Background: an optimization exercise with open tools, aiming at small area, a short achievable clock period and few clock cycles per item. Do not read the settings as production practice.
RTL that was checked went through simulation tests only; none was proved equivalent to the original.
Not every run is shown, and edits may drop behaviour that the tests do not exercise.
Only the layout flow was run in runs 2 to 4; the RTL was not checked for function there.
No activity file was given, so power comes from the tool's default toggle rates.

### A small window of the routed layout, run 1

Scale bar: 10 µm. Region (98, 19) to (138, 59) µm. Cells in grey, sequential cells in the stronger grey; small squares are vias.
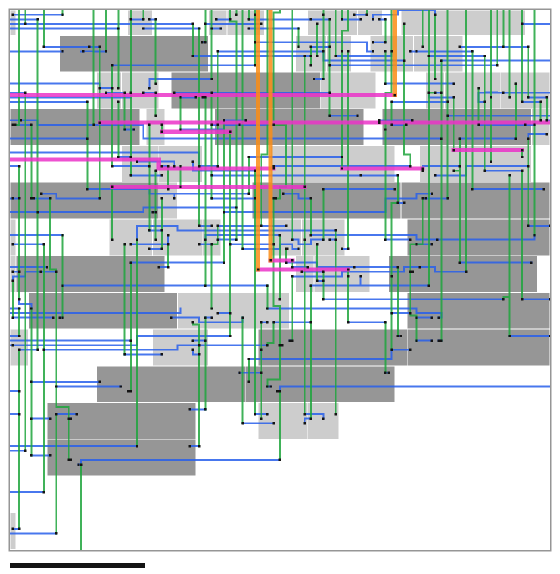
### Full-chip view from the flow's report step, run 1

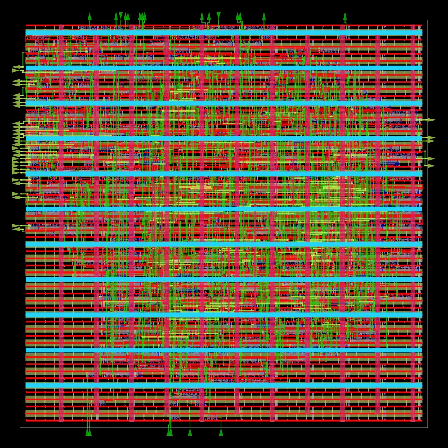
### Local utilization, run 1

Scale bar: 50 µm. The die is cut into 16 by 16 equal tiles; white is low, dark blue is high, 0 to 100% covered.
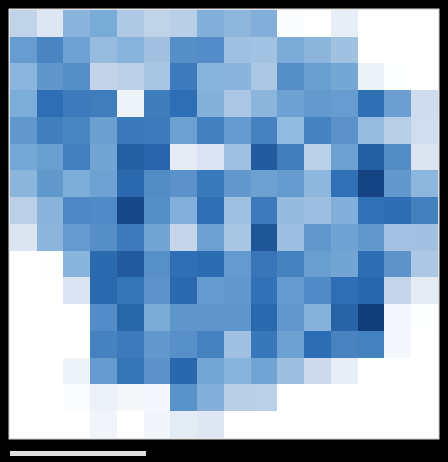
==> flow/design.v <==
module mproc (input wire clk, reset, input wire [15:0] ins, output wire [15:0] addr,
  output wire halted, wb_en, output wire [2:0] wb_addr, output wire [15:0] wb_data);
  reg [15:0] pc;
  reg        ir_v;      
  reg        ir_h;      
  reg [10:0] ir;
  wire is_alu = ins[15:11] == 5'd0;
  always @(posedge clk) begin
    if (reset) begin
      pc   <= 16'd0;
      ir_v <= 1'b0;
      ir_h <= 1'b0;
    end else if (!ir_h) begin
      pc   <= pc + 16'd1;
      ir_v <= is_alu;
      ir_h <= !is_alu;
    end
    if (!ir_h) ir <= ins[10:0];
  end
  wire [1:0] op = ir[10:9];
  wire [2:0] d  = ir[8:6];
  wire [2:0] b  = ir[5:3];
  wire [2:0] a  = ir[2:0];
  reg [15:0] rf [0:7];
  wire [15:0] va = rf[a];
  wire [15:0] vb = rf[b];
  reg  [15:0] res;
  always @(*) begin
    case (op)
      2'b00: res = va + vb;
      2'b01: res = va - vb;
      2'b10: res = va & vb;
      default: res = va | vb;
    endcase
  end
  wire [15:0] wd0 = res | {16{reset}};
  wire [15:0] wdx = res & ~{16{reset}};
  integer i;
  always @(posedge clk) begin
    if (reset | (ir_v & d == 3'd0)) rf[0] <= wd0;
    for (i = 1; i < 8; i = i + 1)
      if (reset | (ir_v & d == i)) rf[i] <= wdx;
  end
  reg        wb_en_r, halted_r;
  reg [2:0]  wb_addr_r;
  reg [15:0] wb_data_r;
  always @(posedge clk) begin
    wb_en_r   <= ir_v & !reset;
    halted_r  <= ir_h & !reset;
    wb_addr_r <= d;
    wb_data_r <= res;
  end
  assign addr    = pc;
  assign halted  = halted_r;
  assign wb_en   = wb_en_r;
  assign wb_addr = wb_addr_r;
  assign wb_data = wb_data_r;
endmodule
==> flow/run.sh <==
#!/bin/bash
# synth_recipe.tcl (not shown) runs the flow's synth.tcl, then flattens the netlist and writes it again
# the make line also repeats each setting of config.mk as NAME=value (left out here)
make -C /OpenROAD-flow-scripts/flow DESIGN_CONFIG=/design/flow/config.mk WORK_HOME=/design/flow/orfs CLKGATE_MAP_FILE= SYNTH_SCRIPT=/design/flow/synth_recipe.tcl finish
==> flow/config.mk <==
export PLATFORM = sky130hd
export DESIGN_NAME = mproc
export DESIGN_NICKNAME = mproc
export VERILOG_FILES = /design/flow/design.v
export SDC_FILE = /design/flow/constraint.sdc
export NUM_CORES = 4
export LEC_CHECK = 0
export CAP_MARGIN = 20
export CORE_MARGIN = 2
export CORE_UTILIZATION = 40
export SLEW_MARGIN = 20
==> flow/constraint.sdc <==
create_clock -name core_clock -period 12.0 [get_ports {clk}]
set_input_delay 2.4000 -clock core_clock [delete_from_list [all_inputs] [get_ports {clk}]]
set_output_delay 2.4000 -clock core_clock [all_outputs]
set_load 0.01 [all_outputs]
==> results.txt, run 1 <==
----------------------------------------------------
[Routing]
  Routed length per placed instance ... 21.50 µm
  Detailed Routing Iterations Pass 1 ... 5
  Antenna-violating nets left ... 0
  Starting DRC count in detailed routing ... 561
  Vias after detailed routing ... 6868
  Number of DRC violations after detailed routing ... 0
  Vias per Instance ... 5.704
  Post-Route WL ... 25880 µm

[Timing]
  Setup repair after global routing missed its margin ... no
  Worst slew pin tran ... 1.050 ns
  Final setup violation count ... 0
  Max-slew violation count ... 0
  TNS Setup ... 0 ns
  Fin Clk Skew ... 0.01758 ns
  Time the final worst path needs with I/O delays and setup ... 5.575 ns
  Fraction of the cycle the final worst path needs ... 46.45%
  Peak Freq ... 179.4 MHz
  Worst hold slack across all endpoints ... 0.4926 ns
  Final Hold Vio Count ... 0

[Cells and area]
  Filler cell count ... 2169
  Finished Layout Cells ... 1204
  Most frequent standard cell in the layout excluding fill and tap cells ... edfxtp_1
  Post-layout nets ... 911
  Most frequent cells in the layout ... edfxtp_1, nor2_1, clkdlybuf4s50_1
  Share of post-route cells with drive strength above 1 ... 9.492%
  Number of diodes added for antenna fixing ... 0
  Area growth from synthesis to layout ... 14.34%

[Hold path]
  Tightest Hold Check Type ... reg2reg

[Placed design]
  Number of instances in the placed design ... 1172
  Buffers added on ports ... 54
  HPWL after detailed placement ... 17540 µm
  Routability congestion estimate from global placement ... 0.9082

[Logic synthesis]
  Cell types occupying the most area after synthesis ... edfxtp_1, dfxtp_1, mux2i_1
  Number of warnings reported in the yosys synthesis log ... 2
  Sequential-to-total area share from yosys stat ... 52.79%
  Number of distinct library cells after synthesis ... 79
  Post-synth EDFFs ... 139
  Avg Inst Size Synth ... 11.20 µm²
  Post-synth net total ... 877
  Most area-hungry cell type in the Yosys netlist ... edfxtp_1
  Synthesized area ... 9387 µm²

[Global routing]
  Global-route congestion overflow total ... 0
  GRT met1 Usage ... 28.87%
  Met3 track demand over resource ... 4.405%
  Global routing met2 resource utilization ... 34.31%
  Top Usage Layer GRT ... met2
  GRT Total Usage ... 21.69%
  Largest net degree at the start of global routing ... 61
  Global-route wire length before repair ... 39630 µm
  Antenna violations before repair ... 0
  Number of global-route vias before repair ... 6730

[Power and ir drop]
  Power Dens Cells ... 179.3 nW/µm²
  Worst VDD drop ... 0.00007968 V

[Floorplanning]
  Top Ports ... 55
  Die Area ... 24710 µm²

[Status]
  Run status ... no timing/DRC/antenna violations

[Clock network]
  TritonCTS sink count ... 178
  Cts repair resizes ... 0
  TritonCTS Buffers ... 17
  Max clock buf depth ... 2
  Hold bufs inserted after CTS ... 0
  CTS tree ... yes
  H-tree levels ... 4
  Root buffer cell ... clkbuf_16
  Worst-skew pair later-pin latency ... 0.45 ns
  Total setup buffers inserted after CTS ... 0

[Worst setup path]
  Biggest fanout along the worst timing path ... 16
  R2r setup slk ... 6.43 ns
  Required time at the worst-slack endpoint ... 12.16 ns
  Category of the worst setup path launch point ... flip-flop
  Kind of end point of the critical path ... flip-flop
  Data arrival time of the critical path ... 5.73 ns
  Classification of the worst setup path ... reg2reg

[Run]
  Max-capacitance violation count ... 0

----------------------------------------------------
Testbench counts for the RTL of run 1, summed over its fixed seeds: cycles 29,394, instrs 28,434.
## Picture notes: 'A small window of the routed layout'
[green] M2
[blue] M1
[orange] M4
[magenta] M3
most frequent: edfxtp_1 (19), mux2i_1 (5), nand2_1 (4)
cells with their middle in the window: 52
netlist names of flops here include: `rf` (19)
sequential cells in the window: 19

## Picture notes: 'Full-chip view from the flow's report step'
Chip Width: 157.2 µm
Rows: 56

## Picture notes: 'Local utilization'
mean over tiles: 42%
nearly empty tiles: 18%
tiles over 75% full: 9.0%
fullest tile: 95%
fraction of the core area covered by cells at the end of the flow: 46.14%
Initial Utilization: 40.35%
floorplan core area: 23260 µm²

[run 1: where the power goes]
group / internal, µW / leakage [µW] / switching [µW]
Sequential: 793 / 0.00172 / 50.3
Clock: 292 / 0.000298 / 273
Combinational: 218 / 0.00199 / 299
[run 1: state kept, by name (all words and copies together), names as in the netlist]
name       flops
wb_en_r        1
ir_v           1
ir_h           1
wb_data_r     16
wb_addr_r      3
rf           128
ir            11
halted_r       1
pc            16
[run 1: critical path, cell delays in order, from the launching register on]
cell      delay [ns]
edfxtp_1        0.72
buf_4           0.33
inv_1           0.30
nand2_1         0.63
o32ai_1         0.28
ha_1            0.30
fa_1            0.38
nor2b_1         0.14
o21ai_0         0.13
a21boi_1        0.22
o21a_1          0.15
o21ai_1         0.10
a21oi_1         0.38
nor3_1          0.13
or4_1           0.59
a31oi_1         0.49
[run 1: metrics by stage]
step | total power (µW) | area [µm²] | setup slack, ns
after detailed placement | 1365 | 10120 | 6.602
after global placement | 1368 | 10120 | 6.694
after floorplan | 1179 | 9387 | 7.791
after global routing | 2014 | 10730 | 6.108
final | 1924 | 10730 | 6.425
after CTS | 1925 | 10730 | 6.576
[run 1: cells in the mapped netlist, types with 3 or more instances]
library cell  instances
a211oi_1              6
a32oi_1               4
nand3_1              16
nor3b_1               3
a31o_2                4
dfxtp_1              39
o22ai_1              21
o21ai_0              33
a22o_1               10
nand2b_1             15
edfxtp_1            139
nor2_1               72
nor3_1               10
o221ai_1              5
buf_6                 7
and2_1                8
nand4_1               3
a22oi_1               6
or2_2                 9
a221oi_1             10
a21oi_1              47
xor2_1               15
o22a_1                4
clkbuf_1             23
inv_1                40
a31oi_1               5
maj3_1                6
buf_4                 4
nand2_1              49
and3_1                9
o2bb2ai_1             3
o21a_1                9
xnor2_1              19
mux2i_1              41
ha_1                 20
or3_1                 4
a41o_1                3
mux2_2                8
mux4_2                8
a21boi_0              4
o21ai_1               4
buf_2                13
o211ai_1              4
nor2b_1              27
[run 1: kinds of logic after synthesis]
group / synth area share, %
adders and majority gates: 3.759
DFF: 52.79
and+or+nand+nor: 12.66
muxes: 7.678
AOI/OAI and AO/OA: 15.49
xor gates and xnor gates: 3.173
buffers and inverters: 4.452
[run 1: final timing paths]
kind	depth (start not counted)	startpoint	end
worst min-delay path	0	ir[8]	wb_addr_r[2]
worst max register to register	15	ir[2]	rf[6][14]
worst max-delay path	15	ir[2]	rf[6][14]
worst min register to register	0	ir[8]	wb_addr_r[2]
[run 1: final cells by class]
type	count	area (µm²)	share of cell area [%]
inverters	41	153.9	1.434
clock buffers	18	450.4	4.197
repair buffers	63	603.1	5.619
clock inverters	14	157.7	1.469
flip-flops and latches	178	4955	46.16
well taps	319	399.1	3.719
multi-input cells	571	4014	37.40
[run 1: metal layers]
metal  part of all wire [%]  routed length [µm]  vias up
met3                    7.0                1801       52
met5                      0                   0        -
met2                     47               12130      291
li1                       -                   -     3189
met1                     43               11110     3336
met4                    3.2                 839        0
### Register map, names as in the netlist, run 1

Other sequential cells in the stronger grey, the rest of the logic in the fainter grey.
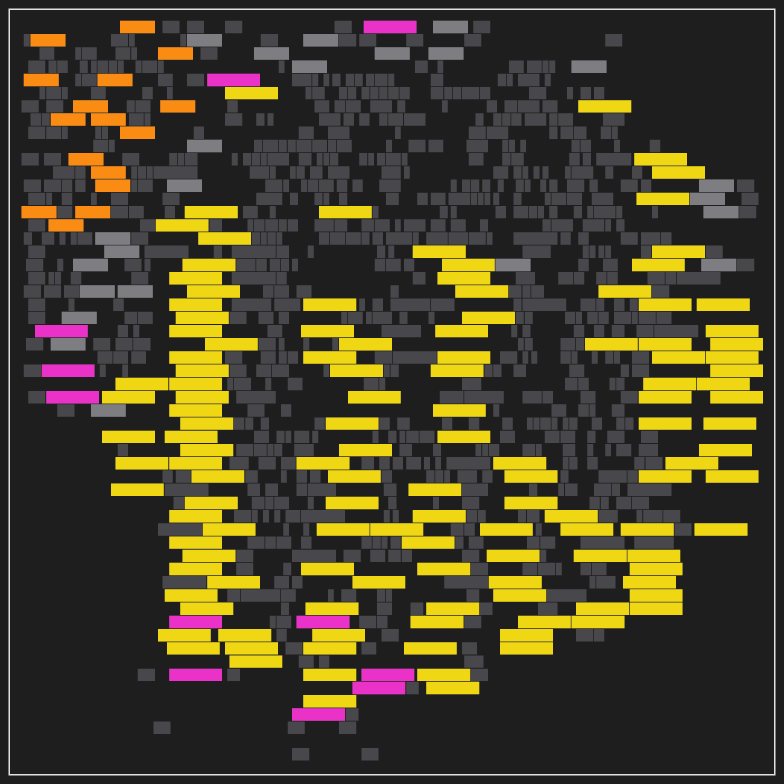

## Run 2: what changed since run 1
==> flow/design.v (replaced) <==
module mproc (input wire clk, reset, input wire [15:0] ins, output wire [15:0] addr,
  output wire halted, wb_en, output wire [2:0] wb_addr, output wire [15:0] wb_data);
  reg [15:0] rf [0:7];
  reg [15:0] pc;
  reg        x_v;       
  reg        x_h;       
  reg [1:0]  x_op;
  reg [2:0]  x_d;
  reg [15:0] x_a, x_b;  
  reg        x_fa, x_fb;  
  wire       is_alu = ins[15:11] == 5'd0;
  wire [2:0] f_a = ins[2:0];
  wire [2:0] f_b = ins[5:3];
  always @(posedge clk) begin
    if (reset) begin
      pc  <= 16'd0;
      x_v <= 1'b0;
      x_h <= 1'b0;
    end else if (!x_h) begin
      pc  <= pc + 16'd1;
      x_v <= is_alu;
      x_h <= !is_alu;
    end
    x_op <= ins[10:9];
    x_d  <= ins[8:6];
    x_a  <= rf[f_a];
    x_b  <= rf[f_b];
    x_fa <= x_v & (f_a == x_d);
    x_fb <= x_v & (f_b == x_d);
  end
  reg  [15:0] wb_data_r;
  wire [15:0] va = x_fa ? wb_data_r : x_a;
  wire [15:0] vb = x_fb ? wb_data_r : x_b;
  reg  [15:0] res;
  always @(*) begin
    case (x_op)
      2'b00: res = va + vb;
      2'b01: res = va - vb;
      2'b10: res = va & vb;
      default: res = va | vb;
    endcase
  end
  wire [15:0] wd0 = res | {16{reset}};
  wire [15:0] wdx = res & ~{16{reset}};
  integer i;
  always @(posedge clk) begin
    if (reset | (x_v & x_d == 3'd0)) rf[0] <= wd0;
    for (i = 1; i < 8; i = i + 1)
      if (reset | (x_v & x_d == i)) rf[i] <= wdx;
  end
  reg        wb_en_r, halted_r;
  reg [2:0]  wb_addr_r;
  always @(posedge clk) begin
    wb_en_r   <= x_v & !reset;
    halted_r  <= x_h & !reset;
    wb_addr_r <= x_d;
    wb_data_r <= res;
  end
  assign addr    = pc;
  assign halted  = halted_r;
  assign wb_en   = wb_en_r;
  assign wb_addr = wb_addr_r;
  assign wb_data = wb_data_r;
endmodule
--- a/flow/config.mk
+++ b/flow/config.mk
@@ -6,4 +6,5 @@
 export NUM_CORES = 4
 export LEC_CHECK = 0
+export ABC_AREA = 1
 export CAP_MARGIN = 20
 export CORE_MARGIN = 2
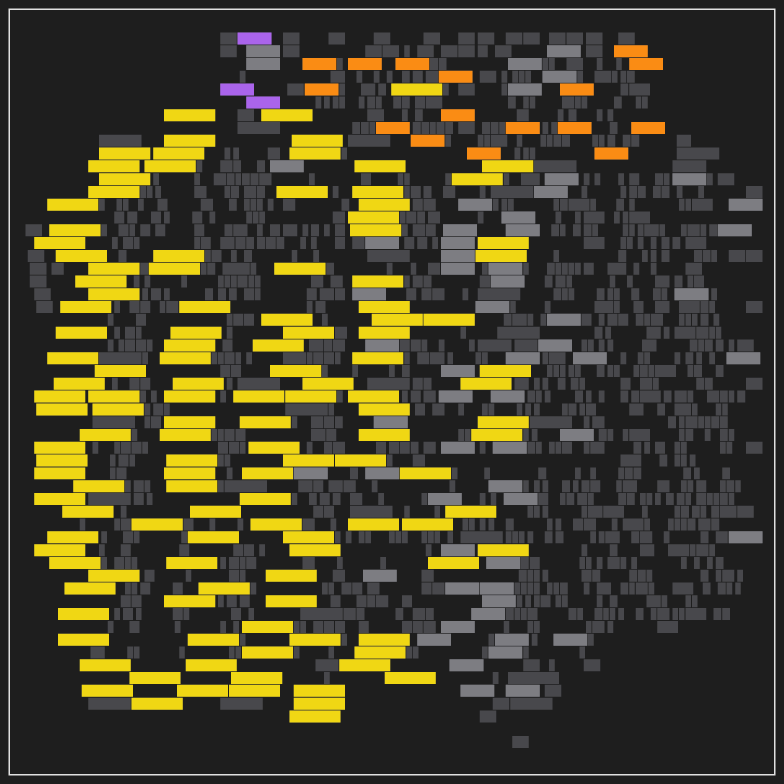
*Register map, names as in the netlist, run 2*
Other sequential cells in the stronger grey, the rest of the logic in the fainter grey.
[yellow] `rf` | sequential cells: 128
[purple] `x_d` | sequential cells: 3
[orange] `pc` | sequential cells: 16
not coloured: 59
share of the final layout cell area in sequential cells: 46.50%
Storage cell area: 5405 µm²
fraction of the core area covered by cells at the end of the flow: 47.52%

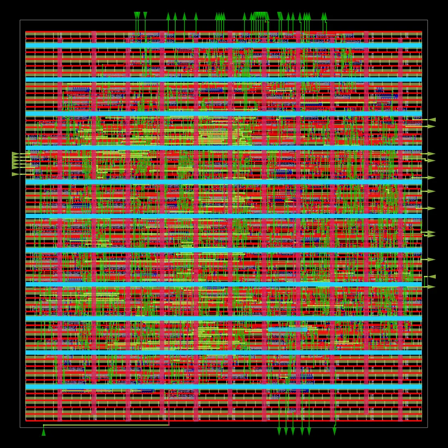
*Full-chip view from the flow's report step, run 2*
Finished Layout Cells: 1530
Top Ports: 55
Die Area: 26390 µm²
Post-Route WL: 26960 µm
Die Height: 162.4 µm

==> results.txt, run 2 <==
----------------------------------------------------
[Status]
  Run status ... no timing/DRC/antenna violations

[Clock network]
  Cts repair resizes ... 0 (unchanged)
  CTS tree ... yes
  H-tree levels ... 1 (-3)
  Total setup buffers inserted after CTS ... 0 (unchanged)
  Max clock buf depth ... 3 (+1)
  Root buffer cell ... clkbuf_16
  TritonCTS sink count ... 206 (+16%)
  Hold bufs inserted after CTS ... 0 (unchanged)
  Clock transition at path regs ... 0.06 ns
  Worst-skew pair later-pin latency ... 0.52 ns (+0.07 ns)
  TritonCTS Buffers ... 23 (+6)

[Routing]
  Detailed Routing Iterations Pass 1 ... 5 (unchanged)
  Routed length per placed instance ... 17.62 µm (-18%)
  Starting DRC count in detailed routing ... 959 (+71%)
  Vias per Instance ... 5.229 (-8.3%)
  Number of DRC violations after detailed routing ... 0 (unchanged)
  Vias after detailed routing ... 8000 (+16%)
  Antenna-violating nets left ... 0 (unchanged)

[Floorplanning]
  Initial Utilization ... 41.05% (+0.70 points)
  Rows ... 57 (+1.8%)
  Floorplan core area ... 24460 µm² (+5.2%)

[Timing]
  TNS Setup ... 0 ns (unchanged)
  Time the final worst path needs with I/O delays and setup ... 4.720 ns (-0.8549 ns)
  Fraction of the cycle the final worst path needs ... 39.33% (-7.1 points)
  Fin Clk Skew ... 0.02124 ns (+0.003662 ns)
  Worst hold slack across all endpoints ... 0.4183 ns (-0.07433 ns)
  Max-slew headroom ... 32.64%
  Setup repair after global routing missed its margin ... no
  Peak Freq ... 211.9 MHz (+18%)
  Worst slew pin tran ... 1.007 ns (-0.04317 ns)
  Final setup violation count ... 0 (unchanged)
  Final Hold Vio Count ... 0 (unchanged)
  Max-slew violation count ... 0 (unchanged)

[Global routing]
  Number of global-route vias before repair ... 7453 (+11%)
  Global-route wire length before repair ... 41730 µm (+5.3%)
  GRT Total Usage ... 20.38% (-1.3 points)
  Antenna violations before repair ... 1 (+1)
  Global-route congestion overflow total ... 0 (unchanged)
  Largest net degree at the start of global routing ... 33 (-46%)

[Cells and area]
  Area growth from synthesis to layout ... 15.75%
  Share of post-route cells with drive strength above 1 ... 6.136% (-3.4 points)
  Most frequent standard cell in the layout excluding fill and tap cells ... inv_1
  Largest register FFs ... 128 (unchanged)
  Filler cell count ... 2332 (+7.5%)
  Most frequent cells in the layout ... inv_1, nand2_1, edfxtp_1
  Number of diodes added for antenna fixing ... 0 (unchanged)
  Post-layout nets ... 1227 (+35%)
  Largest register by flop count ... rf

[Worst setup path]
  Category of the worst setup path launch point ... input port
  Cell family with most CP delay ... simple AND/OR/NAND/NOR gates
  Max stage delay on crit path ... 0.90 ns (+0.18 ns)
  Biggest fanout along the worst timing path ... 16 (unchanged)
  Required time at the worst-slack endpoint ... 12.41 ns (+0.25 ns)
  Data arrival time of the critical path ... 5.13 ns (-0.60 ns)
  Cell with the biggest individual delay on the critical path ... nor2_1
  Sequence of cells on the critical path ... clkdlybuf4s50_1, nor2_1, nand2_1, o211ai_1
  Critical path buffer and inverter count ... 1 (-1)
  Classification of the worst setup path ... in2reg
  Kind of end point of the critical path ... flip-flop

[Logic synthesis]
  Top cells by count, synth ... inv_1, nand2_1, edfxtp_1
  Number of distinct library cells after synthesis ... 46 (-42%)
  Post-synth EDFFs ... 128 (-7.9%)
  Number of warnings reported in the yosys synthesis log ... 2 (unchanged)
  Main synth FF type ... edfxtp_1
  Sequential-to-total area share from yosys stat ... 53.83% (+1.0 points)
  Area fraction of the dominant cell type after synthesis ... 38.28%
  Share of synthesized flip-flops with an asynchronous set or reset ... 0%
  Most frequent cell after synthesis ... inv_1
  Post-synth net total ... 1172 (+34%)
  Most area-hungry cell type in the Yosys netlist ... edfxtp_1
  Synthesized area ... 10040 µm² (+7.0%)
  Cell types occupying the most area after synthesis ... edfxtp_1, dfxtp_1, inv_1
  Synthesized instance count ... 1134
  Seq cells post-synth ... 206
  Avg Inst Size Synth ... 8.855 µm² (-21%)

[Placed design]
  HPWL after detailed placement ... 19550 µm (+11%)
  Routability congestion estimate from global placement ... 0.8854 (-2.5%)
  Number of instances in the placed design ... 1488 (+27%)

[Power and ir drop]
  Worst VDD drop ... 0.00009625 V (+21%)
  Power Dens Cells ... 188.5 nW/µm² (+5.1%)
  Leakage dissipation ... 0.004901 µW

[Hold path]
  Tightest Hold Check Type ... reg2reg

[Run]
  Max-capacitance violation count ... 0 (unchanged)

----------------------------------------------------
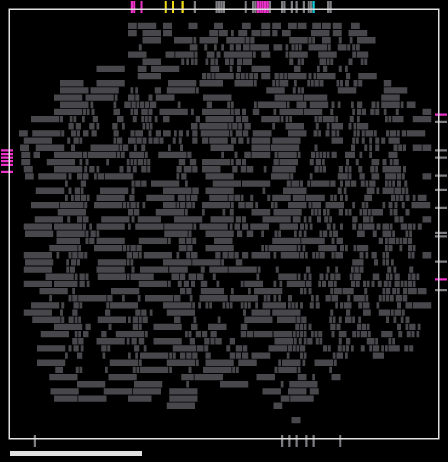
*Ports around the boundary, run 2*
Scale bar: 50 µm. Pins as bars across the die edge, other pins in grey.
[yellow] `wb_addr` | pins: 3 | direction: output | edge: top
[magenta] `ins` | pins: 16 | direction: input | edge: 8 top, 6 left, 2 right
[cyan] `wb_en` | pins: 1 | direction: output | edge: top
buffers added on ports: 54
Chip Width: 162.4 µm

run 2: changes by cell type in the layout (fill, tap and decap cells not counted), sizes merged, moves of 16 or more:
cell	before	now
nand3	16	38
dfxtp	39	78
xnor2	19	0
nor2b	28	0
nand2	49	180
o22ai	21	97
mux2i	42	0
nor2	73	93
inv	48	234
o21ai	37	69
clkbuf	18	34
o211ai	4	38
run 2: kinds of logic after synthesis:
logic type | synth area share [%]
AOI/OAI and AO/OA | 17.08
xor gates and xnor gates | 1.308
adders and majority gates | 2.567
buffers and inverters | 10.60
DFF | 53.83
and+or+nand+nor | 14.62
run 2: metrics by stage:
| step | instance area (µm²) | utilization (%) | setup slack (ns) | power [µW] |
|---|---|---|---|---|
| 5_1_grt | 11620 | 47.52 | 7.066 | 2312 |
| 4_1_cts | 11620 | 47.52 | 7.400 | 2202 |
| 3_5_place_dp | 10890 | 44.51 | 6.864 | 1519 |
| 3_3_place_gp | 10890 | 44.51 | 7.027 | 1509 |
| 6_report | 11620 | 47.52 | 7.280 | 2190 |
| 2_1_floorplan | 10040 | - | 8.048 | 1311 |
run 2: final timing paths:
check | from | endpoint | slack (ns) | cells past startpoint
setup / recovery | ins[1] | x_a[14] | 7.28 | 4
hold / removal | x_d[2] | wb_addr_r[2] | 0.42 | 0
setup reg to reg | x_fb | rf[7][13] | 7.50 | 21
hold reg to reg | x_d[2] | wb_addr_r[2] | 0.42 | 0
run 2: report_power, final:
| part | leakage, µW | internal (µW) | total, µW | switching, µW |
|---|---|---|---|---|
| clock network | 0.000358 | 399 | 679 | 280 |
| registers | 0.00194 | 899 | 945 | 45.8 |
| logic | 0.00260 | 193 | 567 | 374 |
| total | 0.00490 | 1490 | 2190 | 699 |
run 2: layout make-up:
cell class | instances | area (µm²) | area share [%]
clock buffer | 34 | 646.9 | 5.565
clock inverter | 8 | 88.84 | 0.7643
inverter | 233 | 882.1 | 7.589
multi-input combinational | 660 | 3572 | 30.73
sequential | 206 | 5405 | 46.50
tap | 324 | 405.4 | 3.488
timing repair buffer | 65 | 623.1 | 5.361
run 2: worst register-to-register path, stage by stage, from the launching register on:
cell	delay (ns)
dfxtp_1	0.86
inv_8	0.13
o21ai_1	0.39
inv_1	0.12
ha_1	0.23
nand2_1	0.13
nor2_2	0.07
nand3_1	0.08
nand3b_1	0.13
nand2_1	0.05
nand2_1	0.06
nand2_1	0.06
ha_1	0.37
a21oi_1	0.21
o21ai_0	0.11
a31oi_1	0.20
nand2_1	0.07
nand2_1	0.06
nand3_1	0.07
nand2_1	0.15
inv_1	0.10
nor2_1	0.54
run 2: layer usage:
metal  vias up  track usage [%]  wire (µm)
met5         -                0         13
met4         2            4.747        481
met3        34            4.125       2255
met2       289            31.03      11660
met1      3707            29.96      12550
li1       3968                -          -
### Local utilization, run 2

Scale bar: 50 µm. The die is cut into 16 by 16 equal tiles; white is low, dark blue is high, 0 to 100% covered.
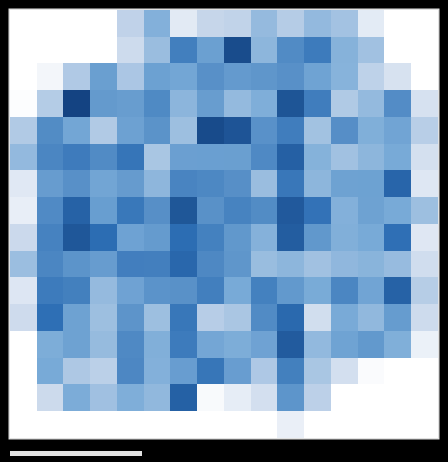

## Run 3: what changed since run 2
==> flow/design.v (replaced) <==
module alu_add16 (input wire [15:0] a, b, input wire cin,
  output wire [15:0] sum, g, p);
  assign g = a & b;
  assign p = a ^ b;
  wire [15:0] g0 = {g[15:1], g[0] | (p[0] & cin)};
  wire [15:0] p0 = p;
  wire [15:0] g1, p1, g2, p2, g3, p3, g4, p4;
  genvar i;
  generate
    for (i = 0; i < 16; i = i + 1) begin : pre
      if (i % 2 == 1) begin
        assign g1[i] = g0[i] | (p0[i] & g0[i-1]);
        assign p1[i] = p0[i] & p0[i-1];
      end else begin
        assign g1[i] = g0[i];
        assign p1[i] = p0[i];
      end
      if (i % 4 >= 2) begin
        assign g2[i] = g1[i] | (p1[i] & g1[(i/4)*4+1]);
        assign p2[i] = p1[i] & p1[(i/4)*4+1];
      end else begin
        assign g2[i] = g1[i];
        assign p2[i] = p1[i];
      end
      if (i % 8 >= 4) begin
        assign g3[i] = g2[i] | (p2[i] & g2[(i/8)*8+3]);
        assign p3[i] = p2[i] & p2[(i/8)*8+3];
      end else begin
        assign g3[i] = g2[i];
        assign p3[i] = p2[i];
      end
      if (i % 16 >= 8) begin
        assign g4[i] = g3[i] | (p3[i] & g3[7]);
        assign p4[i] = p3[i] & p3[7];
      end else begin
        assign g4[i] = g3[i];
        assign p4[i] = p3[i];
      end
    end
  endgenerate
  assign sum = p ^ {g4[14:0], cin};
endmodule
module mproc (input wire clk, reset, input wire [15:0] ins, output wire [15:0] addr,
  output wire halted, wb_en, output wire [2:0] wb_addr, output wire [15:0] wb_data);
  reg [15:0] rf [0:7];
  reg [15:0] pc;
  reg        x_v;       
  reg        x_h;       
  reg        x_sub;     
  reg        x_log;     
  reg        x_or;      
  reg [2:0]  x_d;
  reg [15:0] x_a, x_b;  
  reg        x_fa, x_fb;  
  reg        x_ka, x_kb;  
  reg        x_ia, x_ib;  
  reg        rf_reset;    
  wire       is_alu = ins[15:11] == 5'd0;
  wire [2:0] f_a = ins[2:0];
  wire [2:0] f_b = ins[5:3];
  always @(posedge clk) begin
    if (reset) begin
      pc  <= 16'd0;
      x_v <= 1'b0;
      x_h <= 1'b0;
    end else if (!x_h) begin
      pc  <= pc + 16'd1;
      x_v <= is_alu;
      x_h <= !is_alu;
    end
    x_sub <= ins[10:9] == 2'b01;
    x_log <= ins[10];
    x_or  <= ins[9];
    x_d   <= ins[8:6];
    x_a   <= rf[f_a];
    x_b   <= rf[f_b];
    x_fa  <= x_v & (f_a == x_d);
    x_fb  <= x_v & (f_b == x_d);
    x_ka  <= !rf_reset & !(x_v & (f_a == x_d));
    x_kb  <= !rf_reset & !(x_v & (f_b == x_d));
    x_ia  <= rf_reset & (f_a == 3'd0);
    x_ib  <= rf_reset & (f_b == 3'd0);
    rf_reset <= reset;
  end
  reg  [15:0] wb_data_r;
  wire [15:0] va = ({16{x_fa}} & wb_data_r) | ({16{x_ka}} & x_a) | {16{x_ia}};
  wire [15:0] vb = (({16{x_fb}} & wb_data_r) | ({16{x_kb}} & x_b) | {16{x_ib}}) ^ {16{x_sub}};
  wire [15:0] sum, g, p;
  alu_add16 add (va, vb, x_sub, sum, g, p);
  wire [15:0] res = x_log ? (x_or ? (g | p) : g) : sum;
  wire [15:0] wd0 = res | {16{rf_reset}};
  wire [15:0] wdx = res & ~{16{rf_reset}};
  integer i;
  always @(posedge clk) begin
    if (rf_reset | (x_v & x_d == 3'd0)) rf[0] <= wd0;
    for (i = 1; i < 8; i = i + 1)
      if (rf_reset | (x_v & x_d == i)) rf[i] <= wdx;
  end
  reg        wb_en_r, halted_r;
  reg [2:0]  wb_addr_r;
  always @(posedge clk) begin
    wb_en_r   <= x_v & !reset;
    halted_r  <= x_h & !reset;
    wb_addr_r <= x_d;
    wb_data_r <= res;
  end
  assign addr    = pc;
  assign halted  = halted_r;
  assign wb_en   = wb_en_r;
  assign wb_addr = wb_addr_r;
  assign wb_data = wb_data_r;
endmodule
==> flow/flow/run.sh (new file) <==
#!/bin/bash
# The standard layout, with timing repair aiming past the design's period:
# repair_timing works until the setup slack is at least SETUP_SLACK_MARGIN.
set -euo pipefail
bash standard.sh SETUP_SLACK_MARGIN=9.0 finish > standard_flow.log 2>&1
==> flow/standard.sh (new file) <==
#!/bin/bash
# synth_recipe.tcl (not shown) runs the flow's synth.tcl, then flattens the netlist and writes it again
# the make line also repeats each setting of config.mk as NAME=value (left out here)
make -C /OpenROAD-flow-scripts/flow DESIGN_CONFIG=/design/flow/config.mk WORK_HOME=/design/flow/orfs CLKGATE_MAP_FILE= SYNTH_SCRIPT=/design/flow/synth_recipe.tcl "${@:-finish}"
removed: flow/run.sh
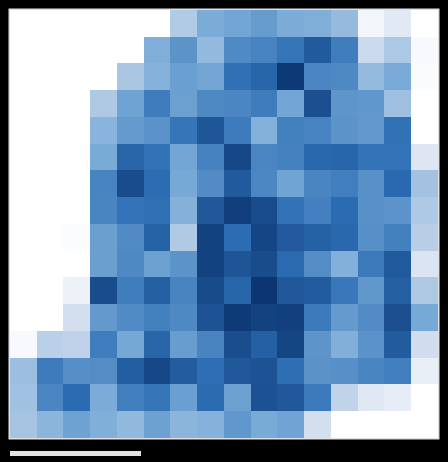
*Local utilization, run 3*
Scale bar: 50 µm. The die is cut into 16 by 16 equal tiles; white is low, dark blue is high, 0 to 100% covered.
fullest tile: 98%
mean over tiles: 50%
nearly empty tiles: 19%
fraction of the core area covered by cells at the end of the flow: 54.43%
floorplan core area: 24960 µm²
Initial Utilization: 40.48%

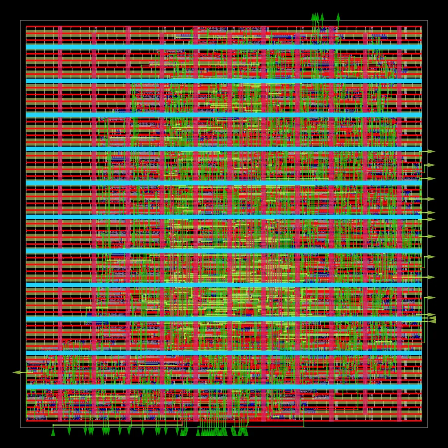
*Full-chip view from the flow's report step, run 3*
Chip Width: 162.9 µm
Finished Layout Cells: 1584
Die Height: 162.9 µm

==> results.txt, run 3 <==
----------------------------------------------------
[Timing]
  Fraction of the cycle the final worst path needs ... 28.33% (-11 points)
  TNS Setup ... 0 ns (unchanged)
  Time the final worst path needs with I/O delays and setup ... 3.400 ns (-1.320 ns)
  Worst slew pin tran ... 1.059 ns (+0.05280 ns)
  Max-slew headroom ... 29.29% (-3.4 points)
  Setup repair after global routing missed its margin ... yes
  Max-slew violation count ... 0 (unchanged)
  Peak Freq ... 294.2 MHz (+39%)
  Final Hold Vio Count ... 0 (unchanged)
  Fin Clk Skew ... 0.03008 ns (+0.008836 ns)
  Final setup violation count ... 0 (unchanged)

[Placed design]
  Routability congestion estimate from global placement ... 0.8372 (-5.4%)
  HPWL after detailed placement ... 17870 µm (-8.6%)
  Buffers added on ports ... 54 (unchanged)

[Logic synthesis]
  Cell types occupying the most area after synthesis ... edfxtp_1, dfxtp_1, inv_1
  Avg Inst Size Synth ... 9.313 µm² (+5.2%)
  Most area-hungry cell type in the Yosys netlist ... edfxtp_1
  Post-synth net total ... 1140 (-2.7%)
  Synthesized area ... 10100 µm² (+0.62%)
  Main synth FF type ... edfxtp_1
  Sequential-to-total area share from yosys stat ... 54.68% (+0.86 points)
  Post-synth EDFFs ... 128 (unchanged)
  Synthesized instance count ... 1085 (-4.3%)
  Area fraction of the dominant cell type after synthesis ... 38.04% (-0.24 points)
  Top cells by count, synth ... inv_1, nand2_1, edfxtp_1
  Most frequent cell after synthesis ... inv_1
  Number of distinct library cells after synthesis ... 36 (-22%)
  Seq cells post-synth ... 212 (+2.9%)
  Share of synthesized flip-flops with an asynchronous set or reset ... 0% (unchanged)
  Number of warnings reported in the yosys synthesis log ... 2 (unchanged)

[Cells and area]
  Most frequent standard cell in the layout excluding fill and tap cells ... inv_1
  Largest register FFs ... 128 (unchanged)
  Area growth from synthesis to layout ... 34.46%
  Number of diodes added for antenna fixing ... 0 (unchanged)
  Share of post-route cells with drive strength above 1 ... 27.75% (+22 points)
  Filler cell count ... 2178 (-6.6%)
  Most frequent cells in the layout ... inv_1, edfxtp_1, nand2_1
  Largest register by flop count ... rf
  Post-layout nets ... 1291 (+5.2%)

[Run]
  Max-capacitance violation count ... 0 (unchanged)

[Clock network]
  H-tree levels ... 1 (unchanged)
  Clock transition at path regs ... 0.06 ns (about the same)
  TritonCTS sink count ... 212 (+2.9%)
  Root buffer cell ... clkbuf_16
  Worst-skew pair later-pin latency ... 0.53 ns (about the same)
  TritonCTS Buffers ... 24 (+4.3%)
  CTS tree ... yes
  Max clock buf depth ... 3 (unchanged)
  Hold bufs inserted after CTS ... 0 (unchanged)

[Worst setup path]
  Critical path buffer and inverter count ... 1 (unchanged)
  Classification of the worst setup path ... reg2out
  Required time at the worst-slack endpoint ... 9.60 ns (-2.81 ns)
  Kind of end point of the critical path ... output port
  Biggest fanout along the worst timing path ... 2 (-14)
  Cell with the biggest individual delay on the critical path ... dfxtp_4
  Data arrival time of the critical path ... 1.00 ns (-4.13 ns)
  Category of the worst setup path launch point ... flip-flop
  Sequence of cells on the critical path ... buf_6
  Max stage delay on crit path ... 0.36 ns (-0.54 ns)
  Cell family with most CP delay ... flip-flops

[Global routing]
  Number of global-route vias before repair ... 7991 (+7.2%)
  Global-route wire length before repair ... 43950 µm (+5.3%)
  Largest net degree at the start of global routing ... 33 (unchanged)
  GRT Total Usage ... 21.61% (+1.2 points)
  Antenna violations before repair ... 0 (-1)
  Global-route congestion overflow total ... 0 (unchanged)

[Hold path]
  Tightest Hold Check Type ... reg2reg

[Power and ir drop]
  P_sw ... 601.0 µW (-14%)
  Cell-internal power ... 1513 µW (+1.4%)
  Clock Power Share ... 35.4% (+4.4 points)
  Overall Power ... 2114 µW (-3.5%)
  Combinational share of power ... 21.3% (-4.6 points)
  Portion of total power attributed to sequential cells ... 43.4% (+0.3 points)
  Worst VDD drop ... 0.00009964 V (+3.5%)
  Leakage dissipation ... 0.005798 µW (+18%)
  Power Dens Cells ... 155.6 nW/µm² (-17%)
  Switching share of power ... 28.43% (-3.5 points)

[Routing]
  Number of DRC violations after detailed routing ... 0 (unchanged)
  Post-Route WL ... 30520 µm (+13%)
  Vias after detailed routing ... 8383 (+4.8%)
  Vias per Instance ... 5.292 (+1.2%)
  Routed length per placed instance ... 19.27 µm (+9.4%)
  Detailed Routing Iterations Pass 1 ... 5 (unchanged)
  Antenna-violating nets left ... 0 (unchanged)
  Starting DRC count in detailed routing ... 683 (-29%)

[Status]
  Run status ... no timing/DRC/antenna violations

[Floorplanning]
  Top Ports ... 55 (unchanged)
  Die Area ... 26550 µm² (+0.61%)
  Rows ... 58 (+1.8%)

----------------------------------------------------
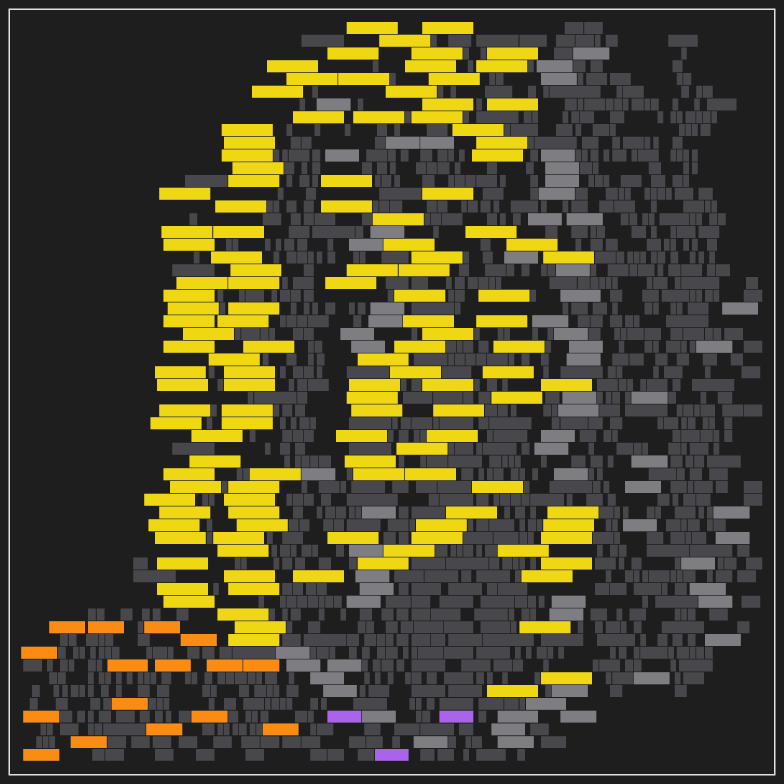
*Register map, names as in the netlist, run 3*
Other sequential cells in the stronger grey, the rest of the logic in the fainter grey.
[yellow] `rf` | sequential cells: 128
[purple] `x_d` | sequential cells: 3
[orange] `pc` | sequential cells: 16 | where: bottom left
not coloured: 65
power in sequential cells: 917 µW
share of the final layout cell area in sequential cells: 41.11%
Storage cell area: 5585 µm²

run 3: final timing paths:
check	slack [ns]	end	depth (start not counted)	from
setup reg to reg	9.01	rf[0][9]	17	wb_data_r[5]
hold / removal	0.39	wb_addr_r[0]	0	x_d[0]
hold reg to reg	0.39	wb_addr_r[0]	0	x_d[0]
setup / recovery	8.60	wb_data[15]	1	wb_data_r[15]
run 3: logic make-up (layout without fill, tap and decap cells):
family	after synthesis	after routing	synth area share, %
buffers and inverters	273	437	10.95
and+or+nand+nor	314	319	14.00
xor gates and xnor gates	21	21	1.820
DFF	212	212	54.68
adders and majority gates	37	37	4.879
AOI/OAI and AO/OA	228	228	13.67
run 3: worst reg2reg max path, stage by stage, from the launching register on:
cell and delay, ns:
dfxtp_2 0.33, buf_4 0.13, a221o_1 0.35, xor2_1 0.18, inv_1 0.10, ha_4 0.30, nand2_2 0.07, nor2_4 0.09
nand3_2 0.09, nand2_2 0.11, inv_2 0.05, fa_2 0.38, nand2_1 0.06, inv_1 0.05, o21ai_2 0.12, nand2_2 0.13
inv_2 0.12, nand2_1 0.05
run 3: metrics by stage:
stage          std cells  hold WS (ns)  area [µm²]  worst slack [ns]  utilization, %
5_1_grt             1584        0.4149       13590             8.574           54.43
3_5_place_dp        1438        0.3779       11010             7.429           44.09
2_1_floorplan       1085        0.3640       10290             8.727               -
3_3_place_gp        1438        0.3775       11010             7.438           44.09
6_report            1584        0.3876       13590             8.600           54.43
4_1_cts             1545        0.3900       12780             8.583           51.21
run 3: metal layers:
metal | vias to the layer above | share of wire, % | track usage, % | wire, µm
met5 | - | 0 | 0 | 0
met4 | 0 | 3.6 | 9.091 | 1093
met3 | 91 | 6.8 | 3.591 | 2060
met2 | 320 | 49 | 36.38 | 14800
met1 | 3980 | 41 | 27.60 | 12560
li1 | 3992 | - | - | -
run 3: power by group through the flow:
stage	clock [µW]	combinational (µW)	sequential [µW]
floorplan	0	211	919
global placement	0	318	929
detailed placement	0	323	930
CTS	758	387	915
global route	787	491	924
finish	747	449	917
run 3: timing repair:
action | in CTS | in global routing
gates cloned | 3 | 2
setup buffers | 60 | 37
endpoints found under the setup margin | 196 | 169
resized for setup | 322 | 88
pin swaps | 15 | 37
run 3: cell type report:
cell class / count / area, µm² / share of cell area, %
Tap cell: 330 / 412.9 / 3.039
Multi-Input combinational cell: 605 / 4174 / 30.72
Inverter: 232 / 902.1 / 6.640
Timing Repair Buffer: 161 / 1695 / 12.48
Clock buffer: 30 / 643.1 / 4.733
Sequential cell: 212 / 5585 / 41.11
Clock inverter: 14 / 173.9 / 1.280
### A small window of the routed layout, run 3

Scale bar: 10 µm. Region (102, 21) to (142, 61) µm. Cells in grey, sequential cells in the stronger grey; small squares are vias.
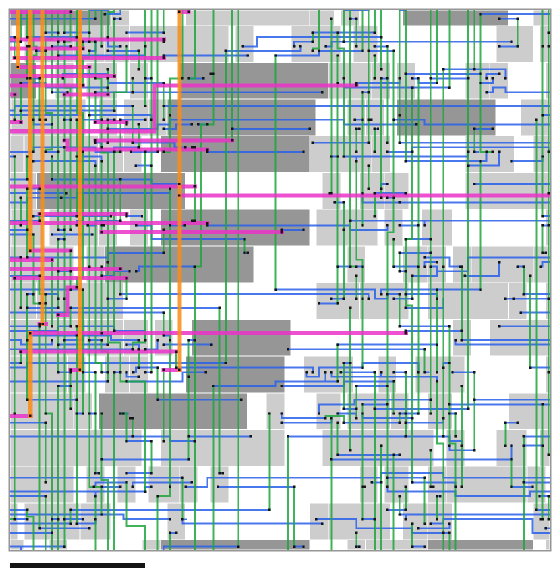

## Run 4: what changed since run 3
==> flow/flow/run.sh (replaced) <==
#!/bin/bash
# The standard layout, with timing repair aiming past the design's period:
# repair_timing works until the setup slack is at least SETUP_SLACK_MARGIN.
set -euo pipefail
bash standard.sh SETUP_SLACK_MARGIN=8.5 finish > standard_flow.log 2>&1
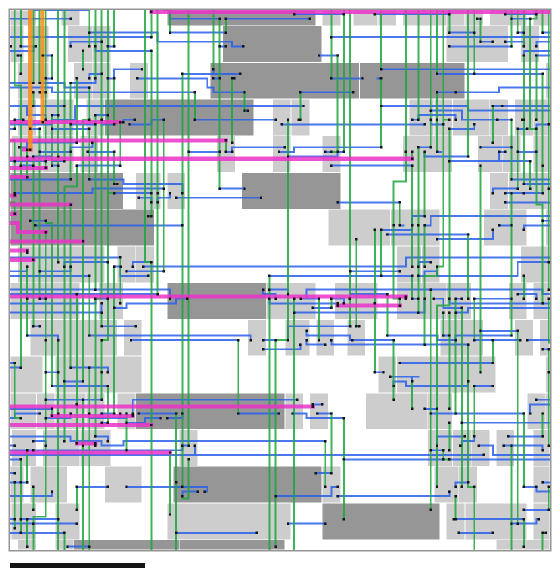
*A small window of the routed layout, run 4*
Scale bar: 10 µm. Region (102, 21) to (142, 61) µm. Cells in grey, sequential cells in the stronger grey; small squares are vias.
[magenta] M3
[orange] M4
[green] M2
[blue] M1
cells with their middle in the window: 104
netlist names of flops here include: `rf` (6), `wb_data_r` (2), `x_b` (2)
most frequent: inv_1 (21), nand2_1 (19), nand3_1 (7)
sequential cells in the window: 11

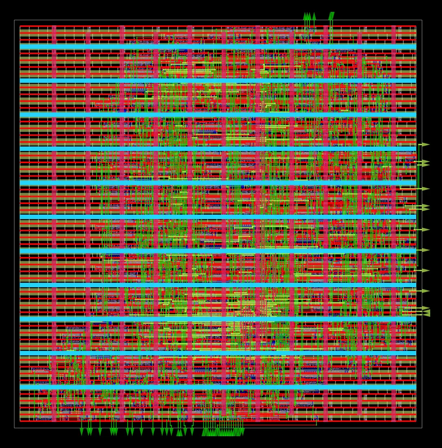
*Full-chip view from the flow's report step, run 4*
Finished Layout Cells: 1503
Post-Route WL: 26460 µm

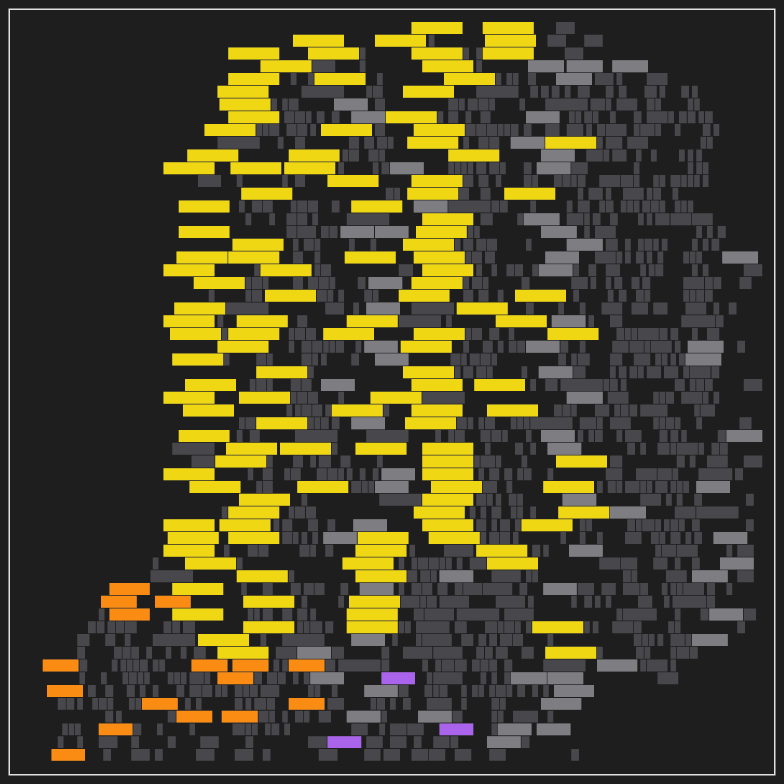
*Register map, names as in the netlist, run 4*
Other sequential cells in the stronger grey, the rest of the logic in the fainter grey.
[orange] `pc` | sequential cells: 16 | where: bottom left
[yellow] `rf` | sequential cells: 128
[purple] `x_d` | sequential cells: 3
not coloured: 65
power in sequential cells: 915 µW
fraction of the core area covered by cells at the end of the flow: 47.52%
share of the final layout cell area in sequential cells: 47.04%
Storage cell area: 5580 µm²

==> results.txt, run 4 <==
----------------------------------------------------
[Global routing]
  Global-route wire length before repair ... 40880 µm (-7.0%)
  GRT Total Usage ... 19.85% (-1.8 points)
  Number of global-route vias before repair ... 7341 (-8.1%)
  Global-route congestion overflow total ... 0 (unchanged)
  Antenna violations before repair ... 0 (unchanged)
  Largest net degree at the start of global routing ... 33 (unchanged)

[Cells and area]
  Share of post-route cells with drive strength above 1 ... 14.32% (-13 points)
  Post-route standard cell area excluding fillers ... 11860 µm² (-13%)
  Most frequent standard cell in the layout excluding fill and tap cells ... inv_1
  Largest register FFs ... 128 (unchanged)
  Largest register by flop count ... rf
  Number of diodes added for antenna fixing ... 0 (unchanged)
  Post-layout nets ... 1211 (-6.2%)
  Area growth from synthesis to layout ... 17.41%
  Most frequent cells in the layout ... inv_1, nand2_1, edfxtp_1

[Floorplanning]
  Top Ports ... 55 (unchanged)
  Rows ... 58 (unchanged)
  Floorplan core area ... 24960 µm² (unchanged)
  Die Height ... 162.9 µm (unchanged)
  Initial Utilization ... 40.48% (unchanged)
  Die Area ... 26550 µm² (unchanged)
  Chip Width ... 162.9 µm (unchanged)

[Clock network]
  Worst-skew pair later-pin latency ... 0.51 ns (-0.02 ns)
  TritonCTS Buffers ... 23 (-4.2%)
  CTS tree ... yes
  Clock transition at path regs ... 0.06 ns (about the same)
  Max clock buf depth ... 3 (unchanged)
  H-tree levels ... 1 (unchanged)
  Hold bufs inserted after CTS ... 0 (unchanged)
  Root buffer cell ... clkbuf_16
  TritonCTS sink count ... 212 (unchanged)

[Power and ir drop]
  Leakage dissipation ... 0.005102 µW (-12%)
  Power Dens Cells ... 158.7 nW/µm² (+2.0%)
  Worst VDD drop ... 0.00009705 V (-2.6%)

[Timing]
  Time the final worst path needs with I/O delays and setup ... 3.497 ns (+0.09721 ns)
  Worst slew pin tran ... 0.7909 ns (-0.2686 ns)
  Fin Clk Skew ... 0.01885 ns (-0.01122 ns)
  Max-slew headroom ... 47.22% (+18 points)
  Max-slew violation count ... 0 (unchanged)
  Peak Freq ... 286.0 MHz (-2.8%)
  Worst hold slack across all endpoints ... 0.4104 ns (+0.02275 ns)
  Final Hold Vio Count ... 0 (unchanged)
  TNS Setup ... 0 ns (unchanged)
  Fraction of the cycle the final worst path needs ... 29.14% (+0.81 points)
  Final setup violation count ... 0 (unchanged)
  Setup repair after global routing missed its margin ... yes

[Run]
  Max-capacitance violation count ... 0 (unchanged)

[Hold path]
  Hold-critical path depth ... 0 (unchanged)
  Tightest Hold Check Type ... reg2reg

[Placed design]
  Routability congestion estimate from global placement ... 0.8473 (+1.2%)
  Number of instances in the placed design ... 1439 (+0.070%)
  HPWL after detailed placement ... 17710 µm (-0.90%)
  Post-place instance area ... 10910 µm² (-0.91%)
  Buffers added on ports ... 54 (unchanged)

[Logic synthesis]
  Synthesized area ... 10100 µm² (unchanged)
  Seq cells post-synth ... 212 (unchanged)
  Most frequent cell after synthesis ... inv_1
  Most area-hungry cell type in the Yosys netlist ... edfxtp_1
  Area fraction of the dominant cell type after synthesis ... 38.04% (unchanged)
  Sequential-to-total area share from yosys stat ... 54.68% (unchanged)
  Cell types occupying the most area after synthesis ... edfxtp_1, dfxtp_1, inv_1
  Post-synth net total ... 1140 (unchanged)
  Number of distinct library cells after synthesis ... 36 (unchanged)
  Number of warnings reported in the yosys synthesis log ... 2 (unchanged)
  Main synth FF type ... edfxtp_1
  Share of synthesized flip-flops with an asynchronous set or reset ... 0% (unchanged)
  Post-synth EDFFs ... 128 (unchanged)
  Top cells by count, synth ... inv_1, nand2_1, edfxtp_1
  Avg Inst Size Synth ... 9.313 µm² (unchanged)
  Synthesized instance count ... 1085 (unchanged)

[Status]
  Run status ... no timing/DRC/antenna violations

[Routing]
  Vias after detailed routing ... 7753 (-7.5%)
  Starting DRC count in detailed routing ... 645 (-5.6%)
  Number of DRC violations after detailed routing ... 0 (unchanged)
  Vias per Instance ... 5.158 (-2.5%)
  Antenna-violating nets left ... 0 (unchanged)
  Routed length per placed instance ... 17.60 µm (-8.6%)
  Detailed Routing Iterations Pass 1 ... 5 (unchanged)

[Worst setup path]
  Classification of the worst setup path ... in2reg
  Biggest fanout along the worst timing path ... 16 (+14)
  Kind of end point of the critical path ... flip-flop
  Data arrival time of the critical path ... 3.87 ns (+2.87 ns)
  Logic depth of the worst register-to-register path ... 17 (unchanged)
  Category of the worst setup path launch point ... input port
  Required time at the worst-slack endpoint ... 12.38 ns (+2.78 ns)

----------------------------------------------------
==> run 4: layout make-up <==
type	instances	area (µm²)
fillers	2386	13100
flip-flops and latches	212	5580
multi-input cells	600	3598
inverters	232	877.1
repair buffers	87	705.7
clock buffers	31	635.6
well taps	330	412.9
clock inverters	11	53.80
==> run 4: where the power goes <==
| part | switching (µW) | leakage (µW) | internal, µW |
|---|---|---|---|
| registers | 40.5 | 0.00200 | 875 |
| clock network | 274 | 0.000339 | 371 |
| logic | 208 | 0.00276 | 115 |
| total | 523 | 0.00510 | 1360 |
==> run 4: repair_timing <==
action	4_1_cts	5_1_grt
buffers inserted	6	16
resized for setup	177	32
endpoints found under the hold margin	0	0
endpoints found under the setup margin	92	87
==> run 4: cell families after synthesis <==
group	count (synthesis)	share of synthesized area, %
buf+inv	273	10.95
simple gates	314	14.00
flops	212	54.68
xor+xnor	21	1.820
compound gates	228	13.67
fa+ha+maj	37	4.879
==> run 4: worst paths after layout <==
path / startpoint / end / slack, ns
worst max register to register: wb_data_r[5] / rf[1][9] / 8.70
worst min-delay path: x_d[0] / wb_addr_r[0] / 0.41
worst max-delay path: ins[3] / x_b[1] / 8.50
worst min register to register: x_d[0] / wb_addr_r[0] / 0.41
==> run 4: stage by stage <==
stage                     worst slack [ns]  power [µW]  util [%]
after floorplan                      8.582        1121         -
after global placement               7.384        1236     43.68
after detailed placement             7.305        1242     43.68
after CTS                            8.427        1886     47.16
after global routing                 8.459        1975     47.52
final                                8.503        1883     47.52
==> run 4: layer usage <==
layer / part of all wire, % / wire, µm / GRT usage (%) / vias up
li1: - / - / - / 3818
met1: 43 / 11290 / 26.34 / 3586
met2: 48 / 12700 / 34.01 / 286
met3: 6.9 / 1819 / 2.597 / 63
met4: 2.5 / 653 / 5.752 / 0
met5: 0 / 0 / 0 / -
==> run 4: worst max-delay path, stage by stage <==
cell and delay, ns:
clkdlybuf4s18_2 0.38, inv_1 0.18, nand3_4 0.25, o22ai_1 0.11, nor4_1 0.40, o21ai_0 0.15
### Ports around the boundary, run 4

Scale bar: 50 µm. Pins as bars across the die edge, other pins in grey.
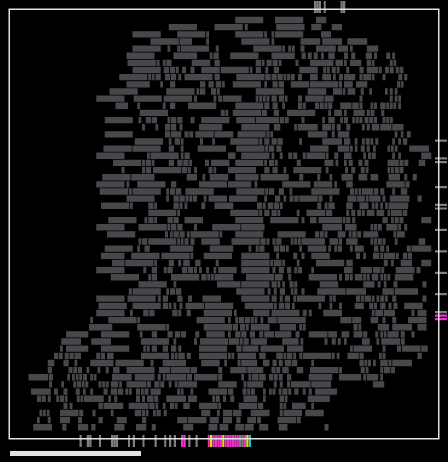

## Run 5: what changed since run 4
--- a/flow/design.v
+++ b/flow/design.v
@@ -51,12 +51,8 @@
   reg        x_or;      
   reg [2:0]  x_d;
-  reg [15:0] x_a, x_b;  
-  reg        x_fa, x_fb;  
-  reg        x_ka, x_kb;  
-  reg        x_ia, x_ib;  
-  reg        rf_reset;    
+  reg [7:0]  x_sa, x_sb;  
+  reg        rf_reset;  
   wire       is_alu = ins[15:11] == 5'd0;
-  wire [2:0] f_a = ins[2:0];
-  wire [2:0] f_b = ins[5:3];
+  integer i;
   always @(posedge clk) begin
     if (reset) begin
@@ -73,17 +69,20 @@
     x_or  <= ins[9];
     x_d   <= ins[8:6];
-    x_a   <= rf[f_a];
-    x_b   <= rf[f_b];
-    x_fa  <= x_v & (f_a == x_d);
-    x_fb  <= x_v & (f_b == x_d);
-    x_ka  <= !rf_reset & !(x_v & (f_a == x_d));
-    x_kb  <= !rf_reset & !(x_v & (f_b == x_d));
-    x_ia  <= rf_reset & (f_a == 3'd0);
-    x_ib  <= rf_reset & (f_b == 3'd0);
+    for (i = 0; i < 8; i = i + 1) begin
+      x_sa[i] <= ins[2:0] == i;
+      x_sb[i] <= ins[5:3] == i;
+    end
     rf_reset <= reset;
   end
-  reg  [15:0] wb_data_r;
-  wire [15:0] va = ({16{x_fa}} & wb_data_r) | ({16{x_ka}} & x_a) | {16{x_ia}};
-  wire [15:0] vb = (({16{x_fb}} & wb_data_r) | ({16{x_kb}} & x_b) | {16{x_ib}}) ^ {16{x_sub}};
+  reg [15:0] va, vb0;
+  always @(*) begin
+    va  = 16'd0;
+    vb0 = 16'd0;
+    for (i = 0; i < 8; i = i + 1) begin
+      va  = va  | ({16{x_sa[i]}} & rf[i]);
+      vb0 = vb0 | ({16{x_sb[i]}} & rf[i]);
+    end
+  end
+  wire [15:0] vb = vb0 ^ {16{x_sub}};
   wire [15:0] sum, g, p;
   alu_add16 add (va, vb, x_sub, sum, g, p);
@@ -91,5 +90,4 @@
   wire [15:0] wd0 = res | {16{rf_reset}};
   wire [15:0] wdx = res & ~{16{rf_reset}};
-  integer i;
   always @(posedge clk) begin
     if (rf_reset | (x_v & x_d == 3'd0)) rf[0] <= wd0;
@@ -99,4 +97,5 @@
   reg        wb_en_r, halted_r;
   reg [2:0]  wb_addr_r;
+  reg [15:0] wb_data_r;
   always @(posedge clk) begin
     wb_en_r   <= x_v & !reset;
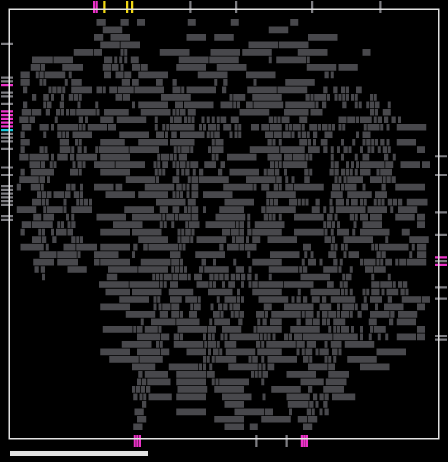
*Ports around the boundary, run 5*
Scale bar: 50 µm. Pins as bars across the die edge, other pins in grey.
[cyan] `wb_en` | pins: 1 | direction: output | edge: left
[yellow] `wb_addr` | pins: 3 | direction: output | edge: top
[magenta] `ins` | pins: 16 | direction: input | edge: 6 bottom, 6 left, 2 right, 2 top
all pins by edge: 27 left, 11 right, 9 top, 8 bottom
Die Height: 155.5 µm
Chip Width: 155.5 µm

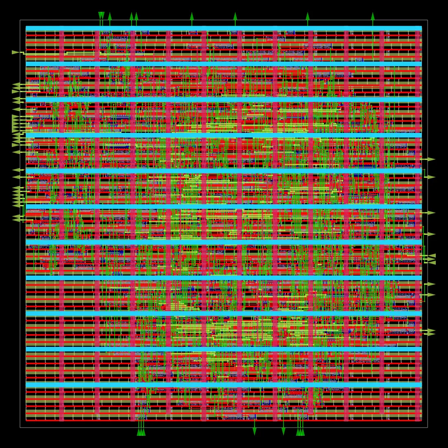
*Full-chip view from the flow's report step, run 5*
Post-Route WL: 25390 µm
fraction of the core area covered by cells at the end of the flow: 48.30%
post-route standard cell area excluding fillers: 10900 µm²
Rows: 55
Finished Layout Cells: 1324

==> results.txt, run 5 <==
----------------------------------------------------
[Timing]
  Time the final worst path needs with I/O delays and setup ... 3.473 ns (-0.02392 ns)
  Fraction of the cycle the final worst path needs ... 28.94% (-0.20 points)
  Setup repair after global routing missed its margin ... yes
  Smallest setup slack after layout ... 8.527 ns (+0.02392 ns)
  Final Hold Vio Count ... 0 (unchanged)
  Final setup violation count ... 0 (unchanged)
  Worst hold slack across all endpoints ... 0.3759 ns (-0.03449 ns)
  Peak Freq ... 288.0 MHz (+0.69%)
  Max-slew headroom ... 43.57% (-3.7 points)
  Worst slew pin tran ... 0.8454 ns (+0.05448 ns)
  TNS Setup ... 0 ns (unchanged)

[Power and ir drop]
  Worst VDD drop ... 0.00008322 V (-14%)
  Power Dens Cells ... 168.6 nW/µm² (+6.2%)
  Portion of total power attributed to sequential cells ... 47.0% (-1.6 points)
  Clock Power Share ... 32.6% (-1.6 points)
  Cell-internal power ... 1271 µW (-6.5%)
  Switching share of power ... 30.81% (+3.0 points)
  Overall Power ... 1838 µW (-2.4%)
  P_sw ... 566.3 µW (+8.3%)

[Logic synthesis]
  Number of warnings reported in the yosys synthesis log ... 2 (unchanged)
  Post-synth net total ... 1023 (-10%)
  Top cells by count, synth ... nand2_1, edfxtp_1, inv_1
  Most frequent cell after synthesis ... nand2_1
  Synthesized area ... 9178 µm² (-9.2%)
  Synthesized instance count ... 968 (-11%)
  Main synth FF type ... edfxtp_1

[Routing]
  Number of DRC violations after detailed routing ... 0 (unchanged)
  Antenna-violating nets left ... 0 (unchanged)
  Routed length per placed instance ... 19.18 µm (+8.9%)
  Detailed Routing Iterations Pass 1 ... 5 (unchanged)

[Run]
  Max-capacitance violation count ... 0 (unchanged)

[Placed design]
  Buffers added on ports ... 54 (unchanged)
  Post-place instance area ... 9992 µm² (-8.4%)
  Routability congestion estimate from global placement ... 0.8297 (-2.1%)
  Post-placement setup slack ... 7.892 ns (+0.5869 ns)

[Worst setup path]
  Cell family with most CP delay ... flip-flops
  Critical path buffer and inverter count ... 1 (-1)
  Worst setup path start ... pc[0]
  Cell with the biggest individual delay on the critical path ... dfxtp_2
  Kind of end point of the critical path ... output port
  Classification of the worst setup path ... reg2out
  Required time at the worst-slack endpoint ... 9.60 ns (-2.78 ns)
  Sequence of cells on the critical path ... clkdlybuf4s15_2

[Floorplanning]
  Top Ports ... 55 (unchanged)
  Die Area ... 24170 µm² (-9.0%)

[Global routing]
  Global-route wire length before repair ... 38740 µm (-5.2%)
  GRT Total Usage ... 21.48% (+1.6 points)
  Number of global-route vias before repair ... 6706 (-8.7%)
  Antenna violations before repair ... 0 (unchanged)
  Global-route congestion overflow total ... 0 (unchanged)
  Largest net degree at the start of global routing ... 33 (unchanged)

[Cells and area]
  Most frequent cells in the layout ... nand2_1, edfxtp_1, inv_1
  Area growth from synthesis to layout ... 18.79%
  Number of diodes added for antenna fixing ... 0 (unchanged)
  Most frequent standard cell in the layout excluding fill and tap cells ... nand2_1

[Clock network]
  Max clock buf depth ... 2 (-1)
  TritonCTS sink count ... 190 (-10%)
  Worst-skew pair later-pin latency ... 0.44 ns (-0.07 ns)
  Hold bufs inserted after CTS ... 0 (unchanged)
  TritonCTS Buffers ... 17 (-26%)
  CTS tree ... yes
  Root buffer cell ... clkbuf_16

[Status]
  Run status ... no timing/DRC/antenna violations

[Hold path]
  Tightest Hold Check Type ... reg2reg
  Hold path startpoint ... x_d[2]

----------------------------------------------------
Testbench counts for the RTL of run 5, summed over its fixed seeds: cycles 29,394, instrs 28,434.
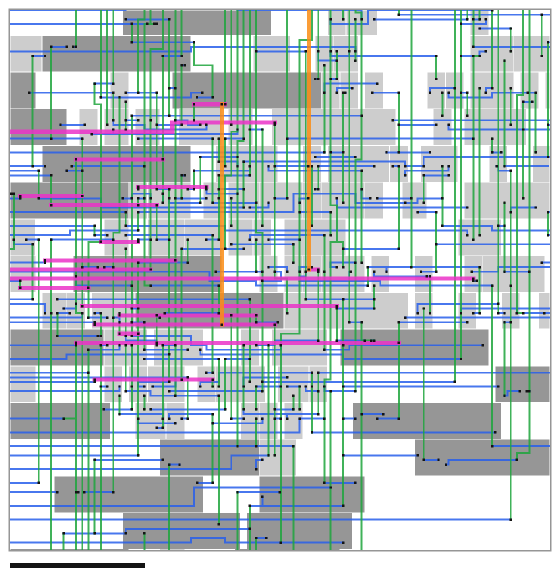
*A small window of the routed layout, run 5*
Scale bar: 10 µm. Region (97, 19) to (137, 59) µm. Cells in grey, sequential cells in the stronger grey; small squares are vias.
[orange] M4
[magenta] M3
[blue] M1
[green] M2
netlist names of flops here include: `rf` (13), `x_sa` (4)
cells with their middle in the window: 97
most frequent: nand2_1 (25), edfxtp_1 (13), inv_1 (11)
sequential cells in the window: 17

==> run 5: changes by cell type after synthesis, moves of 18 or more <==
cell,before,now
inv_1,227,116
a22o_1,0,22
nor2_1,78,35
nor4_1,31,11
nand3_1,47,29
o22ai_1,96,0
nor3_1,6,26
a221oi_1,2,25
nand2_1,135,268
dfxtp_1,84,62
==> run 5: area by class of cell <==
class	count	area (µm²)
clock inverters	10	101.3
inverters	119	451.7
well taps	285	356.6
multi-input cells	616	3608
fillers	2083	11670
clock buffers	22	528.0
repair buffers	82	700.7
flip-flops and latches	190	5155
==> run 5: metal layers <==
layer,up-vias,track usage [%],wire (µm)
li1,3399,-,-
met1,3341,28.64,11090
met2,314,35.31,11890
met3,39,4.345,1972
met4,0,6.772,441
met5,-,0,0
==> run 5: repair_timing <==
item / CTS / global route
gates resized for setup: 86 / 52
endpoints found under the setup margin: 139 / 117
setup buffers: 0 / 17
cloned: 0 / 0
pin swaps: 0 / 5
==> run 5: power by group through the flow <==
stage / sequential (µW) / combinational (µW) / clock (µW)
floorplan: 863 / 230 / 0
global placement: 881 / 353 / 0
detailed placement: 880 / 360 / 0
CTS: 866 / 351 / 607
global route: 871 / 424 / 633
finish: 863 / 376 / 599
==> run 5: final timing paths <==
| check | end | slack (ns) | cells after the start |
|---|---|---|---|
| worst max-delay path | addr[0] | 8.53 | 1 |
| worst min-delay path | wb_addr_r[2] | 0.38 | 0 |
| worst max register to register | rf[4][8] | 8.65 | 17 |
| worst min register to register | wb_addr_r[2] | 0.38 | 0 |
==> run 5: cells by family (layout without fill, tap and decap cells) <==
kind of cell / after synthesis / count (layout) / synth area share [%]
buf+inv: 162 / 233 / 7.103
simple gates: 400 / 400 / 19.01
fa+ha+maj: 37 / 37 / 5.372
xor+xnor: 23 / 23 / 2.195
compound gates: 156 / 156 / 10.92
flops: 190 / 190 / 55.41
==> run 5: stage by stage <==
stage / utilization [%] / instances
6_report: 48.30 / 1324
5_1_grt: 48.30 / 1324
4_1_cts: 47.25 / 1307
3_5_place_dp: 44.27 / 1275
3_3_place_gp: 44.24 / 1275
2_1_floorplan: - / 968
### Register map, names as in the netlist, run 5

Other sequential cells in the stronger grey, the rest of the logic in the fainter grey.
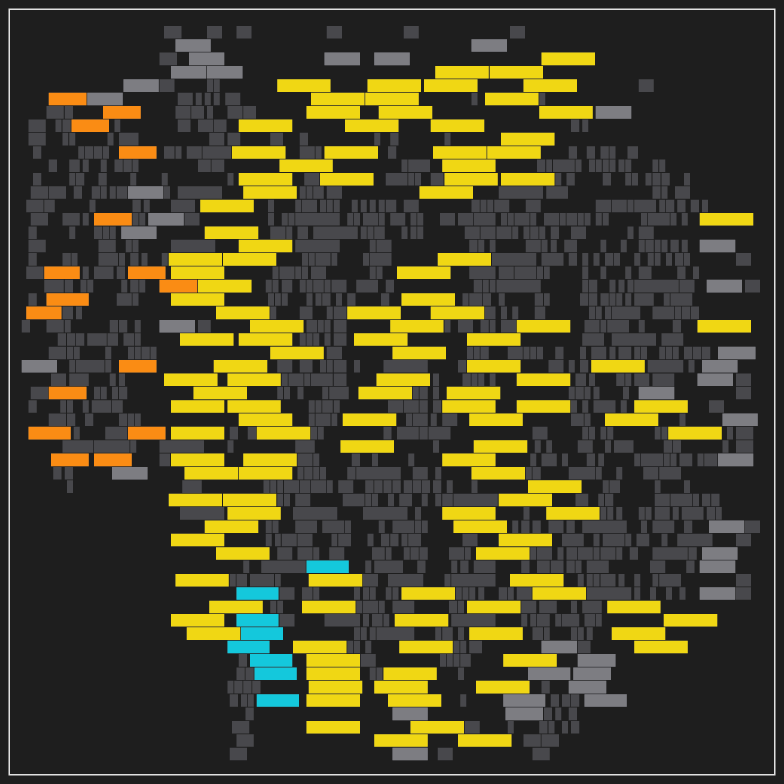

## Run 6: what changed since run 5
==> flow/flow/run.sh (replaced) <==
#!/bin/bash
# The standard layout, with timing repair aiming past the design's period:
# repair_timing works until the setup slack is at least SETUP_SLACK_MARGIN.
set -euo pipefail
bash standard.sh SETUP_SLACK_MARGIN=9.0 finish > standard_flow.log 2>&1
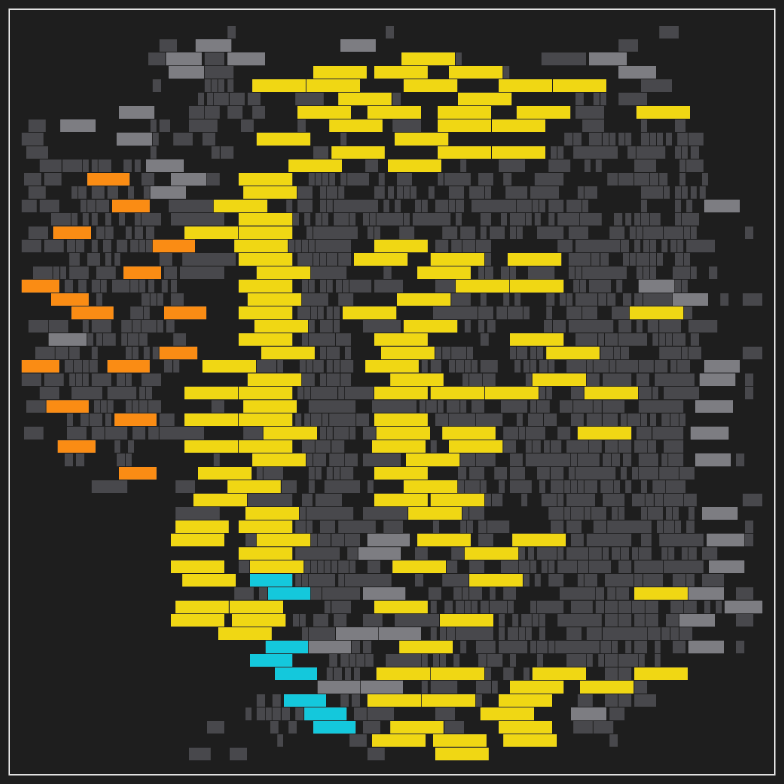
*Register map, names as in the netlist, run 6*
Other sequential cells in the stronger grey, the rest of the logic in the fainter grey.
[cyan] `x_sb` | sequential cells: 8
[yellow] `rf` | sequential cells: 128
[orange] `pc` | sequential cells: 16
power in sequential cells: 869 µW
fraction of the core area covered by cells at the end of the flow: 55.67%

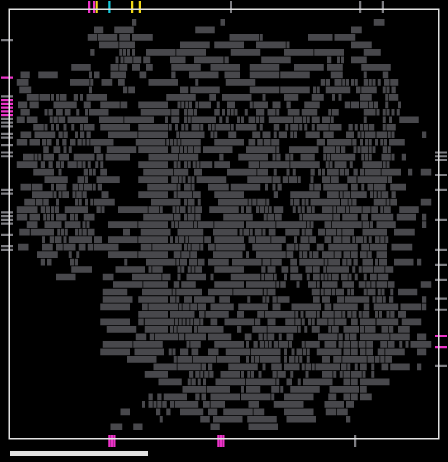
*Ports around the boundary, run 6*
Scale bar: 50 µm. Pins as bars across the die edge, other pins in grey.
[magenta] `ins` | pins: 16 | direction: input | edge: 6 bottom, 6 left, 2 right, 2 top
[cyan] `wb_en` | pins: 1 | direction: output | edge: top
[yellow] `wb_addr` | pins: 3 | direction: output | edge: top

==> results.txt, run 6 <==
----------------------------------------------------
[Status]
  Run status ... no timing/DRC/antenna violations

[Power and ir drop]
  Worst VDD drop ... 0.00009441 V (+13%)
  Clock Power Share ... 28.8% (-3.8 points)
  Combinational share of power ... 28.3%
  P_sw ... 653.2 µW (+15%)
  Power Dens Cells ... 161.4 nW/µm² (-4.3%)
  Portion of total power attributed to sequential cells ... 42.8% (-4.2 points)
  Cell-internal power ... 1375 µW (+8.1%)
  Switching share of power ... 32.21% (+1.4 points)
  Leakage dissipation ... 0.005374 µW
  Overall Power ... 2028 µW (+10%)

[Worst setup path]
  Worst setup endpoint ... addr[10]
  Sequence of cells on the critical path ... buf_6
  Kind of end point of the critical path ... output port
  Cell with the biggest individual delay on the critical path ... dfxtp_4
  Classification of the worst setup path ... reg2out
  R2r setup slk ... 8.86 ns (+0.21 ns)
  Biggest fanout along the worst timing path ... 4
  Worst setup path start ... pc[10]
  Logic depth of the worst register-to-register path ... 17 (unchanged)
  Worst reg2reg path endpoint ... rf[4][8]
  Cell family with most CP delay ... flip-flops
  Max stage delay on crit path ... 0.36 ns
  Required time at the worst-slack endpoint ... 9.60 ns (about the same)
  Stages on the worst setup path ... 1 (unchanged)
  Category of the worst setup path launch point ... flip-flop
  Critical path buffer and inverter count ... 1 (unchanged)

[Timing]
  Final Hold Vio Count ... 0 (unchanged)
  Setup repair after global routing missed its margin ... yes
  Peak Freq ... 302.4 MHz (+5.0%)
  Worst slew pin tran ... 1.093 ns (+0.2472 ns)
  Final setup violation count ... 0 (unchanged)
  Worst hold slack across all endpoints ... 0.3721 ns (-0.003781 ns)
  Max-slew headroom ... 27.15% (-16 points)
  Smallest setup slack after layout ... 8.693 ns (+0.1662 ns)
  Fin Clk Skew ... 0.01141 ns
  Max-slew violation count ... 0
  TNS Setup ... 0 ns (unchanged)
  Fraction of the cycle the final worst path needs ... 27.55% (-1.4 points)
  Time the final worst path needs with I/O delays and setup ... 3.307 ns (-0.1662 ns)

[Logic synthesis]
  Top cells by count, synth ... nand2_1, edfxtp_1, inv_1
  Avg Inst Size Synth ... 9.481 µm²
  Main synth FF type ... edfxtp_1
  Synthesized area ... 9178 µm² (unchanged)
  Area fraction of the dominant cell type after synthesis ... 41.88%
  Most frequent cell after synthesis ... nand2_1
  Number of distinct library cells after synthesis ... 40
  XOR/XNOR share of the synthesized area ... 2.195% (unchanged)
  Mux share of post-synthesis cell area ... 0% (unchanged)
  Number of warnings reported in the yosys synthesis log ... 2 (unchanged)
  Combinational family with the most area after synthesis ... simple AND/OR/NAND/NOR gates
  Fraction of the mapped netlist area in compound gates ... 10.92% (unchanged)
  Sequential-to-total area share from yosys stat ... 55.41%
  Synthesized instance count ... 968 (unchanged)
  Post-Synth Simple-Gate Area ... 19.00% (unchanged)
  Cell types occupying the most area after synthesis ... edfxtp_1, dfxtp_1, nand2_1
  Post-synth net total ... 1023 (unchanged)
  Fraction of the mapped netlist area in adder cells ... 5.372% (unchanged)
  Share of synthesized flip-flops with an asynchronous set or reset ... 0%

[Clock network]
  Root buffer cell ... clkbuf_16
  Hold bufs inserted after CTS ... 0 (unchanged)
  Worst-skew pair later-pin latency ... 0.44 ns (about the same)
  Max clock buf depth ... 2 (unchanged)
  TritonCTS sink count ... 190 (unchanged)
  TritonCTS Buffers ... 17 (unchanged)
  H-tree levels ... 4
  Clock transition at path regs ... 0.07 ns
  CTS tree ... yes

[Hold path]
  Tightest Hold Check Type ... reg2reg
  Hold-critical path depth ... 0 (unchanged)

[Global routing]
  Largest net degree at the start of global routing ... 33 (unchanged)
  Global-route congestion overflow total ... 0 (unchanged)
  Global-route wire length before repair ... 40050 µm (+3.4%)
  Antenna violations before repair ... 0 (unchanged)
  GRT Total Usage ... 21.98% (+0.50 points)
  Number of global-route vias before repair ... 7085 (+5.7%)

[Routing]
  Number of DRC violations after detailed routing ... 0 (unchanged)
  Vias per Instance ... 5.398
  Post-Route WL ... 27580 µm (+8.6%)
  Detailed Routing Iterations Pass 1 ... 8 (+3)
  Vias after detailed routing ... 7703
  Routed length per placed instance ... 19.33 µm (+0.78%)
  Antenna-violating nets left ... 0 (unchanged)

[Cells and area]
  Number of diodes added for antenna fixing ... 0 (unchanged)
  Most frequent cells in the layout ... nand2_1, edfxtp_1, buf_4
  Most frequent standard cell in the layout excluding fill and tap cells ... nand2_1
  Largest register by flop count ... rf
  Largest register FFs ... 128
  Area growth from synthesis to layout ... 36.92%
  Share of post-route cells with drive strength above 1 ... 35.55%
  Largest regs ... rf x128, pc x16, wb_data_r x16

[Run]
  Max-capacitance violation count ... 0 (unchanged)

[Placed design]
  Routability congestion estimate from global placement ... 0.8194 (-1.2%)
  Post-placement setup slack ... 7.951 ns (+0.05941 ns)
  HPWL after detailed placement ... 15920 µm
  Buffers added on ports ... 54 (unchanged)

[Floorplanning]
  Die Height ... 155.5 µm (unchanged)
  Chip Width ... 155.5 µm (unchanged)
  Top Ports ... 55 (unchanged)
  Die Area ... 24170 µm² (unchanged)
  Rows ... 55 (unchanged)

----------------------------------------------------
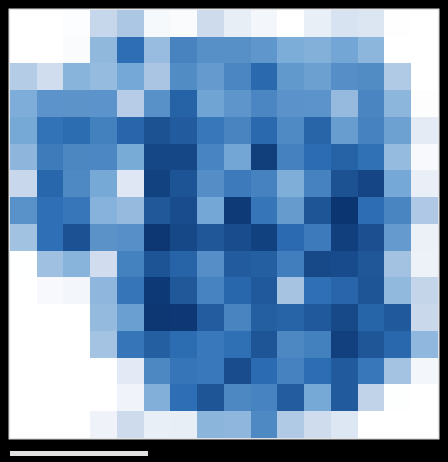
*Local utilization, run 6*
Scale bar: 50 µm. The die is cut into 16 by 16 equal tiles; white is low, dark blue is high, 0 to 100% covered.
densest ninth of the die: middle
fullest tile: 98%
mean over tiles: 51%
emptiest ninth of the die: bottom left
Initial Utilization: 40.66%
floorplan core area: 22570 µm²

-- run 6: changes by cell type in the layout (fill, tap and decap cells not counted), sizes merged --
cell	previous run	this run
buf	28	168
bufinv	0	2
clkbuf	30	17
clkdlybuf4s15	9	0
clkdlybuf4s50	17	13
clkinv	1	5
clkinvlp	1	2
dlygate4sd2	20	1
dlymetal6s2s	0	3
inv	127	125
-- run 6: worst min path at each step --
| stage | endpoint | slack [ns] | from |
|---|---|---|---|
| floorplan | wb_addr_r[2] | 0.34 | x_d[2] |
| global placement | wb_addr_r[2] | 0.36 | x_d[2] |
| detailed placement | wb_addr_r[2] | 0.36 | x_d[2] |
| CTS | wb_addr_r[2] | 0.37 | x_d[2] |
| global route | wb_addr_r[2] | 0.39 | x_d[2] |
| finish | wb_addr_r[2] | 0.37 | x_d[2] |
-- run 6: routing by layer --
layer	vias to the layer above	wire [µm]	GRT usage, %	part of all wire (%)
li1	3607	-	-	-
met1	3653	11440	28.88	41
met2	374	13260	35.80	48
met3	69	1980	4.290	7.2
met4	0	900	8.912	3.3
met5	-	0	0	0
-- run 6: per-stage QoR --
| stage | cell area, µm² | cells |
|---|---|---|
| 6_report | 12570 | 1427 |
| 5_1_grt | 12570 | 1427 |
| 4_1_cts | 11580 | 1381 |
| 3_5_place_dp | 10000 | 1272 |
| 3_3_place_gp | 9997 | 1272 |
| 2_1_floorplan | 9233 | 968 |
-- run 6: cell type report --
cell class	instances	area [µm²]
Clock buffer	17	425.4
Clock inverter	15	175.2
Fill cell	1891	10010
Inverter	119	462.9
Multi-Input combinational cell	616	4348
Sequential cell	190	5194
Tap cell	285	356.6
Timing Repair Buffer	185	1604
-- run 6: logic make-up (layout without fill, tap and decap cells) --
family | count (synthesis) | in the layout
simple gates | 400 | 400
buf+inv | 162 | 336
fa+ha+maj | 37 | 37
xor+xnor | 23 | 23
flops | 190 | 190
compound gates | 156 | 156
-- run 6: timing repair --
action                                  in CTS  in global routing
endpoints found under the setup margin     183                163
gates resized for setup                    300                146
pin swaps                                   30                 60
setup buffers                               77                 46
-- run 6: power by group through the flow --
| stage | logic, µW | clock network [µW] | registers [µW] |
|---|---|---|---|
| final | 574 | 585 | 869 |
| after global routing | 624 | 618 | 877 |
| after CTS | 439 | 592 | 863 |
| after detailed placement | 365 | 0 | 881 |
| after global placement | 359 | 0 | 882 |
| after floorplan | 236 | 0 | 863 |
### Full-chip view from the flow's report step, run 6

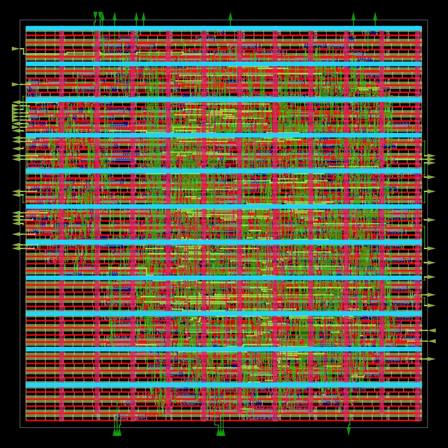

## Run 7: what changed since run 6
==> flow/flow/run.sh (replaced) <==
#!/bin/bash
# The standard layout with three changes to how it is made:
#  - adders are left to abc (no full/half-adder cells, which are slow);
#  - ports are buffered with buf_2 rather than a delay-cell buffer;
#  - timing repair works until the setup slack is at least SETUP_SLACK_MARGIN.
# Each tool's output goes to standard_flow.log (and ORFS's own logs under orfs/logs).
set -euo pipefail
bash standard.sh ADDER_MAP_FILE= SETUP_SLACK_MARGIN=9.0 \
  'BUFFER_PORTS_ARGS=-buffer_cell sky130_fd_sc_hd__buf_2' finish > standard_flow.log 2>&1
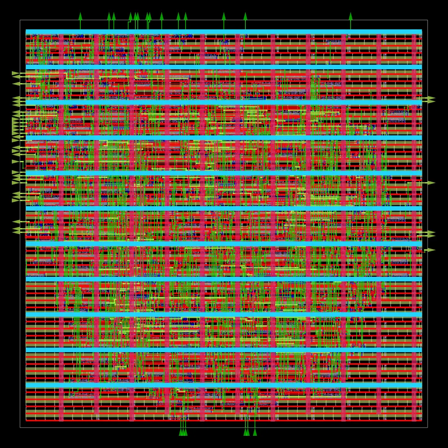
*Full-chip view from the flow's report step, run 7*
Die Height: 156.8 µm
Chip Width: 156.8 µm
Finished Layout Cells: 1517
Die Area: 24590 µm²

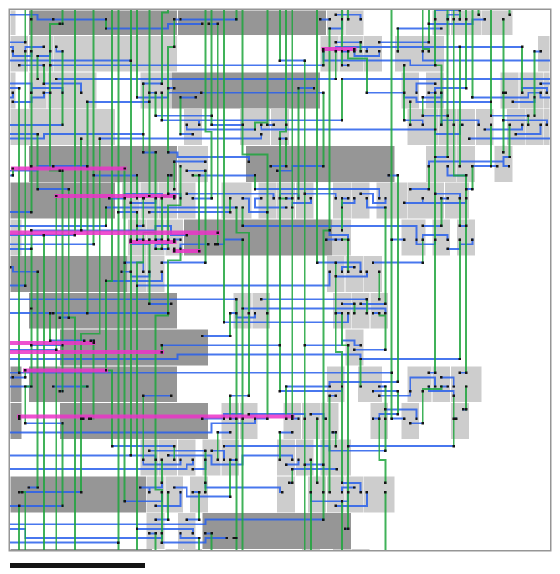
*A small window of the routed layout, run 7*
Scale bar: 10 µm. Region (98, 19) to (138, 59) µm. Cells in grey, sequential cells in the stronger grey; small squares are vias.
[blue] M1
[green] M2
[magenta] M3
netlist names of flops here include: `rf` (14)
most frequent: nand2_1 (63), edfxtp_1 (14), nand3_1 (7)
cells with their middle in the window: 110
sequential cells in the window: 14

==> results.txt, run 7 <==
----------------------------------------------------
[Global routing]
  Largest net degree at the start of global routing ... 24 (-27%)
  GRT Total Usage ... 21.56% (-0.42 points)
  Global-route wire length before repair ... 39390 µm (-1.7%)
  Number of global-route vias before repair ... 7099 (+0.20%)
  Antenna violations before repair ... 0 (unchanged)
  Global-route congestion overflow total ... 0 (unchanged)

[Logic synthesis]
  Top cells by count, synth ... nand2_1, edfxtp_1, inv_1
  Main synth FF type ... edfxtp_1
  Most frequent cell after synthesis ... nand2_1
  Most area-hungry cell type in the Yosys netlist ... edfxtp_1
  Number of warnings reported in the yosys synthesis log ... 2 (unchanged)
  Synthesized area ... 9340 µm² (+1.8%)
  Area fraction of the dominant cell type after synthesis ... 41.15% (-0.73 points)
  Number of distinct library cells after synthesis ... 44 (+10%)
  Post-synth net total ... 1155 (+13%)
  Avg Inst Size Synth ... 8.215 µm² (-13%)
  Cell types occupying the most area after synthesis ... edfxtp_1, nand2_1, dfxtp_1
  Seq cells post-synth ... 190
  Post-synth EDFFs ... 128
  Synthesized instance count ... 1137 (+17%)
  Sequential-to-total area share from yosys stat ... 54.44% (-0.96 points)
  Share of synthesized flip-flops with an asynchronous set or reset ... 0% (unchanged)

[Timing]
  Final Hold Vio Count ... 0 (unchanged)
  Max-slew headroom ... 40.87% (+14 points)
  Peak Freq ... 302.2 MHz (about the same)
  Fraction of the cycle the final worst path needs ... 27.58% (about the same)
  Max-slew violation count ... 0 (unchanged)
  Worst slew pin tran ... 0.8857 ns (-0.2069 ns)
  Time the final worst path needs with I/O delays and setup ... 3.310 ns (+0.002930 ns)
  Smallest setup slack after layout ... 8.690 ns (-0.002930 ns)
  Final setup violation count ... 0 (unchanged)
  Setup repair after global routing missed its margin ... yes
  TNS Setup ... 0 ns (unchanged)
  Fin Clk Skew ... 0.01472 ns (+0.003319 ns)

[Clock network]
  Root buffer cell ... clkbuf_16
  TritonCTS sink count ... 190 (unchanged)
  TritonCTS Buffers ... 17 (unchanged)
  Hold bufs inserted after CTS ... 0 (unchanged)
  CTS tree ... yes
  Clock transition at path regs ... 0.08 ns (about the same)
  Max clock buf depth ... 2 (unchanged)
  Worst-skew pair later-pin latency ... 0.44 ns (about the same)
  H-tree levels ... 4 (unchanged)

[Power and ir drop]
  Worst VDD drop ... 0.00009892 V (+4.8%)
  Power Dens Cells ... 160.6 nW/µm² (-0.49%)
  Leakage dissipation ... 0.004950 µW (-7.9%)

[Routing]
  Routed length per placed instance ... 16.90 µm (-13%)
  Vias per Instance ... 4.906 (-9.1%)
  Detailed Routing Iterations Pass 1 ... 6 (-2)
  Vias after detailed routing ... 7443 (-3.4%)
  Post-Route WL ... 25640 µm (-7.0%)
  Starting DRC count in detailed routing ... 622
  Antenna-violating nets left ... 0 (unchanged)
  Number of DRC violations after detailed routing ... 0 (unchanged)

[Worst setup path]
  R2r setup slk ... 9.23 ns (+0.37 ns)
  Cell family with most CP delay ... flip-flops
  Cell with the biggest individual delay on the critical path ... dfxtp_4
  Sequence of cells on the critical path ... buf_6
  Max stage delay on crit path ... 0.35 ns (about the same)
  Logic depth of the worst register-to-register path ... 3 (-14)
  Category of the worst setup path launch point ... flip-flop
  Worst setup path start ... pc[8]
  Worst reg2reg path endpoint ... rf[6][3]
  Stages on the worst setup path ... 1 (unchanged)
  Required time at the worst-slack endpoint ... 9.60 ns (about the same)
  Biggest fanout along the worst timing path ... 2 (-2)
  Critical path buffer and inverter count ... 1 (unchanged)
  Worst setup endpoint ... addr[8]
  Crit Reg-Reg Startpoint ... x_log
  Classification of the worst setup path ... reg2out
  Data arrival time of the critical path ... 0.91 ns
  Kind of end point of the critical path ... output port

[Cells and area]
  Most frequent cells in the layout ... nand2_1, edfxtp_1, inv_1
  Share of post-route cells with drive strength above 1 ... 19.60% (-16 points)
  Post-layout nets ... 1209
  Largest register FFs ... 128 (unchanged)
  Filler cell count ... 2154 (+14%)
  Largest regs ... rf x128, pc x16, wb_data_r x16
  Number of diodes added for antenna fixing ... 0 (unchanged)
  Most frequent standard cell in the layout excluding fill and tap cells ... nand2_1
  Largest register by flop count ... rf
  Area growth from synthesis to layout ... 15.12%

[Floorplanning]
  Initial Utilization ... 41.01% (+0.35 points)
  Floorplan core area ... 22780 µm² (+0.91%)
  Rows ... 55 (unchanged)
  Top Ports ... 55 (unchanged)

[Status]
  Run status ... no timing/DRC/antenna violations

[Placed design]
  Post-placement setup slack ... 8.819 ns (+0.8675 ns)
  Routability congestion estimate from global placement ... 0.8407 (+2.6%)
  HPWL after detailed placement ... 15390 µm (-3.3%)
  Buffers added on ports ... 54 (unchanged)

[Hold path]
  Tightest Hold Check Type ... reg2reg
  Hold path startpoint ... x_d[2]
  Hold-critical path depth ... 0 (unchanged)

[Run]
  Max-capacitance violation count ... 0 (unchanged)

----------------------------------------------------
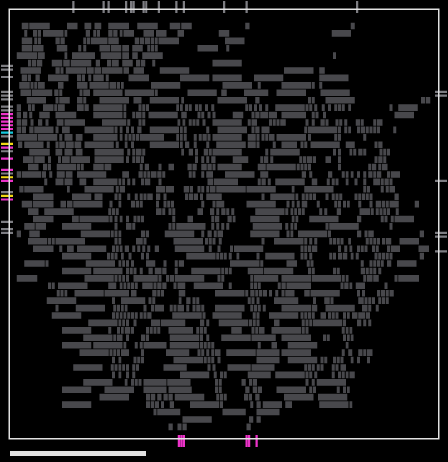
*Ports around the boundary, run 7*
Scale bar: 50 µm. Pins as bars across the die edge, other pins in grey.
[cyan] `wb_en` | pins: 1 | direction: output | edge: left
[magenta] `ins` | pins: 16 | direction: input | edge: 10 left, 6 bottom
[yellow] `wb_addr` | pins: 3 | direction: output | edge: left

==> run 7: cell types whose count changed in the layout (fill, tap and decap cells not counted), moves of 15 or more <==
cell,change
a22o_1,-18
buf_4,-87
nor2_1,+52
o21ai_0,-16
nand2_1,+274
ha_1,-24
a221oi_2,-15
nand3_1,+29
==> run 7: what timing repair did <==
item | CTS | global route
gates resized for setup | 56 | 34
endpoints found under the setup margin | 114 | 121
buffers inserted | 12 | 2
==> run 7: worst min-delay path by stage <==
| stage | end | slack [ns] |
|---|---|---|
| after floorplan | wb_addr_r[2] | 0.34 |
| final | wb_addr_r[2] | 0.36 |
| after detailed placement | wb_addr_r[2] | 0.36 |
| after global routing | wb_addr_r[2] | 0.36 |
| after CTS | wb_addr_r[2] | 0.37 |
| after global placement | wb_addr_r[2] | 0.36 |
==> run 7: layout make-up <==
| class | instances | area (µm²) | share of cell area [%] |
|---|---|---|---|
| repair buffers | 80 | 640.6 | 5.958 |
| clock buffers | 18 | 450.4 | 4.189 |
| flip-flops and latches | 190 | 5179 | 48.16 |
| clock inverters | 14 | 155.1 | 1.443 |
| well taps | 313 | 391.6 | 3.642 |
| multi-input cells | 806 | 3573 | 33.23 |
| inverters | 96 | 362.8 | 3.374 |
==> run 7: power breakdown <==
group | leakage, µW | switching [µW] | total (µW) | internal (µW)
logic | 0.00283 | 201 | 307 | 107
clock network | 0.000300 | 284 | 578 | 295
registers | 0.00182 | 50.8 | 841 | 791
==> run 7: cells by family (layout without fill, tap and decap cells) <==
group / Yosys count / in the layout / synth area share (%)
AND/OR/NAND/NOR: 748 / 748 / 34.09
flip-flops: 190 / 190 / 54.44
AO/OA/AOI/OAI: 55 / 55 / 3.537
buffers and inverters: 141 / 208 / 7.649
XOR/XNOR: 3 / 3 / 0.2814
==> run 7: layer usage <==
metal / up-vias / global-route usage [%] / routed length [µm] / share of wire (%)
met2: 267 / 36.53 / 12210 / 48
met4: 0 / 7.514 / 736 / 2.9
met1: 3390 / 27.95 / 11140 / 43
met5: - / 0 / 0 / 0
met3: 57 / 3.517 / 1545 / 6.0
li1: 3729 / - / - / -
==> run 7: through the flow <==
stage               power (µW)  hold slack, ns  instance area, µm²  std cells  utilization [%]
floorplan                 1056          0.3443                9354       1137                -
global placement          1143          0.3590                9764       1471            42.87
detailed placement        1149          0.3553                9764       1471            42.87
CTS                       1728          0.3692               10630       1515            46.67
global route              1810          0.3649               10750       1517            47.21
finish                    1727          0.3605               10750       1517            47.21
### Local utilization, run 7

Scale bar: 50 µm. The die is cut into 16 by 16 equal tiles; white is low, dark blue is high, 0 to 100% covered.
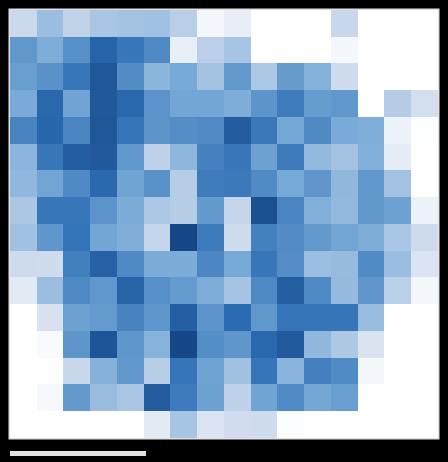

## Run 8: what changed since run 7
--- a/flow/flow/run.sh
+++ b/flow/flow/run.sh
@@ -6,4 +6,4 @@
 # Each tool's output goes to standard_flow.log (and ORFS's own logs under orfs/logs).
 set -euo pipefail
-bash standard.sh ADDER_MAP_FILE= SETUP_SLACK_MARGIN=9.0 \
+bash standard.sh ADDER_MAP_FILE= SETUP_SLACK_MARGIN=8.7 \
   'BUFFER_PORTS_ARGS=-buffer_cell sky130_fd_sc_hd__buf_2' finish > standard_flow.log 2>&1
--- a/flow/config.mk
+++ b/flow/config.mk
@@ -6,5 +6,4 @@
 export NUM_CORES = 4
 export LEC_CHECK = 0
-export ABC_AREA = 1
 export CAP_MARGIN = 20
 export CORE_MARGIN = 2
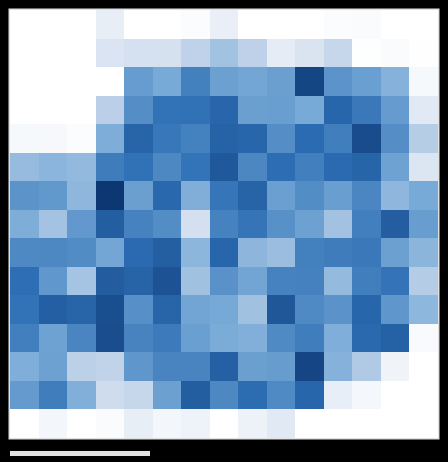
*Local utilization, run 8*
Scale bar: 50 µm. The die is cut into 15 by 15 equal tiles; white is low, dark blue is high, 0 to 100% covered.
fullest tile: 97%
emptiest ninth of the die: top left
mean over tiles: 45%
tiles over 75% full: 17%
nearly empty tiles: 16%
floorplan core area: 21890 µm²
fraction of the core area covered by cells at the end of the flow: 50.22%

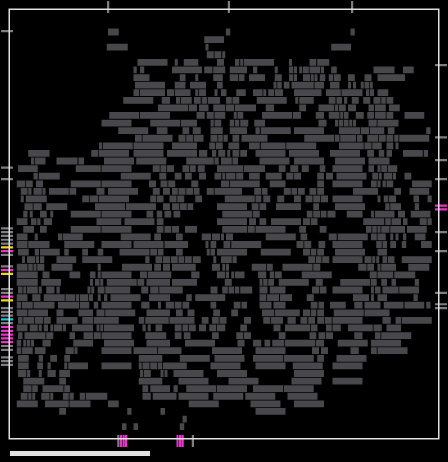
*Ports around the boundary, run 8*
Scale bar: 50 µm. Pins as bars across the die edge, other pins in grey.
[cyan] `wb_en` | pins: 1 | direction: output | edge: left
[yellow] `wb_addr` | pins: 3 | direction: output | edge: left
[magenta] `ins` | pins: 16 | direction: input | edge: 8 left, 6 bottom, 2 right
all pins by edge: 33 left, 11 right, 8 bottom, 3 top
Die Height: 153.4 µm
Chip Width: 153.4 µm

==> results.txt, run 8 <==
----------------------------------------------------
[Global routing]
  Global-route wire length before repair ... 38720 µm (-1.7%)
  Number of global-route vias before repair ... 6717 (-5.4%)
  Largest net degree at the start of global routing ... 40 (+67%)
  Antenna violations before repair ... 0 (unchanged)
  Global-route congestion overflow total ... 0 (unchanged)
  GRT Total Usage ... 21.66% (+0.10 points)

[Routing]
  Starting DRC count in detailed routing ... 756 (+22%)
  Number of DRC violations after detailed routing ... 0 (unchanged)
  Antenna-violating nets left ... 0 (unchanged)
  Detailed Routing Iterations Pass 1 ... 7 (+1)
  Vias after detailed routing ... 7078 (-4.9%)
  Vias per Instance ... 6.209 (+27%)
  Highest signal layer in the routed design ... met4
  Met3 Wirelength ... 2209 µm (+43%)
  Routed length per placed instance ... 22.89 µm (+35%)
  Detailed-routing wirelength on met1 ... 10630 µm (-4.6%)
  Routed length on met2 ... 12450 µm (+1.9%)

[Cells and area]
  Largest register by flop count ... rf
  Area growth from synthesis to layout ... 23.14%
  Most frequent cells in the layout ... edfxtp_1, a22oi_1, buf_4
  Largest register FFs ... 128 (unchanged)
  Post-layout nets ... 865 (-28%)
  Number of diodes added for antenna fixing ... 0 (unchanged)
  Most frequent standard cell in the layout excluding fill and tap cells ... edfxtp_1
  Largest regs ... rf x128, pc x16, wb_data_r x16
  Share of post-route cells with drive strength above 1 ... 32.09% (+12 points)

[Clock network]
  CTS tree ... yes
  Root buffer cell ... clkbuf_16
  Max clock buf depth ... 2 (unchanged)
  Clock transition at path regs ... 0.07 ns (about the same)
  H-tree levels ... 4 (unchanged)
  Worst-skew pair later-pin latency ... 0.45 ns (about the same)
  TritonCTS Buffers ... 17 (unchanged)
  TritonCTS sink count ... 190 (unchanged)
  Hold bufs inserted after CTS ... 0 (unchanged)

[Logic synthesis]
  Number of distinct library cells after synthesis ... 77 (+75%)
  Share of synthesized flip-flops with an asynchronous set or reset ... 0% (unchanged)
  Post-synth net total ... 784 (-32%)
  Post-synth EDFFs ... 128 (unchanged)
  Number of warnings reported in the yosys synthesis log ... 2 (unchanged)
  Avg Inst Size Synth ... 11.66 µm² (+42%)
  Cell types occupying the most area after synthesis ... edfxtp_1, dfxtp_1, a22oi_1
  Sequential-to-total area share from yosys stat ... 56.95% (+2.5 points)
  Synthesized instance count ... 766 (-33%)
  Area fraction of the dominant cell type after synthesis ... 43.05% (+1.9 points)
  Seq cells post-synth ... 190 (unchanged)
  Most frequent cell after synthesis ... edfxtp_1
  Main synth FF type ... edfxtp_1
  Most area-hungry cell type in the Yosys netlist ... edfxtp_1
  Top cells by count, synth ... edfxtp_1, a22oi_1, dfxtp_1
  Synthesized area ... 8929 µm² (-4.4%)

[Timing]
  Peak Freq ... 279.7 MHz (-7.4%)
  Fraction of the cycle the final worst path needs ... 29.79% (+2.2 points)
  Time the final worst path needs with I/O delays and setup ... 3.575 ns (+0.2654 ns)
  Max-slew violation count ... 0 (unchanged)
  Final Hold Vio Count ... 0 (unchanged)
  Setup repair after global routing missed its margin ... yes
  TNS Setup ... 0 ns (unchanged)
  Worst slew pin tran ... 1.111 ns (+0.2257 ns)
  Worst hold slack across all endpoints ... 0.4446 ns (+0.08410 ns)
  Fin Clk Skew ... 0.01290 ns (-0.001825 ns)
  Max-slew headroom ... 25.91% (-15 points)
  Final setup violation count ... 0 (unchanged)

[Power and ir drop]
  Power Dens Cells ... 181.4 nW/µm² (+13%)
  Worst VDD drop ... 0.00009686 V (-2.1%)
  Leakage dissipation ... 0.003968 µW (-20%)

[Hold path]
  Tightest Hold Check Type ... reg2reg
  Hold-critical path depth ... 0 (unchanged)
  Terminating pin of the worst hold path ... wb_addr_r[2]
  Hold path startpoint ... x_d[2]

[Worst setup path]
  Kind of end point of the critical path ... flip-flop
  Classification of the worst setup path ... reg2reg
  Logic depth of the worst register-to-register path ... 12 (+9)
  Category of the worst setup path launch point ... flip-flop
  Required time at the worst-slack endpoint ... 12.19 ns (+2.59 ns)
  Worst reg2reg path endpoint ... rf[1][9]
  Data arrival time of the critical path ... 3.77 ns (+2.86 ns)
  Crit Reg-Reg Startpoint ... rf[0][0]
  Biggest fanout along the worst timing path ... 7 (+5)
  R2r setup slk ... 8.43 ns (-0.80 ns)

[Floorplanning]
  Top Ports ... 55 (unchanged)
  Initial Utilization ... 40.79% (-0.22 points)

[Run]
  Max-capacitance violation count ... 0 (unchanged)

[Status]
  Run status ... no timing/DRC/antenna violations

[Placed design]
  Buffers added on ports ... 54 (unchanged)
  Routability congestion estimate from global placement ... 0.9046 (+7.6%)
  HPWL after detailed placement ... 16030 µm (+4.1%)

----------------------------------------------------
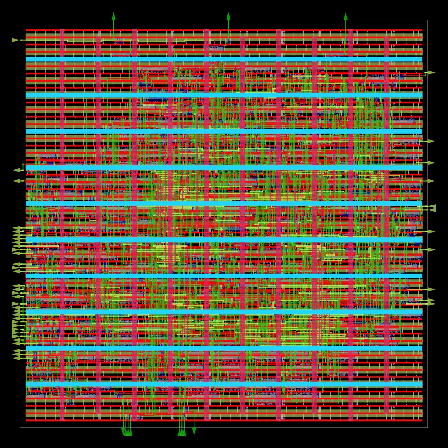
*Full-chip view from the flow's report step, run 8*
post-route standard cell area excluding fillers: 10990 µm²
Post-Route WL: 26100 µm
Die Area: 23530 µm²
Rows: 54
Finished Layout Cells: 1140

==> run 8: logic make-up (layout without fill, tap and decap cells) <==
group,after synthesis,in the layout,share of synthesized area [%]
and+or+nand+nor,226,226,13.61
buffers and inverters,64,158,3.601
AOI/OAI and AO/OA,227,227,19.62
muxes,9,9,1.107
xor gates and xnor gates,43,43,4.302
adders and majority gates,7,7,0.8128
DFF,190,190,56.95
==> run 8: layer usage <==
layer	up-vias	GRT usage [%]
met2	401	34.57
met3	76	5.387
met5	-	0
met4	0	8.650
li1	3137	-
met1	3464	28.44
==> run 8: how the worst max path moves through the flow <==
stage	endpoint	slack, ns	depth (start not counted)	from
after global routing	rf[4][14]	8.33	11	rf[0][0]
after global placement	rf[5][12]	7.99	10	x_sb[0]
after detailed placement	rf[5][12]	7.87	10	x_sb[1]
final	rf[1][9]	8.43	12	rf[0][0]
after CTS	rf[2][14]	8.47	11	rf[0][0]
after floorplan	rf[1][14]	8.65	10	rf[4][0]
==> run 8: layout make-up <==
| type | count | area, µm² |
|---|---|---|
| Tap cell | 280 | 350.3 |
| Inverter | 12 | 45.04 |
| Sequential cell | 190 | 5174 |
| Timing Repair Buffer | 114 | 910.9 |
| Clock buffer | 17 | 425.4 |
| Multi-Input combinational cell | 512 | 3936 |
| Clock inverter | 15 | 152.6 |
| Fill cell | 1931 | 10900 |
==> run 8: critical path: stages, from the launching register on <==
cell	delay [ns]
edfxtp_1	0.49
a22oi_2	0.23
nand4_2	0.12
mux2_4	0.33
maj3_2	0.34
maj3_2	0.38
buf_6	0.14
buf_6	0.10
o2111ai_4	0.28
nand2_2	0.12
o21a_1	0.23
or3_4	0.36
and2_4	0.20
==> run 8: per-stage QoR <==
stage / cell area [µm²] / utilization [%] / total power [µW] / worst slack [ns] / instances
2_1_floorplan: 8962 / - / 1167 / 8.652 / 766
3_3_place_gp: 9340 / 42.67 / 1301 / 7.987 / 1053
3_5_place_dp: 9340 / 42.67 / 1298 / 7.870 / 1053
4_1_cts: 10480 / 47.86 / 1895 / 8.469 / 1110
5_1_grt: 10990 / 50.22 / 2081 / 8.328 / 1140
6_report: 10990 / 50.22 / 1995 / 8.425 / 1140
==> run 8: what timing repair did <==
item	4_1_cts	5_1_grt
pin swaps	18	34
setup endpoints to repair	138	145
gates resized for setup	104	59
setup buffers	25	29
==> run 8: report_power, final <==
group          switching (µW)  internal, µW  leakage, µW
registers                70.1           818      0.00182
clock network             275           276     0.000276
logic                     312           243      0.00187
total                     657          1340      0.00397
### Register map, names as in the netlist, run 8

Other sequential cells in the stronger grey, the rest of the logic in the fainter grey.
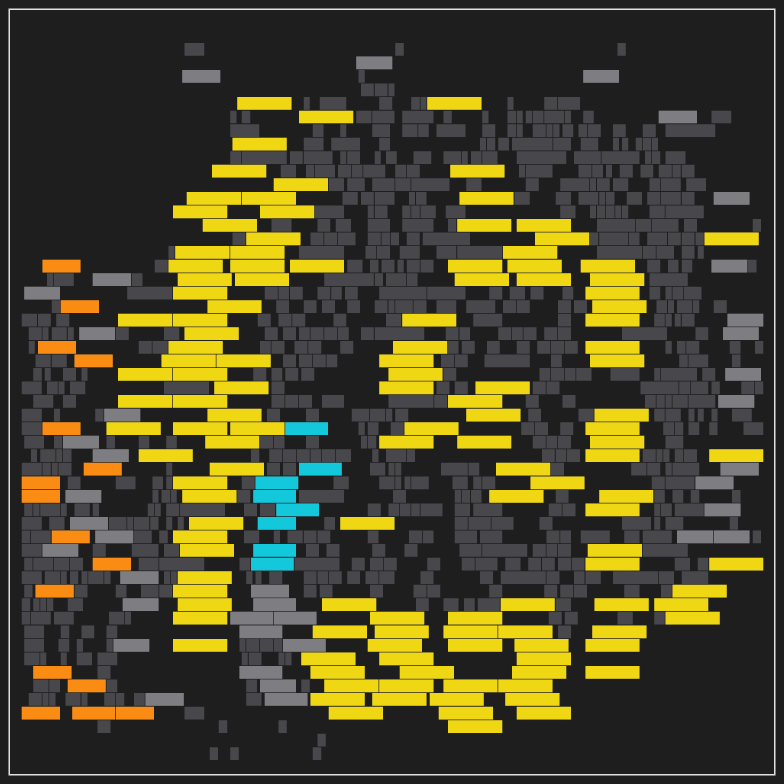

## Run 9: what changed since run 8
--- a/flow/config.mk
+++ b/flow/config.mk
@@ -6,4 +6,5 @@
 export NUM_CORES = 4
 export LEC_CHECK = 0
+export ABC_AREA = 1
 export CAP_MARGIN = 20
 export CORE_MARGIN = 2
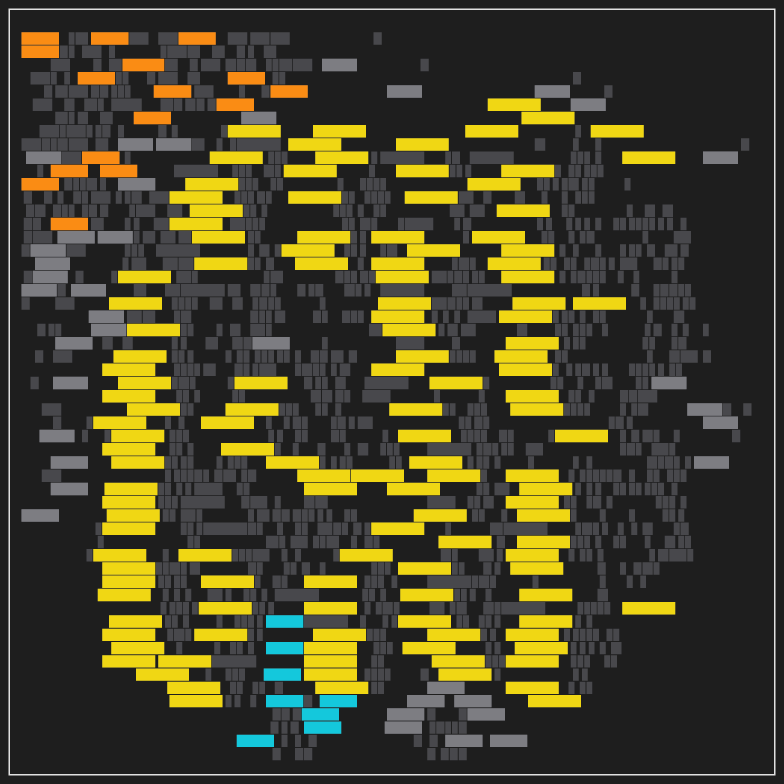
*Register map, names as in the netlist, run 9*
Other sequential cells in the stronger grey, the rest of the logic in the fainter grey.
[cyan] `x_sb` | sequential cells: 8
[yellow] `rf` | sequential cells: 128
[orange] `pc` | sequential cells: 16 | where: top left
not coloured: 38
power in sequential cells: 841 µW
fraction of the core area covered by cells at the end of the flow: 46.83%

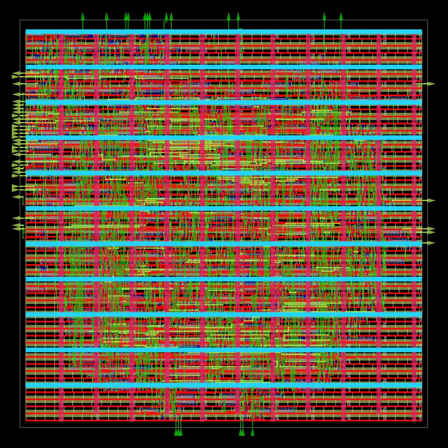
*Full-chip view from the flow's report step, run 9*
Die Height: 156.8 µm
Die Area: 24590 µm²

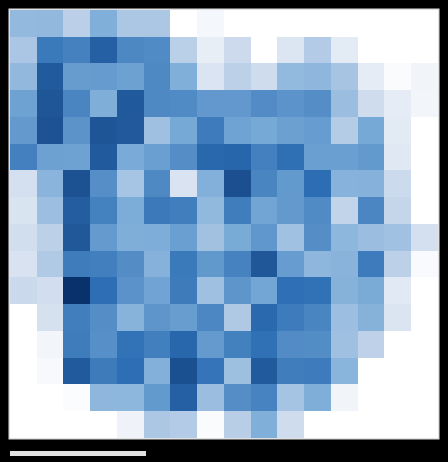
*Local utilization, run 9*
Scale bar: 50 µm. The die is cut into 16 by 16 equal tiles; white is low, dark blue is high, 0 to 100% covered.
tiles over 75% full: 9.4%
mean over tiles: 42%
nearly empty tiles: 16%
fullest tile: 100%
Initial Utilization: 41.01%
floorplan core area: 22780 µm²

==> results.txt, run 9 <==
----------------------------------------------------
[Status]
  Run status ... no timing/DRC/antenna violations

[Logic synthesis]
  Avg Inst Size Synth ... 8.215 µm² (-30%)
  Top cells by count, synth ... nand2_1, edfxtp_1, inv_1
  Combinational family with the most area after synthesis ... simple AND/OR/NAND/NOR gates
  Synthesized area ... 9340 µm² (+4.6%)
  XOR/XNOR share of the synthesized area ... 0.2813% (-4.0 points)
  Most area-hungry cell type in the Yosys netlist ... edfxtp_1
  Post-synth EDFFs ... 128 (unchanged)
  Area fraction of the dominant cell type after synthesis ... 41.15% (-1.9 points)
  Post-synth net total ... 1155 (+47%)
  Fraction of the mapped netlist area in compound gates ... 3.537% (-16 points)
  Number of warnings reported in the yosys synthesis log ... 2 (unchanged)
  Share of synthesized flip-flops with an asynchronous set or reset ... 0% (unchanged)
  Cell types occupying the most area after synthesis ... edfxtp_1, nand2_1, dfxtp_1
  Synthesized instance count ... 1137 (+48%)
  Fraction of the mapped netlist area in adder cells ... 0% (-0.81 points)
  Number of distinct library cells after synthesis ... 44 (-43%)
  Most frequent cell after synthesis ... nand2_1
  Sequential-to-total area share from yosys stat ... 54.44% (-2.5 points)
  Mux share of post-synthesis cell area ... 0% (-1.1 points)
  Main synth FF type ... edfxtp_1
  Seq cells post-synth ... 190 (unchanged)
  Post-Synth Simple-Gate Area ... 34.09% (+20 points)

[Timing]
  Fin Clk Skew ... 0.01551 ns (+0.002612 ns)
  Final Hold Vio Count ... 0 (unchanged)
  Worst hold slack across all endpoints ... 0.3582 ns (-0.08641 ns)
  Smallest setup slack after layout ... 8.690 ns (+0.2646 ns)
  Peak Freq ... 302.1 MHz (+8.0%)
  Final setup violation count ... 0 (unchanged)
  Worst slew pin tran ... 0.7184 ns (-0.3930 ns)
  Max-slew violation count ... 0 (unchanged)
  Setup repair after global routing missed its margin ... yes
  Fraction of the cycle the final worst path needs ... 27.59% (-2.2 points)
  Time the final worst path needs with I/O delays and setup ... 3.310 ns (-0.2646 ns)
  Max-slew headroom ... 52.10% (+26 points)
  TNS Setup ... 0 ns (unchanged)

[Placed design]
  Post-place instance area ... 9768 µm² (+4.6%)
  HPWL after detailed placement ... 15740 µm (-1.8%)
  Number of instances in the placed design ... 1471 (+40%)
  Routability congestion estimate from global placement ... 0.8313 (-8.1%)
  Post-placement setup slack ... 8.764 ns (+0.8934 ns)
  Buffers added on ports ... 54 (unchanged)

[Clock network]
  Root buffer cell ... clkbuf_16
  TritonCTS Buffers ... 17 (unchanged)
  Worst-skew pair later-pin latency ... 0.44 ns (about the same)
  H-tree levels ... 4 (unchanged)
  CTS tree ... yes
  Hold bufs inserted after CTS ... 0 (unchanged)
  TritonCTS sink count ... 190 (unchanged)
  Max clock buf depth ... 2 (unchanged)
  Clock transition at path regs ... 0.08 ns (about the same)

[Cells and area]
  Most frequent cells in the layout ... nand2_1, edfxtp_1, inv_1
  Finished Layout Cells ... 1516 (+33%)
  Post-layout nets ... 1208 (+40%)
  Filler cell count ... 2202 (+14%)
  Largest regs ... rf x128, pc x16, wb_data_r x16
  Storage cell area ... 5136 µm² (-0.73%)
  Post-route standard cell area excluding fillers ... 10670 µm² (-3.0%)
  Number of diodes added for antenna fixing ... 0 (unchanged)
  Multi-input combinational cell area ... 3571 µm² (-9.3%)
  Most frequent standard cell in the layout excluding fill and tap cells ... nand2_1
  Share of post-route cells with drive strength above 1 ... 19.12% (-13 points)
  Largest register by flop count ... rf
  Largest register FFs ... 128 (unchanged)
  Area growth from synthesis to layout ... 14.21%

[Power and ir drop]
  Leakage dissipation ... 0.004925 µW (+24%)
  Cell-internal power ... 1186 µW (-11%)
  Worst VDD drop ... 0.00009526 V (-1.6%)
  Power Dens Cells ... 160.9 nW/µm² (-11%)
  Clock Power Share ... 33.4% (+5.8 points)
  Portion of total power attributed to sequential cells ... 49.0% (+4.5 points)
  P_sw ... 530.1 µW (-19%)
  Combinational share of power ... 17.6% (-10 points)
  Switching share of power ... 30.89% (-2.1 points)

[Global routing]
  Number of global-route vias before repair ... 7180 (+6.9%)
  Global-route congestion overflow total ... 0 (unchanged)
  GRT Total Usage ... 21.79% (+0.13 points)
  Antenna violations before repair ... 0 (unchanged)
  Largest net degree at the start of global routing ... 24 (-40%)
  Global-route wire length before repair ... 39460 µm (+1.9%)

[Routing]
  Post-Route WL ... 25690 µm (-1.6%)
  Number of DRC violations after detailed routing ... 0 (unchanged)
  Starting DRC count in detailed routing ... 694 (-8.2%)
  Vias per Instance ... 4.980 (-20%)
  Antenna-violating nets left ... 0 (unchanged)
  Vias after detailed routing ... 7550 (+6.7%)
  Routed length per placed instance ... 16.95 µm (-26%)
  Detailed Routing Iterations Pass 1 ... 7 (unchanged)

[Worst setup path]
  Cell with the biggest individual delay on the critical path ... dfxtp_2
  Biggest fanout along the worst timing path ... 3 (-4)
  Sequence of cells on the critical path ... buf_6
  Data arrival time of the critical path ... 0.91 ns (-2.86 ns)
  Classification of the worst setup path ... reg2out
  Required time at the worst-slack endpoint ... 9.60 ns (-2.59 ns)
  Category of the worst setup path launch point ... flip-flop
  Cell family with most CP delay ... flip-flops
  Max stage delay on crit path ... 0.36 ns (-0.13 ns)
  Critical path buffer and inverter count ... 1 (-1)
  Kind of end point of the critical path ... output port

[Floorplanning]
  Chip Width ... 156.8 µm (+2.2%)
  Rows ... 55 (+1.9%)
  Top Ports ... 55 (unchanged)

[Run]
  Max-capacitance violation count ... 0 (unchanged)

[Hold path]
  Tightest Hold Check Type ... reg2reg

----------------------------------------------------
[run 9: cell types whose count changed after synthesis, moves of 16 or more]
cell,change
buf_6,+18
nor2_2,+16
inv_1,+75
xnor2_1,-20
nand3_1,+38
xor2_1,-19
clkbuf_1,-16
a22oi_1,-126
nand2_1,+470
nand2_2,+24
nor3_1,+16
nand4_1,-18
nor2_1,+20
[run 9: cell type report]
type	instances	area share (%)
Sequential cell	190	48.15
Clock buffer	18	4.222
Inverter	96	3.378
Clock inverter	14	1.525
Tap cell	313	3.671
Multi-Input combinational cell	806	33.47
Timing Repair Buffer	79	5.583
[run 9: final timing paths]
check	startpoint	end	slack, ns	cells past startpoint
max	pc[5]	addr[5]	8.69	1
max reg2reg	x_sub	rf[4][8]	9.15	14
min	x_d[2]	wb_addr_r[2]	0.36	0
min reg2reg	x_d[2]	wb_addr_r[2]	0.36	0
[run 9: repair_timing]
| item | 4_1_cts | 5_1_grt |
|---|---|---|
| resized for setup | 40 | 23 |
| pin swaps | 0 | 0 |
| setup endpoints to repair | 23 | 109 |
| cloned | 0 | 0 |
| setup buffers | 11 | 2 |
[run 9: kinds of logic (layout without fill, tap and decap cells)]
family          after synthesis  in the layout
compound gates               55             55
flops                       190            190
simple gates                748            748
buf+inv                     141            207
xor+xnor                      3              3
[run 9: through the flow]
stage | power (µW) | utilization [%]
2_1_floorplan | 1055 | -
3_3_place_gp | 1147 | 42.87
3_5_place_dp | 1149 | 42.88
4_1_cts | 1725 | 46.60
5_1_grt | 1799 | 46.83
6_report | 1716 | 46.83
[run 9: routing by layer]
| metal | share of wire [%] | track usage, % | wire (µm) | up-vias |
|---|---|---|---|---|
| met1 | 42 | 28.06 | 10860 | 3457 |
| li1 | - | - | - | 3721 |
| met3 | 8.4 | 3.766 | 2147 | 58 |
| met4 | 2.9 | 8.475 | 739 | 0 |
| met5 | 0 | 0 | 0 | - |
| met2 | 46 | 36.57 | 11950 | 314 |
[run 9: power groups by stage]
stage	clock network (µW)	registers, µW	logic [µW]
finish	573	841	302
global route	607	849	343
CTS	583	840	303
detailed placement	0	853	296
global placement	0	853	294
floorplan	0	838	217
### Ports around the boundary, run 9

Scale bar: 50 µm. Pins as bars across the die edge, other pins in grey.
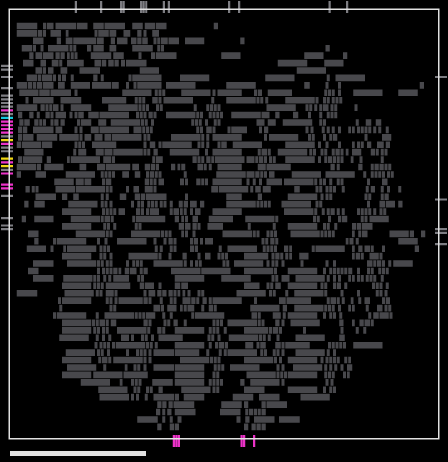

## Run 10: what changed since run 9
--- a/flow/config.mk
+++ b/flow/config.mk
@@ -9,4 +9,7 @@
 export CAP_MARGIN = 20
 export CORE_MARGIN = 2
-export CORE_UTILIZATION = 40
+export CORE_UTILIZATION = 65
+export CTS_CLUSTER_DIAMETER = 60
+export CTS_CLUSTER_SIZE = 40
+export PLACE_DENSITY = 0.75
 export SLEW_MARGIN = 20
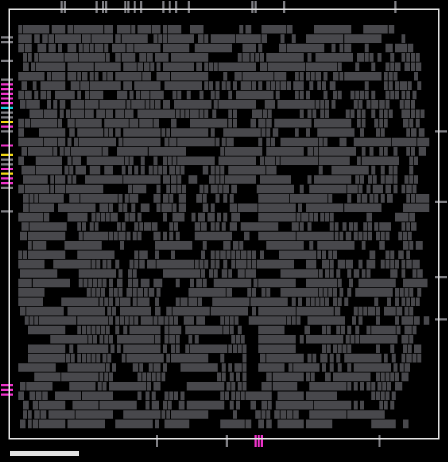
*Ports around the boundary, run 10*
Scale bar: 20 µm. Pins as bars across the die edge, other pins in grey.
[yellow] `wb_addr` | pins: 3 | direction: output | edge: left
[magenta] `ins` | pins: 16 | direction: input | edge: 13 left, 3 bottom
[cyan] `wb_en` | pins: 1 | direction: output | edge: left
Die Height: 123.9 µm
Chip Width: 123.9 µm

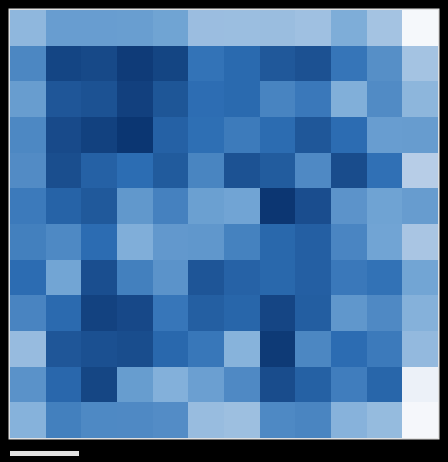
*Local utilization, run 10*
Scale bar: 20 µm. The die is cut into 12 by 12 equal tiles; white is low, dark blue is high, 0 to 100% covered.
tiles over 75% full: 40%
fullest tile: 98%
mean over tiles: 67%
floorplan core area: 13930 µm²
fraction of the core area covered by cells at the end of the flow: 75.15%
Initial Utilization: 67.03%

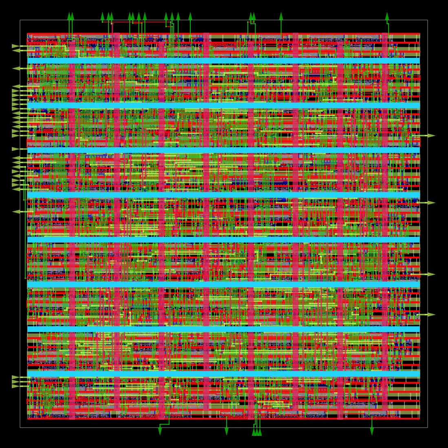
*Full-chip view from the flow's report step, run 10*
Rows: 43
Finished Layout Cells: 1381

==> results.txt, run 10 <==
----------------------------------------------------
[Worst setup path]
  Sequence of cells on the critical path ... buf_6
  Required time at the worst-slack endpoint ... 9.60 ns (about the same)
  Cell with the biggest individual delay on the critical path ... dfxtp_4
  Category of the worst setup path launch point ... flip-flop
  Critical path buffer and inverter count ... 1 (unchanged)
  Max stage delay on crit path ... 0.39 ns (+0.03 ns)
  Kind of end point of the critical path ... output port

[Routing]
  Vias after detailed routing ... 7874 (+4.3%)
  Antenna-violating nets left ... 0 (unchanged)
  Vias per Instance ... 5.702 (+14%)
  Routed length per placed instance ... 18.56 µm (+9.5%)
  Detailed Routing Iterations Pass 1 ... 8 (+1)

[Timing]
  Final Hold Vio Count ... 0 (unchanged)
  Setup repair after global routing missed its margin ... yes
  Final setup violation count ... 0 (unchanged)
  Fraction of the cycle the final worst path needs ... 27.90% (+0.32 points)
  Max-slew violation count ... 0 (unchanged)
  Fin Clk Skew ... 0.01288 ns (-0.002629 ns)
  Max-slew headroom ... 38.88% (-13 points)
  TNS Setup ... 0 ns (unchanged)
  Peak Freq ... 298.7 MHz (-1.1%)

[Logic synthesis]
  Area fraction of the dominant cell type after synthesis ... 41.15% (unchanged)
  Most area-hungry cell type in the Yosys netlist ... edfxtp_1
  Sequential-to-total area share from yosys stat ... 54.44% (unchanged)
  Avg Inst Size Synth ... 8.215 µm² (unchanged)
  Synthesized instance count ... 1137 (unchanged)
  Post-synth EDFFs ... 128 (unchanged)
  Post-synth net total ... 1155 (unchanged)
  Number of warnings reported in the yosys synthesis log ... 2 (unchanged)
  Top cells by count, synth ... nand2_1, edfxtp_1, inv_1
  Most frequent cell after synthesis ... nand2_1
  Cell types occupying the most area after synthesis ... edfxtp_1, nand2_1, dfxtp_1

[Cells and area]
  Largest regs ... rf x128, pc x16, wb_data_r x16
  Area growth from synthesis to layout ... 12.12%
  Largest register by flop count ... rf
  Most frequent standard cell in the layout excluding fill and tap cells ... nand2_1
  Post-layout nets ... 1206 (-0.17%)
  Post-route standard cell area excluding fillers ... 10470 µm² (-1.8%)
  Share of post-route cells with drive strength above 1 ... 18.90% (-0.22 points)
  Most frequent cells in the layout ... nand2_1, edfxtp_1, inv_1
  Largest register FFs ... 128 (unchanged)
  Number of diodes added for antenna fixing ... 0 (unchanged)
  Filler cell count ... 1002 (-54%)

[Floorplanning]
  Top Ports ... 55 (unchanged)

[Clock network]
  Root buffer cell ... clkbuf_16
  Clock transition at path regs ... 0.07 ns (about the same)
  CTS tree ... yes
  H-tree levels ... 4 (unchanged)

[Run]
  Max-capacitance violation count ... 0 (unchanged)

[Global routing]
  Global-route congestion overflow total ... 0 (unchanged)
  Antenna violations before repair ... 0 (unchanged)
  Number of global-route vias before repair ... 7086 (-1.3%)
  Largest net degree at the start of global routing ... 25 (+4.2%)

[Placed design]
  Post-place instance area ... 9575 µm² (-2.0%)
  Routability congestion estimate from global placement ... 0.8830 (+6.2%)
  Buffers added on ports ... 54 (unchanged)
  Number of instances in the placed design ... 1335 (-9.2%)

[Status]
  Run status ... no timing/DRC/antenna violations

[Power and ir drop]
  Power Dens Cells ... 162.4 nW/µm² (+0.96%)
  Worst VDD drop ... 0.0001269 V (+33%)

----------------------------------------------------
## run 10: cell counts after synthesis
No cell type changed its count.
## run 10: final timing paths
path	endpoint	slack, ns	depth (start not counted)
max	addr[8]	8.65	1
min	wb_addr_r[2]	0.37	0
max reg2reg	rf[6][11]	8.92	18
min reg2reg	wb_addr_r[2]	0.37	0
## run 10: area by class of cell
cell class / instances / area (µm²) / area share [%]
clock buffer: 19 / 454.2 / 4.337
clock inverter: 13 / 125.1 / 1.195
inverter: 96 / 360.3 / 3.441
multi-input combinational: 806 / 3582 / 34.21
sequential: 190 / 5139 / 49.07
tap: 180 / 225.2 / 2.151
timing repair buffer: 77 / 586.8 / 5.603
## run 10: metrics by stage
stage	total power [µW]	setup WS, ns
final	1701	8.652
after global routing	1773	8.633
after CTS	1688	8.654
after detailed placement	1141	8.834
after global placement	1133	8.858
after floorplan	1055	8.834
## run 10: power by group
part	switching [µW]	internal (µW)
combinational	201	101
clock	254	303
sequential	49.7	792
total	505	1200
## run 10: kinds of logic after synthesis
family | Yosys count | synth area share [%]
AND/OR/NAND/NOR | 748 | 34.09
buffers and inverters | 141 | 7.649
XOR/XNOR | 3 | 0.2814
AO/OA/AOI/OAI | 55 | 3.537
flip-flops | 190 | 54.44
## run 10: metal layers
layer / vias to the layer above / track usage, % / routed length [µm]
met4: 0 / 15.55 / 1150
met1: 3612 / 44.53 / 9785
li1: 3722 / - / -
met5: - / 0 / 0
met3: 106 / 7.051 / 2534
met2: 434 / 54.98 / 12160
## run 10: what timing repair did
item                       4_1_cts  5_1_grt
setup endpoints to repair       16       87
setup buffers                   10        4
hold buffers                     0        0
cloned                           0        0
resized for setup               26       38

## static timing again, ports no longer ideal
In the flow no input, the clock included, has a driving cell. The finished layouts below were timed again as built, in two steps. Step 1: set_driving_cell puts a clkbuf_16 on clk and a buf_2 on each other input, an assumption about the parent block. Step 2 also shifts input and output timing later by t, the mid clock arrival at the registers, as if the neighbouring blocks saw the same clock. a / b / c = ideal ports / drivers / drivers and shift; a / b = the first two.
run | t, ns | slack for setup (ns) | worst setup path at the end | latest minus earliest clock arrival (ns)
run 1 | 0.491 | 6.425 / 6.425 / 6.425 | register to register | 0.019 / 0.019
run 2 | 0.557 | 7.280 / 7.302 / 6.745 | input to register | 0.022 / 0.022
run 3 | 0.565 | 8.600 / 8.554 / 8.379 | input to register | 0.030 / 0.031
run 4 | 0.546 | 8.503 / 8.492 / 7.973 | input to register | 0.019 / 0.019
run 5 | 0.481 | 8.527 / 8.483 / 8.245 | input to register | 0.011 / 0.010
run 6 | 0.481 | 8.693 / 8.645 / 8.589 | input to register | 0.011 / 0.011
run 7 | 0.477 | 8.690 / 8.646 / 8.830 | input to register | 0.015 / 0.016
run 8 | 0.488 | 8.425 / 8.425 / 8.425 | register to register | 0.014 / 0.014
run 9 | 0.481 | 8.690 / 8.644 / 8.781 | input to register | 0.017 / 0.016
run 10 | 0.472 | 8.652 / 8.607 / 8.600 | input to register | 0.013 / 0.013
After both steps setup and hold are still met in every run listed. The setup slack of run 2, which loses most, moves by +0.022 ns with the drivers and by -0.535 ns with both steps.
